Source: an optimization exercise on an open RTL-to-GDS flow (aim: small area, a short achievable clock period and few clock cycles per item). Production flows keep margins and buffers that such runs may drop.
Function was checked by simulation only, so behaviour that the tests miss may differ from the original.

$ cat flow/design.v
module MUX2to1_16b(
	Data_in1,
	Data_in2,
	sel,
	Data_out
);
	input [16-1:0] Data_in1,Data_in2;
	input sel;
	output reg [16-1:0] Data_out;
always@(*)begin
if(sel)
Data_out=Data_in2;
else
Data_out=Data_in1;
end
endmodule
module PE( 
	clk,
	rst,
	IF_w,
	W_w,
	IF_in,
	W_in,
	Result
);
	input clk;
	input rst;
	input IF_w,W_w;
	input [16-1:0] IF_in,W_in; 
	output reg [32-1:0] Result;
	reg signed [16-1:0] weight [2:0];
	reg signed [16-1:0] feature [2:0];
always@(posedge clk or posedge rst) begin
if(rst) begin
weight[0] <= 16'd0;
weight[1] <= 16'd0;
weight[2] <= 16'd0;
feature[0] <= 16'd0;
feature[1] <= 16'd0;
feature[2] <= 16'd0;
end
else if(W_w==1'b1 && IF_w==1'b1) begin
weight[2] <= W_in;
feature[2] <=IF_in;
weight[1]<=weight[2];
feature[1] <= feature[2];
weight[0]<=weight[1];
feature[0] <= feature[1];
end
else if(W_w==1'b1 && IF_w==1'b0) begin
weight[2]<= W_in;
weight[1] <= weight[2];
weight[0] <= weight[1];
end
else if(IF_w==1'b1 && W_w==1'b0) begin
feature[2]<=IF_in;
feature[1] <= feature[2];
feature[0] <= feature[1];
end
else begin
end
end  
always@(*)begin
Result = weight[2]*feature[2] + weight[1]*feature[1] + weight[0]*feature[0];
end
endmodule
module Adder(
	Data_in1,
	Data_in2,
	Data_in3,
	Psum,
	Bias,
	Mode,
	Result
);
	input signed [31:0] Data_in1,Data_in2,Data_in3;
	input signed [31:0] Psum;
	input signed [15:0] Bias;
	input [1:0] Mode;
	output reg [31:0] Result;
always@(*)begin
case(Mode)
2'd0:begin
Result=Data_in1+Data_in2+Data_in3;
end	
2'd1:begin
Result=Data_in1+Data_in2+Data_in3+Psum;
end
2'd2:begin
Result=Data_in1+Data_in2+Data_in3+Psum+Bias;
end
default:begin
Result=32'd0;
end
endcase
end
endmodule
module Relu(
	Data_in,
	Data_out
);
	input [32-1:0] Data_in;
	output reg [32-1:0] Data_out;
always@(*)
begin
if(Data_in[32-1]==1'b1)
Data_out = 32'b0;
else
Data_out = Data_in;
end
endmodule	
module MUX4to1_32b(
	Data_in1,
	Data_in2,
	Data_in3,
	Data_in4,
	sel,
	Data_out
);
	input [32-1:0] Data_in1,Data_in2,Data_in3,Data_in4;
	input [1:0] sel;
	output reg [32-1:0] Data_out;
always@(*)begin
case(sel)
4'd0:begin Data_out=Data_in1;end
4'd1:begin Data_out=Data_in2;end
4'd2:begin Data_out=Data_in3;end
4'd3:begin Data_out=Data_in4;end
endcase
end
endmodule
module MUX2to1_32b(
	Data_in1,
	Data_in2, 
	sel,
	Data_out
);
	input [32-1:0] Data_in1,Data_in2;
	input sel;
	output reg [32-1:0] Data_out;
always@(*)begin
if(sel)
Data_out=Data_in2;
else
Data_out=Data_in1;
end
endmodule
module Truncate(
	Data_in,
	Data_out
);
	input [32-1:0] Data_in;
	output reg [16-1:0] Data_out;
always@(*)begin
Data_out=Data_in[23:8];
end
endmodule
module Pooling(
	clk,
	rst,
	en,
	Data_in,
	Data_out
);
	input clk;
	input rst;
	input en;
	input [32-1:0] Data_in;
	output reg [32-1:0] Data_out;
	reg  [32-1:0] temp;
	reg [2:0]counter;
always@(posedge clk or posedge rst)begin
if(rst)begin
temp<=32'd0;
end
else if(en)begin
counter<=counter+3'd1;
case(counter)
3'd0:begin
temp<=32'd0;
end
3'd1:begin
temp<=Data_in;
end
3'd2:begin
temp<=(Data_in>temp)?Data_in:temp;
end
3'd3:begin
temp<=(Data_in>temp)?Data_in:temp;
end
3'd4:begin
temp<=(Data_in>temp)?Data_in:temp;
end
3'd5:begin
temp<=temp;
counter<=3'd0;
end
default:begin
counter<=3'd0;
temp<=temp;
end
endcase
end
else begin
counter<=3'd0;
end
end
always@(*)begin
if(counter==3'd5)begin
Data_out=temp;
end
else begin
Data_out=32'd0;
end
end
endmodule
module Decoder(
	clk,
	rst,
	en,
	Data_in,
	Index
);
	input clk;
	input rst;
	input en;
	input signed [31:0] Data_in;
	output reg [31:0] Index;
	reg [4:0]counter;
	reg signed [31:0] temp;
	reg [31:0] temp_Index;
always@(posedge clk or posedge rst)begin
if(rst)begin
	counter<=5'd0;
	temp <= 32'd0;
	temp_Index <= 32'd0; 
end
else begin
if(en)begin
counter<=counter+5'd1;
case(counter)
5'd0:begin
temp<=32'd0;
end
5'd1:begin
temp<=32'd0;
end
5'd2:begin
temp<=Data_in;
end
5'd3:begin
if(Data_in>temp)begin
temp<=Data_in;
temp_Index<=32'd1;
end
else begin
temp<=temp;
temp_Index<=32'd0;
end
end
5'd4:begin
if(Data_in>temp)begin
temp<=Data_in;
temp_Index<=32'd2;
end
else begin
temp<=temp;
temp_Index<=temp_Index;
end
end
5'd5:begin
if(Data_in>temp)begin
temp<=Data_in;
temp_Index<=32'd3;
end
else begin
temp<=temp;
temp_Index<=temp_Index;
end
end
5'd6:begin
if(Data_in>temp)begin
temp<=Data_in;
temp_Index<=32'd4;
end
else begin
temp<=temp;
temp_Index<=temp_Index;
end
end
5'd7:begin
if(Data_in>temp)begin
temp<=Data_in;
temp_Index<=32'd5;
end
else begin
temp<=temp;
temp_Index<=temp_Index;
end
end
5'd8:begin
if(Data_in>temp)begin
temp<=Data_in;
temp_Index<=32'd6;
end
else begin
temp<=temp;
temp_Index<=temp_Index;
end
end
5'd9:begin
if(Data_in>temp)begin
temp<=Data_in;
temp_Index<=32'd7;
end
else begin
temp<=temp;
temp_Index<=temp_Index;
end
end
5'd10:begin
if(Data_in>temp)begin
temp<=Data_in;
temp_Index<=32'd8;
end
else begin
temp<=temp;
temp_Index<=temp_Index;
end
end
5'd11:begin
if(Data_in>temp)begin
temp<=Data_in;
temp_Index<=32'd9;
end
else begin
temp<=temp;
temp_Index<=temp_Index;
end
end
5'd12:begin
temp<=temp;
temp_Index<=temp_Index;
counter<=5'd0;
end
default:begin
temp<=32'd0;
end
endcase
end
else begin
counter<=5'd0;
end
end
end
always@(*)begin
if(counter==5'd12)begin
Index=temp_Index;
end
else
Index=32'd0;
end
endmodule
module Controller(
	clk,
	rst,
	START,
	DONE,
	ROM_IM_CS,ROM_W_CS,ROM_B_CS,
	ROM_IM_OE,ROM_W_OE,ROM_B_OE,
	ROM_IM_A,ROM_W_A,ROM_B_A,
	SRAM_CENA,SRAM_CENB,
	SRAM_WENB,
	SRAM_AA,SRAM_AB,
	PE1_IF_w,PE2_IF_w,PE3_IF_w,
	PE1_W_w,PE2_W_w,PE3_W_w,
	Pool_en,
	Decode_en,
	Adder_mode,
	MUX1_sel,MUX2_sel,MUX3_sel     
);
	parameter   
				CONV0_INIT    = 5'd0,
				CONV0_READ_W = 5'd1,
				CONV0_READ_C = 5'd2,
				CONV0_READ_9 = 5'd3,
				CONV0_WRITE = 5'd4,
				CONV0_DONE = 5'd5,
				POOLING1_READ =5'd6,
				POOLING1_WRITE=5'd7,
				CONV2_INIT   = 5'd8,
				CONV2_READ_W = 5'd9,
				CONV2_READ_C = 5'd10,
				CONV2_READ_9 = 5'd11,
				CONV2_WRITE = 5'd12,
				CONV2_DONE = 5'd13,
				POOLING2_READ=5'd14,
				POOLING2_WRITE=5'd15,
				FC4_INIT=5'd16,
				FC4_READ_W=5'd17,
				FC4_WRITE=5'd18,
				FC4_DONE=5'd19,
				FC5_INIT=5'd20,
				FC5_READ_W=5'd21,
				FC5_WRITE=5'd22,
				FC5_DONE=5'd23,
				DECODE_INIT=5'd24,
				DECODE_READ_W=5'd25,
				DECODE_WRITE=5'd26,
				DECODE_DONE=5'd27;
	input clk;
	input rst;
	input START;
	output reg DONE;
	output reg ROM_IM_CS,ROM_W_CS,ROM_B_CS;
	output reg ROM_IM_OE,ROM_W_OE,ROM_B_OE;
	output reg [10-1:0] ROM_IM_A;
	output reg [17-1:0] ROM_W_A;
	output reg [8-1:0] ROM_B_A;
	output reg SRAM_CENA,SRAM_CENB;
	output reg SRAM_WENB;
	output reg [13-1:0] SRAM_AA,SRAM_AB;
	output reg PE1_IF_w,PE2_IF_w,PE3_IF_w;
	output reg PE1_W_w,PE2_W_w,PE3_W_w;
	output reg Pool_en; 
	output reg Decode_en;
	output reg [1:0] Adder_mode;
	output reg [1:0] MUX2_sel;
	output reg MUX1_sel,MUX3_sel;
reg [2:0]filter_counter;
reg [3:0]counter;	
reg [10:0] column;
reg [9:0] row;
reg [11:0]CONV2_W_counter;
reg[12:0] pooling1_READ_column,pooling1_READ_row,pooling1_WRITE_counter,
		  pooling2_READ_column,pooling2_READ_row,pooling2_WRITE_counter;
reg [4:0]ADDER_counter,BIAS_counter,channel;
reg [4:0]state,n_state;
reg [16:0]FC4_W_counter,FC5_W_counter;
reg[12:0]FC4_SRAM_A_counter,FC5_SRAM_A_counter,start_address;
reg [12:0]FC5_SRAM_B_counter,FC4_SRAM_B_counter;
reg [7:0]BIAS_counter2,FC4_ADD_counter,BIAS_counter3,FC5_ADD_counter;
always@(posedge clk or posedge rst)begin
	if(rst)begin
		state<=CONV0_INIT;
		counter<=4'd0;
		column<=11'd0;
		row<=10'd0;
		filter_counter<=3'd0;
		ADDER_counter<=5'd0;
		BIAS_counter<=5'd1;
		pooling1_WRITE_counter<=13'd4704;
		pooling2_WRITE_counter<=13'd4704;
		pooling1_READ_column<=13'd0;
		pooling1_READ_row<=13'd0;
		channel<=5'd0;
		CONV2_W_counter<=12'd54;
		pooling2_READ_column<=13'd0;
		pooling2_READ_row<=13'd0;
		FC4_SRAM_A_counter<=13'd4703;
		FC4_W_counter<=17'd864;
		FC5_SRAM_A_counter<=17'd0;
		FC5_W_counter<=17'd98064;
		BIAS_counter2<=8'd0;
		FC4_SRAM_B_counter<=13'd0;
		FC4_ADD_counter<=8'd0;
		BIAS_counter3<=8'd0;
		FC5_SRAM_B_counter<=13'd4704;
		FC5_ADD_counter<=8'd0;
	end
	else begin
		state<=n_state;
		if(state==CONV0_READ_W || state==CONV0_READ_C || state==CONV0_READ_9||state==POOLING1_READ||state==CONV2_READ_W||state==CONV2_READ_C||state==CONV2_READ_9||state==POOLING2_READ||state==FC4_READ_W||state==FC5_READ_W||state==DECODE_READ_W)
			counter<=counter+4'd1;
		else 
			counter<=4'd0;
		if(state==CONV0_WRITE && n_state==CONV0_READ_9 )begin
			row<=row+10'd1;
			column<=11'd0;
		end
		else if(state==CONV0_WRITE && n_state==CONV0_READ_C )begin
			column<=column+11'd1;
			row<=row;
		end
		else if(n_state==CONV0_INIT)begin
			row<=10'd0;
			column<=11'd0;
		end
		else begin
		end
		if(state==CONV0_INIT)
			filter_counter<=filter_counter+3'd1;
		else
			filter_counter<=filter_counter;
		if(state==POOLING1_WRITE)begin
			row<=10'd0;
			column<=11'd0;
			pooling1_WRITE_counter<=pooling1_WRITE_counter+13'd1;
			pooling1_READ_column<=pooling1_READ_column+13'd2;
			if(pooling1_READ_column==13'd26)begin
			pooling1_READ_row<=pooling1_READ_row+13'd1;
			pooling1_READ_column<=13'd0;
			end
		end
		else begin
			pooling1_WRITE_counter<=pooling1_WRITE_counter;
			pooling1_READ_column<=pooling1_READ_column;
		end
		if(state==CONV2_INIT)begin
			if(channel==5'd6)begin
			BIAS_counter<=BIAS_counter+5'd1;
			CONV2_W_counter<=12'd54*(BIAS_counter+5'd1);
			channel<=5'd1;
			end
			else begin
			channel<=channel+5'd1;
			BIAS_counter<=BIAS_counter;
			CONV2_W_counter<=CONV2_W_counter;
			start_address<=17'd4704+17'd196*channel;
			end
			row<=10'd0;
			column<=11'd0;
		end
		else begin
			BIAS_counter<=BIAS_counter;
			channel<=channel;
		end
        if(n_state==CONV2_READ_W)begin
			row<=10'd0;
			column<=11'd0;
		end
	else begin
			start_address<=start_address;
			if(state==CONV2_WRITE && n_state==CONV2_READ_9)begin
				row<=row+10'd1;
				column<=11'd0;
			end
			else if(state==CONV2_WRITE && n_state==CONV2_READ_C)begin
				column<=column+11'd1;
				row<=row;
			end
			else begin
			end
		end
		if(state==CONV2_READ_W)begin
				CONV2_W_counter<=CONV2_W_counter+12'd1;
					if(counter>=4'd9)begin
						CONV2_W_counter<=CONV2_W_counter;
					end
		end
		if(state==POOLING2_WRITE)begin
			row<=10'd0;
			column<=11'd0;
			pooling2_WRITE_counter<=pooling2_WRITE_counter+13'd1;
			pooling2_READ_column<=pooling2_READ_column+13'd2;
			BIAS_counter2<=8'd0;
			if(pooling2_READ_column==13'd10)begin
			pooling2_READ_row<=pooling2_READ_row+13'd1;
			pooling2_READ_column<=13'd0;
			end
		end
		else begin
			pooling2_WRITE_counter<=pooling2_WRITE_counter;
			pooling2_READ_column<=pooling2_READ_column;
		end
		if(state==FC4_INIT)begin
			BIAS_counter2<=BIAS_counter2+8'd1;
			FC4_SRAM_A_counter<=13'd4704;
		end
		if(state==FC4_READ_W)begin
			FC4_SRAM_A_counter<=FC4_SRAM_A_counter+13'd1;
			FC4_W_counter<=FC4_W_counter+17'd1;
				if(counter>=4'd10||counter==4'd0)begin
				FC4_SRAM_A_counter<=FC4_SRAM_A_counter;
				FC4_W_counter<=FC4_W_counter;
				end
		end
		if(state==FC4_WRITE)begin
			if(FC4_ADD_counter==8'd59)begin
				FC4_SRAM_B_counter<=FC4_SRAM_B_counter+13'd1;
				FC4_ADD_counter<=8'd0;
			end
			else begin
			  if(n_state==FC4_READ_W)
				FC4_ADD_counter<=FC4_ADD_counter+8'd1;
			  else
				FC4_ADD_counter<=8'd0;
			end
		end
		if(state==FC5_INIT)begin
			BIAS_counter3<=BIAS_counter3+8'd1;
			FC5_SRAM_A_counter<=13'd0;
		end
		if(state==FC5_READ_W)begin
			FC5_SRAM_A_counter<=FC5_SRAM_A_counter+13'd1;
			FC5_W_counter<=FC5_W_counter+17'd1;
				if(counter>=4'd10||counter==4'd0)begin
				FC5_SRAM_A_counter<=FC5_SRAM_A_counter;
				FC5_W_counter<=FC5_W_counter;
				end
			end
		if(state==FC5_WRITE)begin
			if(FC5_ADD_counter==8'd19)begin
				FC5_SRAM_B_counter<=FC5_SRAM_B_counter+13'd1;
				FC5_ADD_counter<=8'd0;
			end
			else begin
			  if(n_state==FC5_READ_W)
				FC5_ADD_counter<=FC5_ADD_counter+8'd1;
			  else
				FC5_ADD_counter<=8'd0;
			end
		end
	end
end
always@(*)begin
	if(state==CONV0_INIT)begin
		n_state=CONV0_READ_W;	ROM_W_A=17'd0; PE1_IF_w=1'b0;PE2_IF_w=1'b0;PE3_IF_w=1'b0;PE1_W_w=1'b0;PE2_W_w=1'b0;PE3_W_w=1'b0;  SRAM_AB=13'd0; Adder_mode=2'd3;SRAM_AA=13'd0;ROM_IM_A=10'd0;ROM_B_A=8'd0;
	end
	else if(state==CONV0_READ_W)begin
		SRAM_AA=13'd0;
		case(counter)
		4'd0:begin	ROM_IM_A=10'd0;  ROM_W_A=17'd0+(filter_counter-1)*17'd9; PE1_IF_w=1'b0;PE2_IF_w=1'b0;PE3_IF_w=1'b0;PE1_W_w=1'b0;PE2_W_w=1'b0;PE3_W_w=1'b0;  n_state=CONV0_READ_W; SRAM_AB=13'd0;ROM_B_A=8'd0;Adder_mode=2'd3;end
		4'd1:begin	ROM_IM_A=10'd1;  ROM_W_A=17'd1+(filter_counter-1)*17'd9; PE1_IF_w=1'b0;PE2_IF_w=1'b0;PE3_IF_w=1'b1;PE1_W_w=1'b0;PE2_W_w=1'b0;PE3_W_w=1'b1;  n_state=CONV0_READ_W; SRAM_AB=13'd0;ROM_B_A=8'd0;Adder_mode=2'd3;end
		4'd2:begin	ROM_IM_A=10'd2;  ROM_W_A=17'd2+(filter_counter-1)*20'd9; PE1_IF_w=1'b0;PE2_IF_w=1'b0;PE3_IF_w=1'b1;PE1_W_w=1'b0;PE2_W_w=1'b0;PE3_W_w=1'b1;  n_state=CONV0_READ_W; SRAM_AB=13'd0;ROM_B_A=8'd0;Adder_mode=2'd3;end
		4'd3:begin	ROM_IM_A=10'd30;  ROM_W_A=17'd3+(filter_counter-1)*20'd9; PE1_IF_w=1'b0;PE2_IF_w=1'b0;PE3_IF_w=1'b1;PE1_W_w=1'b0;PE2_W_w=1'b0;PE3_W_w=1'b1;  n_state=CONV0_READ_W; SRAM_AB=13'd0;ROM_B_A=8'd0;Adder_mode=2'd3;end
		4'd4:begin	ROM_IM_A=10'd31;  ROM_W_A=17'd4+(filter_counter-1)*20'd9; PE1_IF_w=1'b0;PE2_IF_w=1'b1;PE3_IF_w=1'b0;PE1_W_w=1'b0;PE2_W_w=1'b1;PE3_W_w=1'b0;  n_state=CONV0_READ_W; SRAM_AB=13'd0;ROM_B_A=8'd0;Adder_mode=2'd3;end
		4'd5:begin	ROM_IM_A=10'd32; ROM_W_A=17'd5+(filter_counter-1)*20'd9; PE1_IF_w=1'b0;PE2_IF_w=1'b1;PE3_IF_w=1'b0;PE1_W_w=1'b0;PE2_W_w=1'b1;PE3_W_w=1'b0;  n_state=CONV0_READ_W; SRAM_AB=13'd0;ROM_B_A=8'd0;Adder_mode=2'd3;end
		4'd6:begin	ROM_IM_A=10'd60; ROM_W_A=17'd6+(filter_counter-1)*20'd9; PE1_IF_w=1'b0;PE2_IF_w=1'b1;PE3_IF_w=1'b0;PE1_W_w=1'b0;PE2_W_w=1'b1;PE3_W_w=1'b0;  n_state=CONV0_READ_W; SRAM_AB=13'd0;ROM_B_A=8'd0;Adder_mode=2'd3;end
		4'd7:begin	ROM_IM_A=10'd61; ROM_W_A=17'd7+(filter_counter-1)*20'd9; PE1_IF_w=1'b1;PE2_IF_w=1'b0;PE3_IF_w=1'b0;PE1_W_w=1'b1;PE2_W_w=1'b0;PE3_W_w=1'b0;  n_state=CONV0_READ_W; SRAM_AB=13'd0;ROM_B_A=8'd0;Adder_mode=2'd3;end
		4'd8:begin	ROM_IM_A=10'd62; ROM_W_A=17'd8+(filter_counter-1)*20'd9; PE1_IF_w=1'b1;PE2_IF_w=1'b0;PE3_IF_w=1'b0;PE1_W_w=1'b1;PE2_W_w=1'b0;PE3_W_w=1'b0;  n_state=CONV0_READ_W; SRAM_AB=13'd0;ROM_B_A=8'd0;Adder_mode=2'd3;end
		4'd9:begin	ROM_IM_A=10'd0;  ROM_W_A=17'd0; 						 PE1_IF_w=1'b1;PE2_IF_w=1'b0;PE3_IF_w=1'b0;PE1_W_w=1'b1;PE2_W_w=1'b0;PE3_W_w=1'b0;  n_state=CONV0_WRITE ; SRAM_AB=13'd0;ROM_B_A=(filter_counter-1);Adder_mode=2'd2;end
		default:begin ROM_IM_A=10'd0;ROM_W_A=17'd0; 						 PE1_IF_w=1'b0;PE2_IF_w=1'b0;PE3_IF_w=1'b0;PE1_W_w=1'b0;PE2_W_w=1'b0;PE3_W_w=1'b0;  n_state=CONV0_READ_W ;SRAM_AB=13'd0;ROM_B_A=8'd0;Adder_mode=2'd3;end
		endcase
	end
	else if(state==CONV0_WRITE)begin
		PE1_IF_w=1'b0;PE2_IF_w=1'b0;PE3_IF_w=1'b0;PE1_W_w=1'b0;PE2_W_w=1'b0;PE3_W_w=1'b0; 
		ROM_IM_A=10'd0;   ROM_W_A=17'd0; Adder_mode=2'd2;SRAM_AA=13'd0;ROM_B_A=8'd0;
		if((column==11'd27)&&(row==10'd27))begin 
			n_state=CONV0_DONE;
			SRAM_AB={2'd0,column}+13'd28*row+(filter_counter-1)*13'd784;
		end
		else if(column==11'd27)begin 
			n_state=CONV0_READ_9;
			SRAM_AB={2'd0,column}+13'd28*row+(filter_counter-1)*13'd784;
		end
		else begin 
			n_state=CONV0_READ_C;
			SRAM_AB={2'd0,column}+13'd28*row+(filter_counter-1)*13'd784;
		end
	end
	else if(state==CONV0_READ_C)begin
		SRAM_AA=13'd0;
		case(counter)
		4'd0:begin	ROM_IM_A = {6'd0,(column+11'd2)}+17'd30*row        ;ROM_W_A=17'd0; PE1_IF_w=1'b0;PE2_IF_w=1'b0;PE3_IF_w=1'b0;PE1_W_w=1'b0;PE2_W_w=1'b0;PE3_W_w=1'b0;  n_state=CONV0_READ_C; SRAM_AB=13'd0;ROM_B_A=(filter_counter-1);Adder_mode=2'd3;end
		4'd1:begin	ROM_IM_A = {6'd0,(column+11'd2)}+17'd30*(row+10'd1);ROM_W_A=17'd0; PE1_IF_w=1'b0;PE2_IF_w=1'b0;PE3_IF_w=1'b1;PE1_W_w=1'b0;PE2_W_w=1'b0;PE3_W_w=1'b0;  n_state=CONV0_READ_C; SRAM_AB=13'd0;ROM_B_A=(filter_counter-1);Adder_mode=2'd3;end
		4'd2:begin	ROM_IM_A = {6'd0,(column+11'd2)}+17'd30*(row+10'd2);ROM_W_A=17'd0; PE1_IF_w=1'b0;PE2_IF_w=1'b1;PE3_IF_w=1'b0;PE1_W_w=1'b0;PE2_W_w=1'b0;PE3_W_w=1'b0;  n_state=CONV0_READ_C; SRAM_AB=13'd0;ROM_B_A=(filter_counter-1);Adder_mode=2'd3;end
		4'd3:begin	ROM_IM_A = 17'd0				    			   ;ROM_W_A=17'd0; PE1_IF_w=1'b1;PE2_IF_w=1'b0;PE3_IF_w=1'b0;PE1_W_w=1'b0;PE2_W_w=1'b0;PE3_W_w=1'b0;  n_state=CONV0_WRITE ; SRAM_AB=13'd0;ROM_B_A=(filter_counter-1);Adder_mode=2'd2;end
		default:begin   ROM_IM_A = 17'd0  					  	       ;ROM_W_A=17'd0; PE1_IF_w=1'b0;PE2_IF_w=1'b0;PE3_IF_w=1'b0;PE1_W_w=1'b0;PE2_W_w=1'b0;PE3_W_w=1'b0;  n_state=CONV0_READ_C; SRAM_AB=13'd0;ROM_B_A=(filter_counter-1);Adder_mode=2'd3;end
		endcase
	end
	else if(state==CONV0_READ_9)begin
		SRAM_AA=13'd0;
		case(counter)
		4'd0:begin	ROM_IM_A = {6'd0,column}        +17'd30*row       ;ROM_W_A=17'd0; PE1_IF_w=1'b0;PE2_IF_w=1'b0;PE3_IF_w=1'b0;PE1_W_w=1'b0;PE2_W_w=1'b0;PE3_W_w=1'b0;  n_state=CONV0_READ_9; SRAM_AB=13'd0;ROM_B_A=(filter_counter-1);Adder_mode=2'd3;end
		4'd1:begin	ROM_IM_A = {6'd0,column+11'd1}  +17'd30*row       ;ROM_W_A=17'd0; PE1_IF_w=1'b0;PE2_IF_w=1'b0;PE3_IF_w=1'b1;PE1_W_w=1'b0;PE2_W_w=1'b0;PE3_W_w=1'b0;  n_state=CONV0_READ_9; SRAM_AB=13'd0;ROM_B_A=(filter_counter-1);Adder_mode=2'd3;end
		4'd2:begin	ROM_IM_A = {6'd0,column+11'd2}  +17'd30*row       ;ROM_W_A=17'd0; PE1_IF_w=1'b0;PE2_IF_w=1'b0;PE3_IF_w=1'b1;PE1_W_w=1'b0;PE2_W_w=1'b0;PE3_W_w=1'b0;  n_state=CONV0_READ_9; SRAM_AB=13'd0;ROM_B_A=(filter_counter-1);Adder_mode=2'd3;end
		4'd3:begin	ROM_IM_A = {6'd0,column      }  +17'd30*(row+10'd1);ROM_W_A=17'd0; PE1_IF_w=1'b0;PE2_IF_w=1'b0;PE3_IF_w=1'b1;PE1_W_w=1'b0;PE2_W_w=1'b0;PE3_W_w=1'b0;  n_state=CONV0_READ_9; SRAM_AB=13'd0;ROM_B_A=(filter_counter-1);Adder_mode=2'd3;end
		4'd4:begin	ROM_IM_A = {6'd0,column+11'd1}  +17'd30*(row+10'd1);ROM_W_A=17'd0; PE1_IF_w=1'b0;PE2_IF_w=1'b1;PE3_IF_w=1'b0;PE1_W_w=1'b0;PE2_W_w=1'b0;PE3_W_w=1'b0;  n_state=CONV0_READ_9; SRAM_AB=13'd0;ROM_B_A=(filter_counter-1);Adder_mode=2'd3;end
		4'd5:begin	ROM_IM_A = {6'd0,column+11'd2}  +17'd30*(row+10'd1);ROM_W_A=17'd0; PE1_IF_w=1'b0;PE2_IF_w=1'b1;PE3_IF_w=1'b0;PE1_W_w=1'b0;PE2_W_w=1'b0;PE3_W_w=1'b0;  n_state=CONV0_READ_9; SRAM_AB=13'd0;ROM_B_A=(filter_counter-1);Adder_mode=2'd3;end
		4'd6:begin	ROM_IM_A = {6'd0,column      } +17'd30*(row+10'd2);ROM_W_A=17'd0; PE1_IF_w=1'b0;PE2_IF_w=1'b1;PE3_IF_w=1'b0;PE1_W_w=1'b0;PE2_W_w=1'b0;PE3_W_w=1'b0;  n_state=CONV0_READ_9; SRAM_AB=13'd0;ROM_B_A=(filter_counter-1);Adder_mode=2'd3;end
		4'd7:begin	ROM_IM_A = {6'd0,column+11'd1}  +17'd30*(row+10'd2);ROM_W_A=17'd0; PE1_IF_w=1'b1;PE2_IF_w=1'b0;PE3_IF_w=1'b0;PE1_W_w=1'b0;PE2_W_w=1'b0;PE3_W_w=1'b0;  n_state=CONV0_READ_9; SRAM_AB=13'd0;ROM_B_A=(filter_counter-1);Adder_mode=2'd3;end
		4'd8:begin	ROM_IM_A = {6'd0,column+11'd2}  +17'd30*(row+10'd2);ROM_W_A=17'd0; PE1_IF_w=1'b1;PE2_IF_w=1'b0;PE3_IF_w=1'b0;PE1_W_w=1'b0;PE2_W_w=1'b0;PE3_W_w=1'b0;  n_state=CONV0_READ_9; SRAM_AB=13'd0;ROM_B_A=(filter_counter-1);Adder_mode=2'd3;end
		4'd9:begin	ROM_IM_A = 17'd0									;ROM_W_A=17'd0; PE1_IF_w=1'b1;PE2_IF_w=1'b0;PE3_IF_w=1'b0;PE1_W_w=1'b0;PE2_W_w=1'b0;PE3_W_w=1'b0;  n_state=CONV0_WRITE;  SRAM_AB=13'd0;ROM_B_A=(filter_counter-1);Adder_mode=2'd2;end
		default:begin	ROM_IM_A = 17'd0								;ROM_W_A=17'd0; PE1_IF_w=1'b0;PE2_IF_w=1'b0;PE3_IF_w=1'b0;PE1_W_w=1'b0;PE2_W_w=1'b0;PE3_W_w=1'b0;  n_state=CONV0_READ_9; SRAM_AB=13'd0;ROM_B_A=(filter_counter-1);Adder_mode=2'd3;end
		endcase
	end
	else if(state==CONV0_DONE)begin
	ROM_W_A=17'd0; PE1_IF_w=1'b0;PE2_IF_w=1'b0;PE3_IF_w=1'b0;PE1_W_w=1'b0;PE2_W_w=1'b0;PE3_W_w=1'b0;    SRAM_AB=13'd0; Adder_mode=2'd3;SRAM_AA=13'd0;ROM_IM_A=10'd0;ROM_B_A=8'd0;
	if(filter_counter==3'd6)begin
	n_state=POOLING1_READ;
	end
	else begin
	n_state=CONV0_INIT;
	end
	end
	else if(state==POOLING1_READ)begin
	Adder_mode=2'd3;PE1_IF_w=1'b0;PE2_IF_w=1'b0;PE3_IF_w=1'b0;PE1_W_w=1'b0;PE2_W_w=1'b0;PE3_W_w=1'b0;ROM_W_A=17'd0; SRAM_AB=13'd0;ROM_IM_A=10'd0;ROM_B_A=8'd0;
	case(counter)
	4'd0:begin n_state=POOLING1_READ;SRAM_AA=13'd56*pooling1_READ_row+pooling1_READ_column;end
	4'd1:begin n_state=POOLING1_READ;SRAM_AA=13'd56*pooling1_READ_row+pooling1_READ_column+13'd1;end
	4'd2:begin n_state=POOLING1_READ;SRAM_AA=13'd56*pooling1_READ_row+pooling1_READ_column+13'd28;end
	4'd3:begin n_state=POOLING1_READ;SRAM_AA=13'd56*pooling1_READ_row+pooling1_READ_column+13'd29;end
	4'd4:begin n_state=POOLING1_WRITE;SRAM_AA=13'd0;end 
	default:begin n_state=POOLING1_READ;SRAM_AA=13'd0;end
	endcase
	end
	else if(state==POOLING1_WRITE)begin
		Adder_mode=2'd3;PE1_IF_w=1'b0;PE2_IF_w=1'b0;PE3_IF_w=1'b0;PE1_W_w=1'b0;PE2_W_w=1'b0;PE3_W_w=1'b0;SRAM_AA=13'd0;ROM_IM_A=10'd0;ROM_B_A=8'd0;
		SRAM_AB=pooling1_WRITE_counter;ROM_W_A=17'd0;
		if(pooling1_WRITE_counter==13'd5879)begin
			n_state=CONV2_INIT;
		end
		else begin
			n_state=POOLING1_READ;
		end
	end
	else if(state==CONV2_INIT)begin
	n_state=CONV2_READ_W; ROM_W_A=17'd0; PE1_IF_w=1'b0;PE2_IF_w=1'b0;PE3_IF_w=1'b0;PE1_W_w=1'b0;PE2_W_w=1'b0;PE3_W_w=1'b0;  SRAM_AB=13'd0; Adder_mode=2'd3;SRAM_AA=13'd0;ROM_IM_A=10'd0;ROM_B_A=8'd0;
	end
	else if(state==CONV2_READ_W)begin
	ROM_IM_A=10'd0;
	case(counter)
		4'd0:begin	SRAM_AA =start_address;  	    ROM_W_A=CONV2_W_counter; PE1_IF_w=1'b0;PE2_IF_w=1'b0;PE3_IF_w=1'b0;PE1_W_w=1'b0;PE2_W_w=1'b0;PE3_W_w=1'b0;  n_state=CONV2_READ_W; SRAM_AB=13'd0;ROM_B_A=8'd0;Adder_mode=2'd3;end
		4'd1:begin	SRAM_AA =start_address+13'd1;   ROM_W_A=CONV2_W_counter; PE1_IF_w=1'b0;PE2_IF_w=1'b0;PE3_IF_w=1'b1;PE1_W_w=1'b0;PE2_W_w=1'b0;PE3_W_w=1'b1;  n_state=CONV2_READ_W; SRAM_AB=13'd0;ROM_B_A=8'd0;Adder_mode=2'd3;end
		4'd2:begin	SRAM_AA =start_address+13'd2;   ROM_W_A=CONV2_W_counter; PE1_IF_w=1'b0;PE2_IF_w=1'b0;PE3_IF_w=1'b1;PE1_W_w=1'b0;PE2_W_w=1'b0;PE3_W_w=1'b1;  n_state=CONV2_READ_W; SRAM_AB=13'd0;ROM_B_A=8'd0;Adder_mode=2'd3;end
		4'd3:begin	SRAM_AA =start_address+13'd14;  ROM_W_A=CONV2_W_counter; PE1_IF_w=1'b0;PE2_IF_w=1'b0;PE3_IF_w=1'b1;PE1_W_w=1'b0;PE2_W_w=1'b0;PE3_W_w=1'b1;  n_state=CONV2_READ_W; SRAM_AB=13'd0;ROM_B_A=8'd0;Adder_mode=2'd3;end
		4'd4:begin	SRAM_AA =start_address+13'd15;  ROM_W_A=CONV2_W_counter; PE1_IF_w=1'b0;PE2_IF_w=1'b1;PE3_IF_w=1'b0;PE1_W_w=1'b0;PE2_W_w=1'b1;PE3_W_w=1'b0;  n_state=CONV2_READ_W; SRAM_AB=13'd0;ROM_B_A=8'd0;Adder_mode=2'd3;end
		4'd5:begin	SRAM_AA =start_address+13'd16;  ROM_W_A=CONV2_W_counter; PE1_IF_w=1'b0;PE2_IF_w=1'b1;PE3_IF_w=1'b0;PE1_W_w=1'b0;PE2_W_w=1'b1;PE3_W_w=1'b0;  n_state=CONV2_READ_W; SRAM_AB=13'd0;ROM_B_A=8'd0;Adder_mode=2'd3;end
		4'd6:begin	SRAM_AA =start_address+13'd28;  ROM_W_A=CONV2_W_counter; PE1_IF_w=1'b0;PE2_IF_w=1'b1;PE3_IF_w=1'b0;PE1_W_w=1'b0;PE2_W_w=1'b1;PE3_W_w=1'b0;  n_state=CONV2_READ_W; SRAM_AB=13'd0;ROM_B_A=8'd0;Adder_mode=2'd3;end
		4'd7:begin	SRAM_AA =start_address+13'd29;  ROM_W_A=CONV2_W_counter; PE1_IF_w=1'b1;PE2_IF_w=1'b0;PE3_IF_w=1'b0;PE1_W_w=1'b1;PE2_W_w=1'b0;PE3_W_w=1'b0;  n_state=CONV2_READ_W; SRAM_AB=13'd0;ROM_B_A=8'd0;Adder_mode=2'd3;end
		4'd8:begin	SRAM_AA =start_address+13'd30;  ROM_W_A=CONV2_W_counter; PE1_IF_w=1'b1;PE2_IF_w=1'b0;PE3_IF_w=1'b0;PE1_W_w=1'b1;PE2_W_w=1'b0;PE3_W_w=1'b0;  n_state=CONV2_READ_W; SRAM_AB=13'd0;ROM_B_A=8'd0;Adder_mode=2'd3;end
		4'd9:begin		SRAM_AA={2'd0,column}+13'd12*row+(BIAS_counter-1)*13'd144;                 								    ROM_W_A=17'd0;PE1_IF_w=1'b1;PE2_IF_w=1'b0;PE3_IF_w=1'b0;PE1_W_w=1'b1;PE2_W_w=1'b0;PE3_W_w=1'b0;  n_state=CONV2_WRITE ; SRAM_AB=13'd0;ROM_B_A=(BIAS_counter-5'd1)+5'd6;Adder_mode=2'd3;end
		default:begin SRAM_AA =13'd0;ROM_W_A=17'd0;PE1_IF_w=1'b0;PE2_IF_w=1'b0;PE3_IF_w=1'b0;PE1_W_w=1'b0;PE2_W_w=1'b0;PE3_W_w=1'b0;  n_state=CONV2_READ_W ;SRAM_AB=13'd0;ROM_B_A=8'd0;Adder_mode=2'd3;end
		endcase
	end
	else if(state==CONV2_READ_C)begin
	ROM_IM_A=10'd0;ROM_B_A=8'd0;
		case(counter)
		4'd0:begin	SRAM_AA = start_address+{6'd0,(column+11'd2)}+13'd14*row        ;ROM_W_A=17'd0; PE1_IF_w=1'b0;PE2_IF_w=1'b0;PE3_IF_w=1'b0;PE1_W_w=1'b0;PE2_W_w=1'b0;PE3_W_w=1'b0;  n_state=CONV2_READ_C; SRAM_AB=13'd0;Adder_mode=2'd3;end
		4'd1:begin	SRAM_AA = start_address+{6'd0,(column+11'd2)}+13'd14*(row+10'd1);ROM_W_A=17'd0; PE1_IF_w=1'b0;PE2_IF_w=1'b0;PE3_IF_w=1'b1;PE1_W_w=1'b0;PE2_W_w=1'b0;PE3_W_w=1'b0;  n_state=CONV2_READ_C; SRAM_AB=13'd0;Adder_mode=2'd3;end
		4'd2:begin	SRAM_AA = start_address+{6'd0,(column+11'd2)}+13'd14*(row+10'd2);ROM_W_A=17'd0; PE1_IF_w=1'b0;PE2_IF_w=1'b1;PE3_IF_w=1'b0;PE1_W_w=1'b0;PE2_W_w=1'b0;PE3_W_w=1'b0;  n_state=CONV2_READ_C; SRAM_AB=13'd0;Adder_mode=2'd3;end
		4'd3:begin	SRAM_AA = {2'd0,column}+13'd12*row+(BIAS_counter-1)*13'd144;ROM_W_A=17'd0; PE1_IF_w=1'b1;PE2_IF_w=1'b0;PE3_IF_w=1'b0;PE1_W_w=1'b0;PE2_W_w=1'b0;PE3_W_w=1'b0;  n_state=CONV2_WRITE ; SRAM_AB=13'd0;Adder_mode=2'd3;end
		default:begin   SRAM_AA=13'd0;  					  	       ROM_W_A=17'd0; PE1_IF_w=1'b0;PE2_IF_w=1'b0;PE3_IF_w=1'b0;PE1_W_w=1'b0;PE2_W_w=1'b0;PE3_W_w=1'b0;  n_state=CONV2_READ_C; SRAM_AB=13'd0;Adder_mode=2'd3;end
		endcase
	end
	else if(state==CONV2_READ_9)begin
	ROM_IM_A=10'd0;ROM_B_A=8'd0;
		Adder_mode=2'd3;
		case(counter)
		4'd0:begin	SRAM_AA = start_address+{6'd0,column}        +13'd14*row       ;ROM_W_A=17'd0; PE1_IF_w=1'b0;PE2_IF_w=1'b0;PE3_IF_w=1'b0;PE1_W_w=1'b0;PE2_W_w=1'b0;PE3_W_w=1'b0;  n_state=CONV2_READ_9; SRAM_AB=13'd0;end
		4'd1:begin	SRAM_AA = start_address+{6'd0,column+11'd1}  +13'd14*row       ;ROM_W_A=17'd0; PE1_IF_w=1'b0;PE2_IF_w=1'b0;PE3_IF_w=1'b1;PE1_W_w=1'b0;PE2_W_w=1'b0;PE3_W_w=1'b0;  n_state=CONV2_READ_9; SRAM_AB=13'd0;end
		4'd2:begin	SRAM_AA = start_address+{6'd0,column+11'd2}  +13'd14*row       ;ROM_W_A=17'd0; PE1_IF_w=1'b0;PE2_IF_w=1'b0;PE3_IF_w=1'b1;PE1_W_w=1'b0;PE2_W_w=1'b0;PE3_W_w=1'b0;  n_state=CONV2_READ_9; SRAM_AB=13'd0;end
		4'd3:begin	SRAM_AA = start_address+{6'd0,column      }  +13'd14*(row+10'd1);ROM_W_A=17'd0; PE1_IF_w=1'b0;PE2_IF_w=1'b0;PE3_IF_w=1'b1;PE1_W_w=1'b0;PE2_W_w=1'b0;PE3_W_w=1'b0;  n_state=CONV2_READ_9; SRAM_AB=13'd0;end
		4'd4:begin	SRAM_AA = start_address+{6'd0,column+11'd1}  +13'd14*(row+10'd1);ROM_W_A=17'd0; PE1_IF_w=1'b0;PE2_IF_w=1'b1;PE3_IF_w=1'b0;PE1_W_w=1'b0;PE2_W_w=1'b0;PE3_W_w=1'b0;  n_state=CONV2_READ_9; SRAM_AB=13'd0;end
		4'd5:begin	SRAM_AA = start_address+{6'd0,column+11'd2}  +13'd14*(row+10'd1);ROM_W_A=17'd0; PE1_IF_w=1'b0;PE2_IF_w=1'b1;PE3_IF_w=1'b0;PE1_W_w=1'b0;PE2_W_w=1'b0;PE3_W_w=1'b0;  n_state=CONV2_READ_9; SRAM_AB=13'd0;end
		4'd6:begin	SRAM_AA = start_address+{6'd0,column      }  +13'd14*(row+10'd2);ROM_W_A=17'd0; PE1_IF_w=1'b0;PE2_IF_w=1'b1;PE3_IF_w=1'b0;PE1_W_w=1'b0;PE2_W_w=1'b0;PE3_W_w=1'b0;  n_state=CONV2_READ_9; SRAM_AB=13'd0;end
		4'd7:begin	SRAM_AA = start_address+{6'd0,column+11'd1}  +13'd14*(row+10'd2);ROM_W_A=17'd0; PE1_IF_w=1'b1;PE2_IF_w=1'b0;PE3_IF_w=1'b0;PE1_W_w=1'b0;PE2_W_w=1'b0;PE3_W_w=1'b0;  n_state=CONV2_READ_9; SRAM_AB=13'd0;end
		4'd8:begin	SRAM_AA = start_address+{6'd0,column+11'd2}  +13'd14*(row+10'd2);ROM_W_A=17'd0; PE1_IF_w=1'b1;PE2_IF_w=1'b0;PE3_IF_w=1'b0;PE1_W_w=1'b0;PE2_W_w=1'b0;PE3_W_w=1'b0;  n_state=CONV2_READ_9; SRAM_AB=13'd0;end
		4'd9:begin	SRAM_AA = {2'd0,column}+13'd12*row+(BIAS_counter-1)*13'd144;ROM_W_A=17'd0; PE1_IF_w=1'b1;PE2_IF_w=1'b0;PE3_IF_w=1'b0;PE1_W_w=1'b0;PE2_W_w=1'b0;PE3_W_w=1'b0;  n_state=CONV2_WRITE;  SRAM_AB=13'd0;end
		default:begin	SRAM_AA=13'd0;								ROM_W_A=17'd0; PE1_IF_w=1'b0;PE2_IF_w=1'b0;PE3_IF_w=1'b0;PE1_W_w=1'b0;PE2_W_w=1'b0;PE3_W_w=1'b0;  n_state=CONV2_READ_9; SRAM_AB=13'd0;end
		endcase
	end
	else if(state==CONV2_WRITE)begin
		ROM_W_A=17'd0;ROM_IM_A=10'd0;
		PE1_IF_w=1'b0;PE2_IF_w=1'b0;PE3_IF_w=1'b0;PE1_W_w=1'b0;PE2_W_w=1'b0;PE3_W_w=1'b0; SRAM_AA=13'd0;ROM_B_A=8'd0;
		if(channel==5'd1)begin
			Adder_mode=2'd0;
		end
		else if(channel==5'd6)begin
			Adder_mode=2'd2;
		end
		else begin  
			Adder_mode=2'd1;
		end
		if((column==11'd11)&&(row==10'd11))begin 
			n_state=CONV2_DONE;
			SRAM_AB={2'd0,column}+13'd12*row+(BIAS_counter-1)*13'd144;
		end
		else if(column==11'd11)begin 
			n_state=CONV2_READ_9;
			SRAM_AB={2'd0,column}+13'd12*row+(BIAS_counter-1)*13'd144;
		end
		else begin 
			n_state=CONV2_READ_C;
			SRAM_AB={2'd0,column}+13'd12*row+(BIAS_counter-1)*13'd144;
		end
	end
	else if(state==CONV2_DONE)begin
	ROM_W_A=17'd0;ROM_IM_A=10'd0;ROM_B_A=8'd0;
	Adder_mode=2'd3;PE1_IF_w=1'b0;PE2_IF_w=1'b0;PE3_IF_w=1'b0;PE1_W_w=1'b0;PE2_W_w=1'b0;PE3_W_w=1'b0;SRAM_AA=13'd0;SRAM_AB=13'd0;
	if(BIAS_counter==5'd15 && channel==5'd6)
		n_state=POOLING2_READ;
	else
		n_state=CONV2_INIT;
end
	else if(state==POOLING2_READ)begin
	Adder_mode=2'd3;PE1_IF_w=1'b0;PE2_IF_w=1'b0;PE3_IF_w=1'b0;PE1_W_w=1'b0;PE2_W_w=1'b0;PE3_W_w=1'b0;ROM_W_A=17'd0;SRAM_AB=13'd0;ROM_IM_A=10'd0;ROM_B_A=8'd0;
	case(counter)
	4'd0:begin n_state=POOLING2_READ;SRAM_AA=13'd24*pooling2_READ_row+pooling2_READ_column;end
	4'd1:begin n_state=POOLING2_READ;SRAM_AA=13'd24*pooling2_READ_row+pooling2_READ_column+13'd1;end
	4'd2:begin n_state=POOLING2_READ;SRAM_AA=13'd24*pooling2_READ_row+pooling2_READ_column+13'd12;end
	4'd3:begin n_state=POOLING2_READ;SRAM_AA=13'd24*pooling2_READ_row+pooling2_READ_column+13'd13;end
	4'd4:begin n_state=POOLING2_WRITE;SRAM_AA=13'd0;end 
	default:begin n_state=POOLING2_READ;SRAM_AA=13'd0;end
	endcase
	end
else if(state==POOLING2_WRITE)begin
		Adder_mode=2'd3;PE1_IF_w=1'b0;PE2_IF_w=1'b0;PE3_IF_w=1'b0;PE1_W_w=1'b0;PE2_W_w=1'b0;PE3_W_w=1'b0;ROM_W_A=17'd0;ROM_IM_A=10'd0;ROM_B_A=8'd0;
		SRAM_AB=pooling2_WRITE_counter;SRAM_AA=13'd0;
		if(pooling2_WRITE_counter==13'd5243)begin
			n_state=FC4_INIT;
		end
		else begin
			n_state=POOLING2_READ;
		end
	end
else if(state==FC4_INIT)begin
	n_state=FC4_READ_W; ROM_W_A=17'd0; PE1_IF_w=1'b0;PE2_IF_w=1'b0;PE3_IF_w=1'b0;PE1_W_w=1'b0;PE2_W_w=1'b0;PE3_W_w=1'b0;  SRAM_AB=13'd0; Adder_mode=2'd0;SRAM_AA=13'd0;ROM_IM_A=10'd0;ROM_B_A=8'd0;
end
else if(state==FC4_READ_W)begin
	ROM_W_A = FC4_W_counter;ROM_IM_A=10'd0;
	case(counter)
		4'd1:begin	PE1_IF_w=1'b0;PE2_IF_w=1'b0;PE3_IF_w=1'b0;PE1_W_w=1'b0;PE2_W_w=1'b0;PE3_W_w=1'b0;  n_state=FC4_READ_W; SRAM_AB=13'd0;ROM_B_A=8'd0;Adder_mode=2'd0;SRAM_AA = FC4_SRAM_A_counter;ROM_W_A = FC4_W_counter;end
		4'd2:begin	PE1_IF_w=1'b0;PE2_IF_w=1'b0;PE3_IF_w=1'b1;PE1_W_w=1'b0;PE2_W_w=1'b0;PE3_W_w=1'b1;  n_state=FC4_READ_W; SRAM_AB=13'd0;ROM_B_A=8'd0;Adder_mode=2'd0;SRAM_AA = FC4_SRAM_A_counter;ROM_W_A = FC4_W_counter;end
		4'd3:begin	PE1_IF_w=1'b0;PE2_IF_w=1'b0;PE3_IF_w=1'b1;PE1_W_w=1'b0;PE2_W_w=1'b0;PE3_W_w=1'b1;  n_state=FC4_READ_W; SRAM_AB=13'd0;ROM_B_A=8'd0;Adder_mode=2'd0;SRAM_AA = FC4_SRAM_A_counter;ROM_W_A = FC4_W_counter;end
		4'd4:begin	PE1_IF_w=1'b0;PE2_IF_w=1'b0;PE3_IF_w=1'b1;PE1_W_w=1'b0;PE2_W_w=1'b0;PE3_W_w=1'b1;  n_state=FC4_READ_W; SRAM_AB=13'd0;ROM_B_A=8'd0;Adder_mode=2'd0;SRAM_AA = FC4_SRAM_A_counter;ROM_W_A = FC4_W_counter;end
		4'd5:begin	PE1_IF_w=1'b0;PE2_IF_w=1'b1;PE3_IF_w=1'b0;PE1_W_w=1'b0;PE2_W_w=1'b1;PE3_W_w=1'b0;  n_state=FC4_READ_W; SRAM_AB=13'd0;ROM_B_A=8'd0;Adder_mode=2'd0;SRAM_AA = FC4_SRAM_A_counter;ROM_W_A = FC4_W_counter;end
		4'd6:begin	PE1_IF_w=1'b0;PE2_IF_w=1'b1;PE3_IF_w=1'b0;PE1_W_w=1'b0;PE2_W_w=1'b1;PE3_W_w=1'b0;  n_state=FC4_READ_W; SRAM_AB=13'd0;ROM_B_A=8'd0;Adder_mode=2'd0;SRAM_AA = FC4_SRAM_A_counter;ROM_W_A = FC4_W_counter;end
		4'd7:begin	PE1_IF_w=1'b0;PE2_IF_w=1'b1;PE3_IF_w=1'b0;PE1_W_w=1'b0;PE2_W_w=1'b1;PE3_W_w=1'b0;  n_state=FC4_READ_W; SRAM_AB=13'd0;ROM_B_A=8'd0;Adder_mode=2'd0;SRAM_AA = FC4_SRAM_A_counter;ROM_W_A = FC4_W_counter;end
		4'd8:begin	PE1_IF_w=1'b1;PE2_IF_w=1'b0;PE3_IF_w=1'b0;PE1_W_w=1'b1;PE2_W_w=1'b0;PE3_W_w=1'b0;  n_state=FC4_READ_W; SRAM_AB=13'd0;ROM_B_A=8'd0;Adder_mode=2'd0;SRAM_AA = FC4_SRAM_A_counter;ROM_W_A = FC4_W_counter;end
		4'd9:begin	PE1_IF_w=1'b1;PE2_IF_w=1'b0;PE3_IF_w=1'b0;PE1_W_w=1'b1;PE2_W_w=1'b0;PE3_W_w=1'b0;  n_state=FC4_READ_W; SRAM_AB=13'd0;ROM_B_A=8'd0;Adder_mode=2'd0;SRAM_AA = FC4_SRAM_A_counter;ROM_W_A = FC4_W_counter;end
		4'd10:begin	SRAM_AA =17'd0;ROM_W_A=17'd0;PE1_IF_w=1'b1;PE2_IF_w=1'b0;PE3_IF_w=1'b0;PE1_W_w=1'b1;PE2_W_w=1'b0;PE3_W_w=1'b0;  n_state=FC4_WRITE ; SRAM_AB=13'd0;ROM_B_A=(BIAS_counter2-8'd1)+8'd21;Adder_mode=2'd0;
		if(FC4_ADD_counter==8'd0)begin
			SRAM_AA=13'd0;
		end
		else if(FC4_ADD_counter==8'd59)begin
			SRAM_AA=FC4_SRAM_B_counter;
		end
		else begin
			SRAM_AA=FC4_SRAM_B_counter;
		end
			end
		default:begin SRAM_AA =17'd0;ROM_W_A=17'd0; PE1_IF_w=1'b0;PE2_IF_w=1'b0;PE3_IF_w=1'b0;PE1_W_w=1'b0;PE2_W_w=1'b0;PE3_W_w=1'b0;  n_state=FC4_READ_W ;SRAM_AB=13'd0;ROM_B_A=8'd0;Adder_mode=2'd3;end
		endcase
	end
else if(state==FC4_WRITE)begin
	SRAM_AA=13'd0;ROM_B_A=8'd0;
	if(FC4_ADD_counter==8'd0)begin
			Adder_mode=2'd0;
		end
		else if(FC4_ADD_counter==8'd59)begin
			Adder_mode=2'd2;
		end
		else begin
			Adder_mode=2'd1;
		end
	PE1_IF_w=1'b0;PE2_IF_w=1'b0;PE3_IF_w=1'b0;PE1_W_w=1'b0;PE2_W_w=1'b0;PE3_W_w=1'b0; 
	ROM_IM_A=10'd0;   ROM_W_A=17'd0;
	SRAM_AB=FC4_SRAM_B_counter;  
	if(FC4_ADD_counter==8'd59)
	n_state=FC4_DONE;
	else
	n_state=FC4_READ_W;
	end
else if(state==FC4_DONE)begin
	Adder_mode=2'd3;PE1_IF_w=1'b0;PE2_IF_w=1'b0;PE3_IF_w=1'b0;PE1_W_w=1'b0;PE2_W_w=1'b0;PE3_W_w=1'b0;SRAM_AA=13'd0;ROM_W_A=17'd0;SRAM_AB=13'd0;ROM_IM_A=10'd0;ROM_B_A=8'd0;
	if(BIAS_counter2==12'd180)
		n_state=FC5_INIT;
	else
		n_state=FC4_INIT;
	end
	else if(state==FC5_INIT)begin
		n_state=FC5_READ_W; ROM_W_A=17'd0; PE1_IF_w=1'b0;PE2_IF_w=1'b0;PE3_IF_w=1'b0;PE1_W_w=1'b0;PE2_W_w=1'b0;PE3_W_w=1'b0;  SRAM_AB=13'd0; Adder_mode=2'd0;SRAM_AA=13'd0;ROM_IM_A=10'd0;ROM_B_A=8'd0;
	end
	else if(state==FC5_READ_W)begin
	ROM_W_A = FC5_W_counter;ROM_IM_A=10'd0;
	case(counter)
		4'd1:begin	PE1_IF_w=1'b0;PE2_IF_w=1'b0;PE3_IF_w=1'b0;PE1_W_w=1'b0;PE2_W_w=1'b0;PE3_W_w=1'b0;  n_state=FC5_READ_W; SRAM_AB=13'd0;ROM_B_A=8'd0;Adder_mode=2'd0;SRAM_AA = FC5_SRAM_A_counter;ROM_W_A = FC5_W_counter;end
		4'd2:begin	PE1_IF_w=1'b0;PE2_IF_w=1'b0;PE3_IF_w=1'b1;PE1_W_w=1'b0;PE2_W_w=1'b0;PE3_W_w=1'b1;  n_state=FC5_READ_W; SRAM_AB=13'd0;ROM_B_A=8'd0;Adder_mode=2'd0;SRAM_AA = FC5_SRAM_A_counter;ROM_W_A = FC5_W_counter;end
		4'd3:begin	PE1_IF_w=1'b0;PE2_IF_w=1'b0;PE3_IF_w=1'b1;PE1_W_w=1'b0;PE2_W_w=1'b0;PE3_W_w=1'b1;  n_state=FC5_READ_W; SRAM_AB=13'd0;ROM_B_A=8'd0;Adder_mode=2'd0;SRAM_AA = FC5_SRAM_A_counter;ROM_W_A = FC5_W_counter;end
		4'd4:begin	PE1_IF_w=1'b0;PE2_IF_w=1'b0;PE3_IF_w=1'b1;PE1_W_w=1'b0;PE2_W_w=1'b0;PE3_W_w=1'b1;  n_state=FC5_READ_W; SRAM_AB=13'd0;ROM_B_A=8'd0;Adder_mode=2'd0;SRAM_AA = FC5_SRAM_A_counter;ROM_W_A = FC5_W_counter;end
		4'd5:begin	PE1_IF_w=1'b0;PE2_IF_w=1'b1;PE3_IF_w=1'b0;PE1_W_w=1'b0;PE2_W_w=1'b1;PE3_W_w=1'b0;  n_state=FC5_READ_W; SRAM_AB=13'd0;ROM_B_A=8'd0;Adder_mode=2'd0;SRAM_AA = FC5_SRAM_A_counter;ROM_W_A = FC5_W_counter;end
		4'd6:begin	PE1_IF_w=1'b0;PE2_IF_w=1'b1;PE3_IF_w=1'b0;PE1_W_w=1'b0;PE2_W_w=1'b1;PE3_W_w=1'b0;  n_state=FC5_READ_W; SRAM_AB=13'd0;ROM_B_A=8'd0;Adder_mode=2'd0;SRAM_AA = FC5_SRAM_A_counter;ROM_W_A = FC5_W_counter;end
		4'd7:begin	PE1_IF_w=1'b0;PE2_IF_w=1'b1;PE3_IF_w=1'b0;PE1_W_w=1'b0;PE2_W_w=1'b1;PE3_W_w=1'b0;  n_state=FC5_READ_W; SRAM_AB=13'd0;ROM_B_A=8'd0;Adder_mode=2'd0;SRAM_AA = FC5_SRAM_A_counter;ROM_W_A = FC5_W_counter;end
		4'd8:begin	PE1_IF_w=1'b1;PE2_IF_w=1'b0;PE3_IF_w=1'b0;PE1_W_w=1'b1;PE2_W_w=1'b0;PE3_W_w=1'b0;  n_state=FC5_READ_W; SRAM_AB=13'd0;ROM_B_A=8'd0;Adder_mode=2'd0;SRAM_AA = FC5_SRAM_A_counter;ROM_W_A = FC5_W_counter;end
		4'd9:begin	PE1_IF_w=1'b1;PE2_IF_w=1'b0;PE3_IF_w=1'b0;PE1_W_w=1'b1;PE2_W_w=1'b0;PE3_W_w=1'b0;  n_state=FC5_READ_W; SRAM_AB=13'd0;ROM_B_A=8'd0;Adder_mode=2'd0;SRAM_AA = FC5_SRAM_A_counter;ROM_W_A = FC5_W_counter;end
		4'd10:begin	SRAM_AA =13'd0;ROM_W_A=17'd0;PE1_IF_w=1'b1;PE2_IF_w=1'b0;PE3_IF_w=1'b0;PE1_W_w=1'b1;PE2_W_w=1'b0;PE3_W_w=1'b0;  n_state=FC5_WRITE ; SRAM_AB=13'd0;ROM_B_A=(BIAS_counter3-8'd1)+8'd21; Adder_mode=2'd0;
		if(FC5_ADD_counter==8'd0)begin
			SRAM_AA=13'd0;
		end
		else if(FC5_ADD_counter==8'd19)begin
			SRAM_AA=FC5_SRAM_B_counter;
		end
		else begin
			SRAM_AA=FC5_SRAM_B_counter;
		end
			end
		default:begin SRAM_AA =13'd0;ROM_W_A=17'd0; PE1_IF_w=1'b0;PE2_IF_w=1'b0;PE3_IF_w=1'b0;PE1_W_w=1'b0;PE2_W_w=1'b0;PE3_W_w=1'b0;  n_state=FC5_READ_W ;SRAM_AB=13'd0;ROM_B_A=8'd0;Adder_mode=2'd3;end
		endcase
	end
	else if(state==FC5_WRITE)begin
	SRAM_AA=13'd0;ROM_B_A=8'd0;
	if(FC5_ADD_counter==8'd0)begin
		Adder_mode=2'd0;
	end
	else if(FC5_ADD_counter==8'd19)begin
		Adder_mode=2'd2;
	end
	else begin
		Adder_mode=2'd1;
	end
	PE1_IF_w=1'b0;PE2_IF_w=1'b0;PE3_IF_w=1'b0;PE1_W_w=1'b0;PE2_W_w=1'b0;PE3_W_w=1'b0; 
	ROM_IM_A=10'd0;   ROM_W_A=17'd0;
	SRAM_AB=FC5_SRAM_B_counter;  
	if(FC5_ADD_counter==8'd19)
	n_state=FC5_DONE;
	else
	n_state=FC5_READ_W;
	end
	else if(state==FC5_DONE)begin
	Adder_mode=2'd3;PE1_IF_w=1'b0;PE2_IF_w=1'b0;PE3_IF_w=1'b0;PE1_W_w=1'b0;PE2_W_w=1'b0;PE3_W_w=1'b0;SRAM_AA=13'd0;ROM_W_A=17'd0;SRAM_AB=13'd0;ROM_IM_A=10'd0;ROM_B_A=8'd0;
	if(BIAS_counter3==12'd10)
		n_state=DECODE_INIT;
	else
		n_state=FC5_INIT;
	end
	else if(state==DECODE_INIT)begin
	PE1_IF_w=1'b0;PE2_IF_w=1'b0;PE3_IF_w=1'b0;PE1_W_w=1'b0;PE2_W_w=1'b0;PE3_W_w=1'b0; 
	ROM_IM_A=10'd0;   ROM_W_A=17'd0; Adder_mode=2'd3;ROM_B_A=8'd0;
	n_state=DECODE_READ_W;SRAM_AA=13'd0;SRAM_AB=13'd0;
	end
	else if(state==DECODE_READ_W)begin
	Adder_mode=2'd3;PE1_IF_w=1'b0;PE2_IF_w=1'b0;PE3_IF_w=1'b0;PE1_W_w=1'b0;PE2_W_w=1'b0;PE3_W_w=1'b0;ROM_W_A=17'd0;SRAM_AB=13'd0;ROM_IM_A=10'd0;ROM_B_A=8'd0;
	case(counter)
	4'd0:begin n_state=DECODE_READ_W;SRAM_AA=13'd4704;end
	4'd1:begin n_state=DECODE_READ_W;SRAM_AA=13'd4705;end
	4'd2:begin n_state=DECODE_READ_W;SRAM_AA=13'd4706;end
	4'd3:begin n_state=DECODE_READ_W;SRAM_AA=13'd4707;end
	4'd4:begin n_state=DECODE_READ_W;SRAM_AA=13'd4708;end
	4'd5:begin n_state=DECODE_READ_W;SRAM_AA=13'd4709;end
	4'd6:begin n_state=DECODE_READ_W;SRAM_AA=13'd4710;end
	4'd7:begin n_state=DECODE_READ_W;SRAM_AA=13'd4711;end
	4'd8:begin n_state=DECODE_READ_W;SRAM_AA=13'd4712;end
	4'd9:begin n_state=DECODE_READ_W;SRAM_AA=13'd4713;end
	4'd10:begin n_state=DECODE_WRITE;SRAM_AA=13'd0;end 
	default:begin n_state=DECODE_READ_W;SRAM_AA=13'd0;end
	endcase
	end
	else if(state==DECODE_WRITE)begin
		Adder_mode=2'd3;PE1_IF_w=1'b0;PE2_IF_w=1'b0;PE3_IF_w=1'b0;PE1_W_w=1'b0;PE2_W_w=1'b0;PE3_W_w=1'b0;ROM_W_A=17'd0;
		SRAM_AB=13'd0;SRAM_AA=13'd4704;ROM_IM_A=10'd0;ROM_B_A=8'd0;
		n_state=DECODE_DONE;
	end
	else begin
		Adder_mode=2'd3;PE1_IF_w=1'b0;PE2_IF_w=1'b0;PE3_IF_w=1'b0;PE1_W_w=1'b0;PE2_W_w=1'b0;PE3_W_w=1'b0;ROM_W_A=17'd0;
		SRAM_AB=13'd0;SRAM_AA=13'd0;ROM_IM_A=10'd0;ROM_B_A=8'd0;
		n_state=DECODE_DONE;
	end
end
always@(*)begin
case(state)
CONV0_INIT:begin
	ROM_IM_CS=1'b1;
	ROM_W_CS=1'b1;
	ROM_B_CS=1'b1;
	ROM_IM_OE=1'b0;
	ROM_W_OE=1'b0;
	ROM_B_OE=1'b0;
	SRAM_WENB=1'b0;
	SRAM_CENB=1'b0;
	SRAM_CENA=1'b0;
	MUX1_sel=1'b0;
	MUX2_sel=2'd0;
	MUX3_sel=1'd0;
	Decode_en=1'b0;
	Pool_en=1'd0;
	DONE=1'b0;
	end
CONV0_READ_W:begin
	ROM_IM_CS=1'b1;
	ROM_W_CS=1'b1;
	ROM_B_CS=1'b1;
	Pool_en=1'b0;
	ROM_IM_OE=1'b1;
	ROM_W_OE=1'b1;
	ROM_B_OE=1'b1;
	SRAM_WENB=1'b0;
	SRAM_CENB=1'b0;
	SRAM_CENA=1'b0;
	MUX1_sel=1'b0;
	MUX2_sel=2'd0;
	MUX3_sel=1'd1; 
	DONE=1'b0;
	Decode_en=1'b0;
	end
CONV0_WRITE:begin
	ROM_IM_CS=1'b0;
	ROM_W_CS=1'b0;
	ROM_B_CS=1'b1;
	Pool_en=1'b0;
	ROM_IM_OE=1'b0;
	ROM_W_OE=1'b0;
	ROM_B_OE=1'b1;
	SRAM_CENB=1'b1;
	SRAM_WENB=1'b1;
	SRAM_CENA=1'b0;
	MUX1_sel=1'b0;
	MUX2_sel=2'd0; 
	MUX3_sel=1'd1;
	DONE=1'b0;
	Decode_en=1'b0;
	end
CONV0_READ_C:begin
	ROM_IM_CS=1'b1;
	ROM_W_CS=1'b1;
	ROM_B_CS=1'b1;
	Pool_en=1'b0;
	ROM_IM_OE=1'b1;
	ROM_W_OE=1'b0;
	ROM_B_OE=1'b1;
	SRAM_WENB=1'b0;
	SRAM_CENB=1'b0;
	SRAM_CENA=1'b0;
	MUX1_sel=1'b0;
	MUX2_sel=2'd0;
	MUX3_sel=1'd1; 
	DONE=1'b0;
	Decode_en=1'b0;
	end
CONV0_READ_9:begin
	ROM_IM_CS=1'b1;
	ROM_W_CS=1'b1;
	ROM_B_CS=1'b1;
	Pool_en=1'b0;
	ROM_IM_OE=1'b1;
	ROM_W_OE=1'b0;
	ROM_B_OE=1'b1;
	SRAM_WENB=1'b0;
	SRAM_CENB=1'b0;
	SRAM_CENA=1'b0;
	MUX1_sel=1'b0;
	MUX2_sel=2'd0;
	MUX3_sel=1'd1; 
	DONE=1'b0;
	Decode_en=1'b0;
	end
CONV0_DONE:begin
	ROM_IM_CS=1'b1;
	ROM_W_CS=1'b1;
	ROM_B_CS=1'b1;
	ROM_IM_OE=1'b0;
	ROM_W_OE=1'b0;
	ROM_B_OE=1'b1;
	Pool_en=1'b0;
	SRAM_WENB=1'b0;
	SRAM_CENA=1'b0;
	SRAM_CENB=1'b0;
	MUX1_sel=1'b0;
	MUX2_sel=2'd2;
	MUX3_sel=1'd1;
	DONE=1'b0;
	Decode_en=1'b0;
	end
POOLING1_READ:begin
	ROM_IM_CS=1'b1;
	ROM_W_CS=1'b1;
	ROM_B_CS=1'b1;
	ROM_B_OE=1'b1;
	ROM_W_OE=1'b0;
	ROM_IM_OE=1'b0;
	Pool_en=1'b1;
	SRAM_CENA=1'b1;
	SRAM_CENB=1'b0;
	SRAM_WENB=1'b0;
	MUX1_sel=1'b0;
	MUX2_sel=2'd2;
	MUX3_sel=1'd1;
	DONE=1'b0;
	Decode_en=1'b0;
	end
POOLING1_WRITE:begin
	ROM_IM_CS=1'b1;
	ROM_W_CS=1'b1;
	ROM_B_CS=1'b1;
	ROM_B_OE=1'b1;
	ROM_W_OE=1'b0;
	ROM_IM_OE=1'b0;
	Pool_en=1'b1;
	SRAM_CENA=1'b0;
	SRAM_CENB=1'b1;
	SRAM_WENB=1'b1;
	MUX1_sel=1'b0;
	MUX2_sel=2'd2;
	MUX3_sel=1'd1;
	DONE=1'b0;
	Decode_en=1'b0;
	end
CONV2_INIT:begin
	ROM_IM_CS=1'b1;
	Pool_en=1'b0;
	Decode_en=1'b0;
	ROM_B_CS=1'b1;
	ROM_W_CS=1'b1;
	ROM_IM_OE=1'b0;
	ROM_W_OE=1'b1;
	ROM_B_OE=1'b1;
	SRAM_WENB=1'b0;
	SRAM_CENB=1'b0;
	SRAM_CENA=1'b1;
	MUX1_sel=1'd1;
	if(channel==5'd6)
		MUX2_sel=2'd0;
	else
		MUX2_sel=2'd1;
	MUX3_sel=1'd0;
	DONE=1'b0;
	end
CONV2_READ_W:begin
	ROM_IM_CS=1'b1;
	Pool_en=1'b0;
	Decode_en=1'b0;
	ROM_B_CS=1'b1;
	ROM_W_CS=1'b1;
	ROM_IM_OE=1'b0;
	ROM_W_OE=1'b1;
	ROM_B_OE=1'b1;
	SRAM_WENB=1'b0;
	SRAM_CENB=1'b0;
	SRAM_CENA=1'b1;
	MUX1_sel=1'd1;
	if(channel==5'd6)
		MUX2_sel=2'd0;
	else
		MUX2_sel=2'd1;
	MUX3_sel=1'd1; 
	DONE=1'b0;
	end
CONV2_WRITE:begin
	ROM_IM_CS=1'b1;
	Pool_en=1'b0;
	Decode_en=1'b0;
	ROM_B_CS=1'b1;
	ROM_W_CS=1'b1;
	ROM_IM_OE=1'b0;
	ROM_W_OE=1'b1;
	ROM_B_OE=1'b1;
	SRAM_CENB=1'b1;
	SRAM_WENB=1'b1;
	SRAM_CENA=1'b0;
	MUX1_sel=1'd1;
	if(channel==5'd6)
		MUX2_sel=2'd0;
	else
		MUX2_sel=2'd1;
	MUX3_sel=1'b0;
	DONE=1'b0;
	end
CONV2_READ_C:begin
	ROM_IM_CS=1'b1;
	Pool_en=1'b0;
	Decode_en=1'b0;
	ROM_B_CS=1'b1;
	ROM_W_CS=1'b1;
	ROM_IM_OE=1'b0;
	ROM_W_OE=1'b1;
	ROM_B_OE=1'b1;
	SRAM_CENB=1'b0;
	SRAM_WENB=1'b0;
	SRAM_CENA=1'b1;
	MUX1_sel=1'd1;
	if(channel==5'd6)
		MUX2_sel=2'd0;
	else
		MUX2_sel=2'd1;
	MUX3_sel=1'b0;
	DONE=1'b0;
	end
CONV2_READ_9:begin
	ROM_IM_CS=1'b1;
	Pool_en=1'b0;
	Decode_en=1'b0;
	ROM_B_CS=1'b1;
	ROM_W_CS=1'b1;
	ROM_IM_OE=1'b0;
	ROM_W_OE=1'b1;
	ROM_B_OE=1'b1;
	SRAM_CENB=1'b0;
	SRAM_WENB=1'b0;
	SRAM_CENA=1'b1;
	MUX1_sel=1'd1;
	if(channel==5'd6)
		MUX2_sel=2'd0;
	else
		MUX2_sel=2'd1;
	MUX3_sel=1'b0;
	DONE=1'b0;
	end
CONV2_DONE:begin
	ROM_IM_CS=1'b1;
	Pool_en=1'b0;
	Decode_en=1'b0;
	ROM_B_CS=1'b1;
	ROM_W_CS=1'b1;
	ROM_IM_OE=1'b0;
	ROM_W_OE=1'b0;
	ROM_B_OE=1'b1;
	SRAM_WENB=1'b0;
	SRAM_CENA=1'b0;  
	SRAM_CENB=1'b0;
	MUX1_sel=1'b1;
	MUX2_sel=2'd2;   
	MUX3_sel=1'b1;
	DONE=1'b0;
	end
POOLING2_READ:begin
	ROM_IM_CS=1'b1;
	Pool_en=1'b1;
	Decode_en=1'b0;
	ROM_B_CS=1'b1;
	ROM_W_CS=1'b1;
	ROM_IM_OE=1'b0;
	ROM_W_OE=1'b0;
	ROM_B_OE=1'b1;
	SRAM_CENA=1'b1;
	SRAM_CENB=1'b0;
	SRAM_WENB=1'b0;
	MUX1_sel=1'd1;
	MUX2_sel=2'd2;
	MUX3_sel=1'd1;
	DONE=1'b0;
	end
POOLING2_WRITE:begin
	ROM_IM_CS=1'b1;
	Pool_en=1'b0;
	Decode_en=1'b0;
	ROM_B_CS=1'b1;
	ROM_W_CS=1'b1;
	ROM_IM_OE=1'b0;
	ROM_W_OE=1'b0;
	ROM_B_OE=1'b1;
	SRAM_CENA=1'b0;
	SRAM_CENB=1'b1;
	SRAM_WENB=1'b1;
	MUX1_sel=1'd1;
	MUX2_sel=2'd2;
	MUX3_sel=1'd1;
	DONE=1'b0;
	end
FC4_INIT:begin
	ROM_IM_CS=1'b1;
	SRAM_CENA=1'b0;
	SRAM_CENB=1'b0;
	SRAM_WENB=1'b0;
	ROM_B_CS=1'b1;
	ROM_W_CS=1'b1;
	ROM_IM_OE=1'b0;
	ROM_W_OE=1'b1;
	ROM_B_OE=1'b1;
	MUX1_sel=1'b1;
	if(FC4_ADD_counter==8'd59)
		MUX2_sel=2'd0;
	else
		MUX2_sel=2'd1;
	MUX3_sel=1'b0;
	Decode_en=1'b0;
	Pool_en=1'b0;
	DONE=1'b0;
	end
FC4_READ_W:begin
	ROM_IM_CS=1'b1;
	SRAM_CENA=1'b1;
	SRAM_CENB=1'b0;
	SRAM_WENB=1'b0;
	ROM_B_CS=1'b1;
	ROM_W_CS=1'b1;
	ROM_IM_OE=1'b0;
	ROM_W_OE=1'b1;
	ROM_B_OE=1'b1;
	MUX1_sel=1'b1;
	if(FC4_ADD_counter==8'd59)
		MUX2_sel=2'd0;
	else
		MUX2_sel=2'd1;
	MUX3_sel=1'd0; 
	Decode_en=1'b0;
	Pool_en=1'b0;
	DONE=1'b0;
	end
FC4_WRITE:begin
	ROM_IM_CS=1'b1;
	Pool_en=1'b0;
	ROM_B_CS=1'b1;
	ROM_W_CS=1'b1;
	ROM_IM_OE=1'b0;
	ROM_W_OE=1'b1;
	ROM_B_OE=1'b1;
	SRAM_CENA=1'b0;
	SRAM_CENB=1'b1;
	SRAM_WENB=1'b1;
	MUX1_sel=1'b1;
	if(FC4_ADD_counter==8'd59)
		MUX2_sel=2'd0;
	else
		MUX2_sel=2'd1;
	MUX3_sel=1'd0;
	Decode_en=1'b0;
	DONE=1'b0;
	end
FC4_DONE:begin
	ROM_IM_CS=1'b1;
	SRAM_CENA=1'b0;
	SRAM_CENB=1'b0;
	SRAM_WENB=1'b0;
	ROM_B_CS=1'b1;
	ROM_W_CS=1'b1;
	ROM_IM_OE=1'b0;
	ROM_W_OE=1'b1;
	ROM_B_OE=1'b1;
	MUX1_sel=1'b1;
	MUX2_sel=2'd1;
	MUX3_sel=1'b0;
	Decode_en=1'b0;
	DONE=1'b0;
	Pool_en=1'b0;
	end
FC5_INIT:begin
	ROM_IM_CS=1'b1;
	SRAM_CENA=1'b0;
	SRAM_CENB=1'b0;
	SRAM_WENB=1'b0;
	ROM_B_CS=1'b1;
	ROM_W_CS=1'b1;
	ROM_IM_OE=1'b0;
	ROM_W_OE=1'b1;
	ROM_B_OE=1'b1;
	MUX1_sel=1'b1;
	MUX2_sel=2'd1;
	MUX3_sel=1'b0;
	Decode_en=1'b0;
	Pool_en=1'b0;
	DONE=1'b0;
	end
FC5_READ_W:begin
	ROM_IM_CS=1'b1;
	SRAM_CENA=1'b1;
	SRAM_CENB=1'b0;
	SRAM_WENB=1'b0;
	ROM_B_CS=1'b1;
	ROM_W_CS=1'b1;
	ROM_IM_OE=1'b0;
	ROM_W_OE=1'b1;
	ROM_B_OE=1'b1;
	MUX1_sel=1'b1;
	MUX2_sel=2'd1;
	MUX3_sel=1'd0;  
	Decode_en=1'b0;
	Pool_en=1'b0;
	DONE=1'b0;
	end
FC5_WRITE:begin
	ROM_IM_CS=1'b1;
	SRAM_CENA=1'b0;
	SRAM_CENB=1'b1;
	SRAM_WENB=1'b1;
	ROM_B_CS=1'b1;
	ROM_W_CS=1'b1;
	ROM_IM_OE=1'b0;
	ROM_W_OE=1'b1;
	ROM_B_OE=1'b1;
	MUX1_sel=1'b1;
	MUX2_sel=2'd1;
	MUX3_sel=1'd0;  
	Decode_en=1'b0;
	Pool_en=1'b0;
	DONE=1'b0;
	end
FC5_DONE:begin
	ROM_IM_CS=1'b1;
	SRAM_CENA=1'b0;
	SRAM_CENB=1'b0;
	SRAM_WENB=1'b0;
	ROM_B_CS=1'b1;
	ROM_W_CS=1'b1;
	ROM_IM_OE=1'b0;
	ROM_W_OE=1'b1;
	ROM_B_OE=1'b1;
	MUX1_sel=1'b1;
	MUX2_sel=2'd1;
	MUX3_sel=1'b1;
	Decode_en=1'b0;
	Pool_en=1'b0;
	DONE=1'b0;
	end
DECODE_INIT:begin
	ROM_IM_CS=1'b0;
	ROM_W_CS=1'b0;
	ROM_B_CS=1'b0;
	SRAM_CENA=1'b0;
	SRAM_CENB=1'b0;
	SRAM_WENB=1'b0;
	ROM_IM_OE=1'b0;
	ROM_W_OE=1'b1;
	ROM_B_OE=1'b1;
	MUX1_sel=1'b1;
	MUX2_sel=2'd3;
	MUX3_sel=1'b1;
	Decode_en=1'b1;
	Pool_en=1'b0;
	DONE=1'b0;
	end
DECODE_READ_W:begin
	Pool_en=1'b0;
	ROM_IM_CS=1'b0;
	ROM_W_CS=1'b0;
	ROM_B_CS=1'b0;
	SRAM_CENA=1'b1;
	SRAM_CENB=1'b0;
	SRAM_WENB=1'b0;
	ROM_IM_OE=1'b0;
	ROM_W_OE=1'b1;
	ROM_B_OE=1'b1;
	MUX1_sel=1'b1;
	MUX2_sel=2'd3;
	MUX3_sel=1'b1;
	Decode_en=1'b1;
	DONE=1'b0;
	end
DECODE_WRITE:begin
	ROM_IM_CS=1'b0;
	ROM_W_CS=1'b0;
	ROM_B_CS=1'b0;
	SRAM_CENA=1'b0;
	SRAM_CENB=1'b1;
	SRAM_WENB=1'b1;
	ROM_IM_OE=1'b0;
	ROM_W_OE=1'b1;
	ROM_B_OE=1'b1;
	MUX1_sel=1'b1;
	MUX2_sel=2'd3;
	MUX3_sel=1'b1;
	Decode_en=1'b1;
	Pool_en=1'b0;
	DONE=1'b0;
	end
DECODE_DONE:begin
	ROM_IM_CS=1'b0;
	ROM_W_CS=1'b0;
	ROM_B_CS=1'b0;
	SRAM_CENA=1'b0;
	SRAM_CENB=1'b0;
	SRAM_WENB=1'b0;
	ROM_IM_OE=1'b0;
	ROM_W_OE=1'b1;
	ROM_B_OE=1'b1;
	MUX1_sel=1'b1;
	MUX2_sel=2'd3;
	MUX3_sel=1'b1;
	Decode_en=1'b1;
	Pool_en=1'b0;
	DONE=1'b1;
	end
default:begin
	Decode_en=1'b0;
	Pool_en=1'b0;
	ROM_IM_CS=1'b0;
	ROM_W_CS=1'b0;
	ROM_B_CS=1'b0;
	ROM_IM_OE=1'b0;
	ROM_W_OE=1'b0;
	ROM_B_OE=1'b1;
	MUX1_sel=1'b1;
	MUX2_sel=2'd3;
	MUX3_sel=1'b1;
	SRAM_CENB=1'b0;
	SRAM_WENB=1'b0;
	SRAM_CENA=1'b0;
	DONE=1'b0;
	end
endcase
end
endmodule
module top(
	clk,
	rst,
	START,
	ROM_IM_out,ROM_W_out,ROM_B_out,
	SRAM_QA,
	DONE,
	ROM_IM_OE,ROM_W_OE,ROM_B_OE,
	ROM_IM_CS,ROM_W_CS,ROM_B_CS,
	ROM_IM_A,ROM_W_A,ROM_B_A,
	SRAM_AA,SRAM_AB,
	SRAM_CENA,SRAM_CENB,
	SRAM_WENB,
	SRAM_DB
);
	input clk;
	input rst;
	input START;
	input [16-1:0] ROM_IM_out;
	input [16-1:0] ROM_W_out;
	input [16-1:0] ROM_B_out;
	input [32-1:0] SRAM_QA; 
	output DONE;
	output ROM_IM_OE,ROM_W_OE,ROM_B_OE;
	output ROM_IM_CS,ROM_W_CS,ROM_B_CS;
	output [10-1:0] ROM_IM_A;
	output [17-1:0] ROM_W_A;
	output [8-1:0] ROM_B_A;
	output [13-1:0] SRAM_AA,SRAM_AB;
	output SRAM_CENA,SRAM_CENB;
	output SRAM_WENB;
	output [32-1:0] SRAM_DB;
	wire [32-1:0] zero;
	assign zero = 0;
	wire [16-1:0] MUX1_out;
	wire MUX1_sel;
	wire [1:0] MUX2_sel;
	wire MUX3_sel;
	wire PE1_IF_w,PE2_IF_w,PE3_IF_w;
	wire PE1_W_w,PE2_W_w,PE3_W_w;
	wire [32-1:0] PE1_result,PE2_result,PE3_result;
	wire [32-1:0] Adder_result;
	wire [32-1:0] Psum;
	wire [1:0] Adder_mode;
	wire [32-1:0] Relu_out;
	wire [16-1:0] Truncate_out;
	wire [32-1:0] Pooling_out;
	wire Pooling_en;
	wire [32-1:0] Decoder_out;
	wire Decoder_en;
	MUX2to1_16b M16b2to1(
		.Data_in1(ROM_IM_out),
		.Data_in2(Truncate_out),
		.sel(MUX1_sel),
		.Data_out(MUX1_out)
	);
	PE PE1(
		.clk(clk),
		.rst(rst),
		.IF_w(PE1_IF_w),
		.W_w(PE1_W_w),
		.IF_in(MUX1_out),
		.W_in(ROM_W_out),
		.Result(PE1_result)
	);
	PE PE2(
		.clk(clk),
		.rst(rst),
		.IF_w(PE2_IF_w),
		.W_w(PE2_W_w),
		.IF_in(MUX1_out),
		.W_in(ROM_W_out),
		.Result(PE2_result)
	);
	PE PE3(
		.clk(clk),
		.rst(rst),
		.IF_w(PE3_IF_w),
		.W_w(PE3_W_w),
		.IF_in(MUX1_out),
		.W_in(ROM_W_out),
		.Result(PE3_result)
	);
	Adder AD(
		.Data_in1(PE1_result),
		.Data_in2(PE2_result),
		.Data_in3(PE3_result),
		.Psum(Psum),
		.Bias(ROM_B_out),
		.Mode(Adder_mode),
		.Result(Adder_result)
	);
	Relu RL(
		.Data_in(Adder_result),
		.Data_out(Relu_out)
	);
	MUX4to1_32b M32b4to1(
		.Data_in1(Relu_out),
		.Data_in2(Adder_result),
		.Data_in3(Pooling_out),
		.Data_in4(Decoder_out),
		.sel(MUX2_sel),
		.Data_out(SRAM_DB)
	);
	MUX2to1_32b M32b2to1(
		.Data_in1(SRAM_QA),
		.Data_in2(zero),
		.sel(MUX3_sel),
		.Data_out(Psum)
	);	
	Truncate TRC(
		.Data_in(SRAM_QA),
		.Data_out(Truncate_out)
	);
	Pooling PL(
		.clk(clk),
		.rst(rst),
		.en(Pooling_en),
		.Data_in(SRAM_QA),
		.Data_out(Pooling_out)
	);
	Decoder DC(
		.clk(clk),
		.rst(rst),
		.en(Decoder_en),
		.Data_in(SRAM_QA),
		.Index(Decoder_out)
	);
   Controller CTRL(
   	   .clk(clk),
   	   .rst(rst),
   	   .START(START),
   	   .DONE(DONE),
   	   .ROM_IM_CS(ROM_IM_CS),
   	   .ROM_W_CS(ROM_W_CS),
   	   .ROM_B_CS(ROM_B_CS),
   	   .ROM_IM_OE(ROM_IM_OE),
   	   .ROM_W_OE(ROM_W_OE),
   	   .ROM_B_OE(ROM_B_OE),
   	   .ROM_IM_A(ROM_IM_A),
   	   .ROM_W_A(ROM_W_A),
   	   .ROM_B_A(ROM_B_A),
   	   .SRAM_CENA(SRAM_CENA),
   	   .SRAM_CENB(SRAM_CENB),
   	   .SRAM_WENB(SRAM_WENB),
   	   .SRAM_AA(SRAM_AA),
   	   .SRAM_AB(SRAM_AB),
   	   .PE1_IF_w(PE1_IF_w),
   	   .PE2_IF_w(PE2_IF_w),
   	   .PE3_IF_w(PE3_IF_w),
   	   .PE1_W_w(PE1_W_w),
   	   .PE2_W_w(PE2_W_w),
   	   .PE3_W_w(PE3_W_w),
   	   .Pool_en(Pooling_en),
   	   .Decode_en(Decoder_en),
   	   .Adder_mode(Adder_mode),
   	   .MUX1_sel(MUX1_sel),
   	   .MUX2_sel(MUX2_sel),
	   .MUX3_sel(MUX3_sel)
   );
endmodule
$ cat flow/run.sh
#!/bin/bash
# synth_recipe.tcl (not shown) runs the flow's synth.tcl, then flattens the netlist and writes it again
# the make line also repeats each setting of config.mk as NAME=value (left out here)
make -C /OpenROAD-flow-scripts/flow DESIGN_CONFIG=/design/flow/config.mk WORK_HOME=/design/flow/orfs CLKGATE_MAP_FILE= SYNTH_SCRIPT=/design/flow/synth_recipe.tcl finish
$ cat flow/config.mk
export PLATFORM = sky130hd
export DESIGN_NAME = top
export DESIGN_NICKNAME = top
export VERILOG_FILES = /design/flow/design.v
export SDC_FILE = /design/flow/constraint.sdc
export NUM_CORES = 4
export LEC_CHECK = 0
export CAP_MARGIN = 20
export CORE_MARGIN = 2
export CORE_UTILIZATION = 40
export SETUP_SLACK_MARGIN = 0.3
export SLEW_MARGIN = 20
$ cat flow/constraint.sdc
create_clock -name core_clock -period 20.0 [get_ports {clk}]
set_input_delay 4.0000 -clock core_clock [delete_from_list [all_inputs] [get_ports {clk}]]
set_output_delay 4.0000 -clock core_clock [all_outputs]
set_load 0.01 [all_outputs]
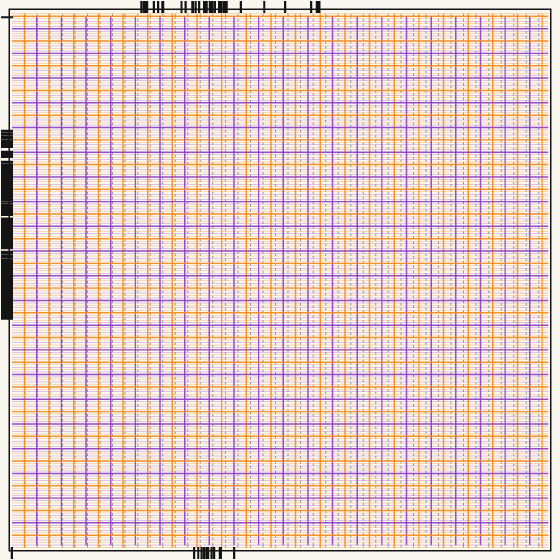
(images/floorplan.png)
Pins as bars on the die edge. Tap cells in grey.
colour	net
orange	VSS
purple	VDD
signal pins	186
met5 straps	43
Die W: 594.5 um
die span in y: 594.5 um
CORE AREA: 346700 sq um

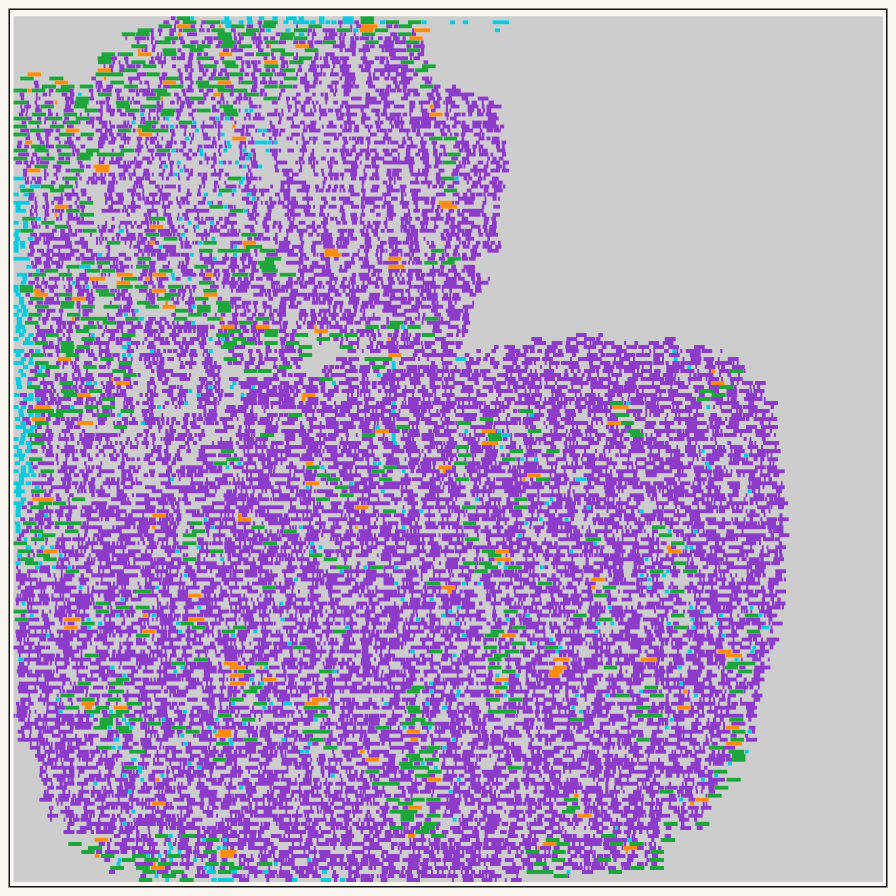
(images/class_map.png)
Fill, decap, tap and diode cells in grey.
colour	class	cells
orange	clock drivers and dummy loads	164
green	registers	618
purple	remaining logic cells	13577
cyan	remaining buffers and delay cells	551
row count: 216
Finished Cell Area: 151700 sq um
Final Util: 0.4376
fraction of area in registers: 0.1037

==> results by group <==
Synth
  • Synth warn: 12
  • Most used DFF post-synth: dfrtp_1
  • Multiplexer share of the synthesized area: 0.02280
  • Compound-gate portion of the synthesized area: 0.07365
  • Area contributors post-synth: fa_1 (42%), dfrtp_1 (10%), ha_1 (8.9%), inv_1 (8.5%), and2_1 (5.5%)
  • Post-synth ARST share: 0.9773
  • Mapped Area: roughly 140000 sq um
  • Post-synthesis adder-cell area fraction: 0.5074
  • Area leader, netlist: fa_1
  • Synth Instances: about 15000
  • Yosys cell types: a little over 90
  • Yosys top cell area share: 0.4180

Layout
  • Most frequent cells in the layout: inv_1 (3143), fa_1 (2893), nand2_1 (1563)
  • Final #Nets: between 15000 and 20000
  • Clock-cell share of area: 0.02143
  • Filler cells: between 30000 and 40000
  • P&R area growth vs syn: 8.787%
  • Multi-Input Combinational: 10420
  • Multi-input gate area: between 100000 and 150000 sq um

Global route
  • Number of global-route vias before repair: 109600

Timing
  • RSZ-0062 raised after global routing: yes
  • Setup violations, final: 0
  • WHS: about 0.47 ns

Worst setup path
  • Worst setup path start: PE3.feature[1][4]
  • Slowest-stage cell, CP: fa_2
  • Critical Path RT: roughly 16 ns
  • Crit Path Class: reg -> out
  • Critical Path Sink: SRAM_DB[18]
  • R2R setup slack: between 10 and 15 ns

Clock network
  • H-tree Lvls: 3
  • Root buf cell: clkbuf_16
  • Clock Pin Slew Worst Setup and Hold Paths: around 0.060 ns
  • CTS tree: done
  • CTS buffer count: 87

Placed design
  • Port bufs: ~180
  • Inst Count DP: about 19000

Outcome
  • Status: finished clean

Floorplan
  • Number of well taps: roughly 4600

Drt
  • Final wirelength: between 400000 and 500000 um
  • Final ANT Viol Nets: 0

Hold path
  • Hold crit path type: reg -> reg
  • Min-Delay Startpoint: CTRL.FC4_W_counter[16]
  • Hold path endpoint: CTRL.FC4_W_counter[16]
Testbench counts, summed over its fixed seeds: cycles 1,909,512, images 8.
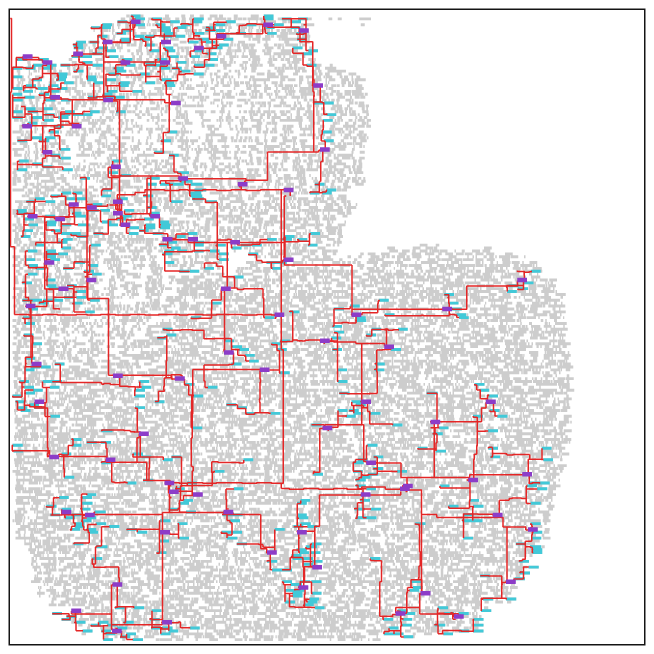
(images/clock_wires.png)
[cyan] flip-flops | count: 618
[purple] clock-net drivers | count: 87
[red] clock wires | length: 14200 um
routed clock nets	88
Clock Latency Late Sink: 0.76 ns
post-route clock skew: 0.05642 ns

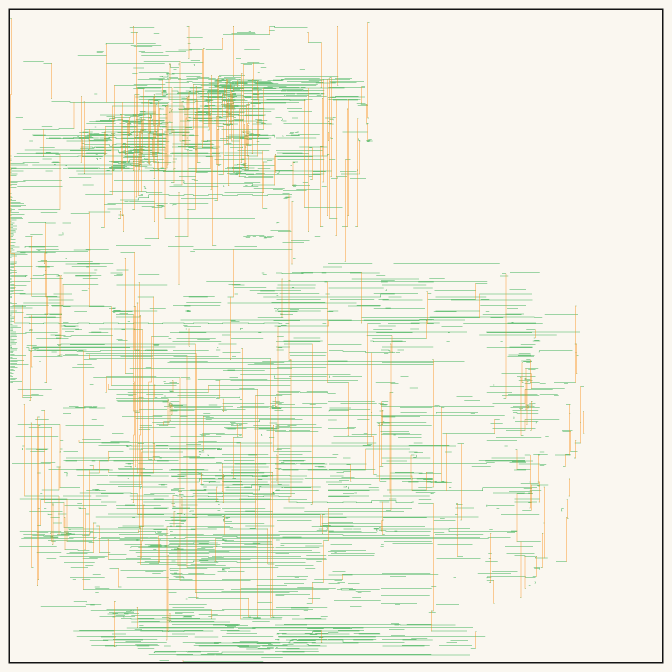
(images/layers.png)
Only two layers are drawn.
colour	layer	wire length
orange	M4	16700 um
green	M3	46.7 mm
DR vias: 104200
WL/cell: 23.77 um
GRT Overall Usage: 0.2646

==> flip-flops by register name, indices dropped and copies added (netlist names), 11 cells and up <==
register                     cells
CTRL.CONV2_W_counter            12
CTRL.FC4_SRAM_A_counter         13
CTRL.FC4_SRAM_B_counter         13
CTRL.FC4_W_counter              17
CTRL.FC5_SRAM_A_counter         13
CTRL.FC5_SRAM_B_counter         13
CTRL.FC5_W_counter              17
CTRL.column                     11
CTRL.pooling1_READ_column       12
CTRL.pooling1_WRITE_counter     13
CTRL.pooling2_READ_column       12
CTRL.pooling2_WRITE_counter     13
CTRL.start_address              11
DC.temp                         32
PE1.feature                     48
PE1.weight                      48
PE2.feature                     48
PE2.weight                      48
PE3.feature                     48
PE3.weight                      48
PL.temp                         32
==> stage by stage <==
step                      utilization
final                          0.4376
after global routing           0.4375
after CTS                      0.4357
after detailed placement       0.4261
after global placement         0.4260
after floorplan                     -
==> synthesized netlist by cell type (25+ instances only) <==
master    instances
nand3_1         138
o22ai_1          80
dfrtp_1         566
dfstp_2          38
nand2b_1        132
o21ai_0         314
o31ai_1          25
and3_1           54
inv_1          3150
nand2_1        1565
a22oi_1          65
buf_1            30
nor2b_1          94
nor3_1           74
mux2_2          221
nor2_1          406
a21oi_1         498
and2_1         1232
o21bai_1         80
xnor2_1         530
clkbuf_1        500
a221oi_1         67
mux2i_1          69
ha_1            997
nand4_1          87
a21o_1          132
a22o_1           64
xor2_1          207
o21a_1           43
a31oi_1          44
a211oi_1         39
fa_1           2912
==> worst max-delay path: cells and delay by family, from the launching register on <==
family,cells,cell delay (ns)
compound gates,17,3.69
xor+xnor,2,0.27
fa+ha+maj,15,7.48
buf+inv,8,1.38
flops,1,0.50
simple gates,5,1.20
==> per-layer routing <==
layer / GRT usage / part of all wire
met5: 0 / 0.00023
met4: 0.08226 / 0.036
met3: 0.05827 / 0.10
met2: 0.4058 / 0.44
met1: 0.3726 / 0.43
==> what timing repair did <==
item	4_1_cts	5_1_grt
hold endpoints to repair	0	0
pin swaps	1	14
buffers inserted	3	27
endpoints found under the setup margin	32	32
gates cloned	0	2
resized for setup	34	175

## re-timing with driven ports
In the flow no input, the clock included, has a driving cell. The finished layout below was timed again as built, in two steps.
Step 1 (the two cells are an assumption about what drives the block):
set clk [get_ports {clk}]
set_driving_cell -lib_cell sky130_fd_sc_hd__clkbuf_16 $clk
set_driving_cell -lib_cell sky130_fd_sc_hd__buf_2 [delete_from_list [all_inputs] $clk]
Step 2 times the ports against the registers' clock, not the clock port: input delays grow and output delays shrink by t, the midpoint of the rising clock arrivals with the driver on.
Three values: no drivers, after step 1, after step 2; two values: the first two.
shift t [ns]: 0.845
slack for setup (ns): 0.708 / 0.600 / 1.444
worst hold slack (ns): 0.473 / 0.473 / 0.473
latest minus earliest clock arrival (ns): 0.059 / 0.059
slew at the worst register clock pin (ns): 0.07 / 0.07
After both steps this run still meets setup and hold. The setup slack of this run moves by -0.108 ns with the drivers and by +0.736 ns with both steps.
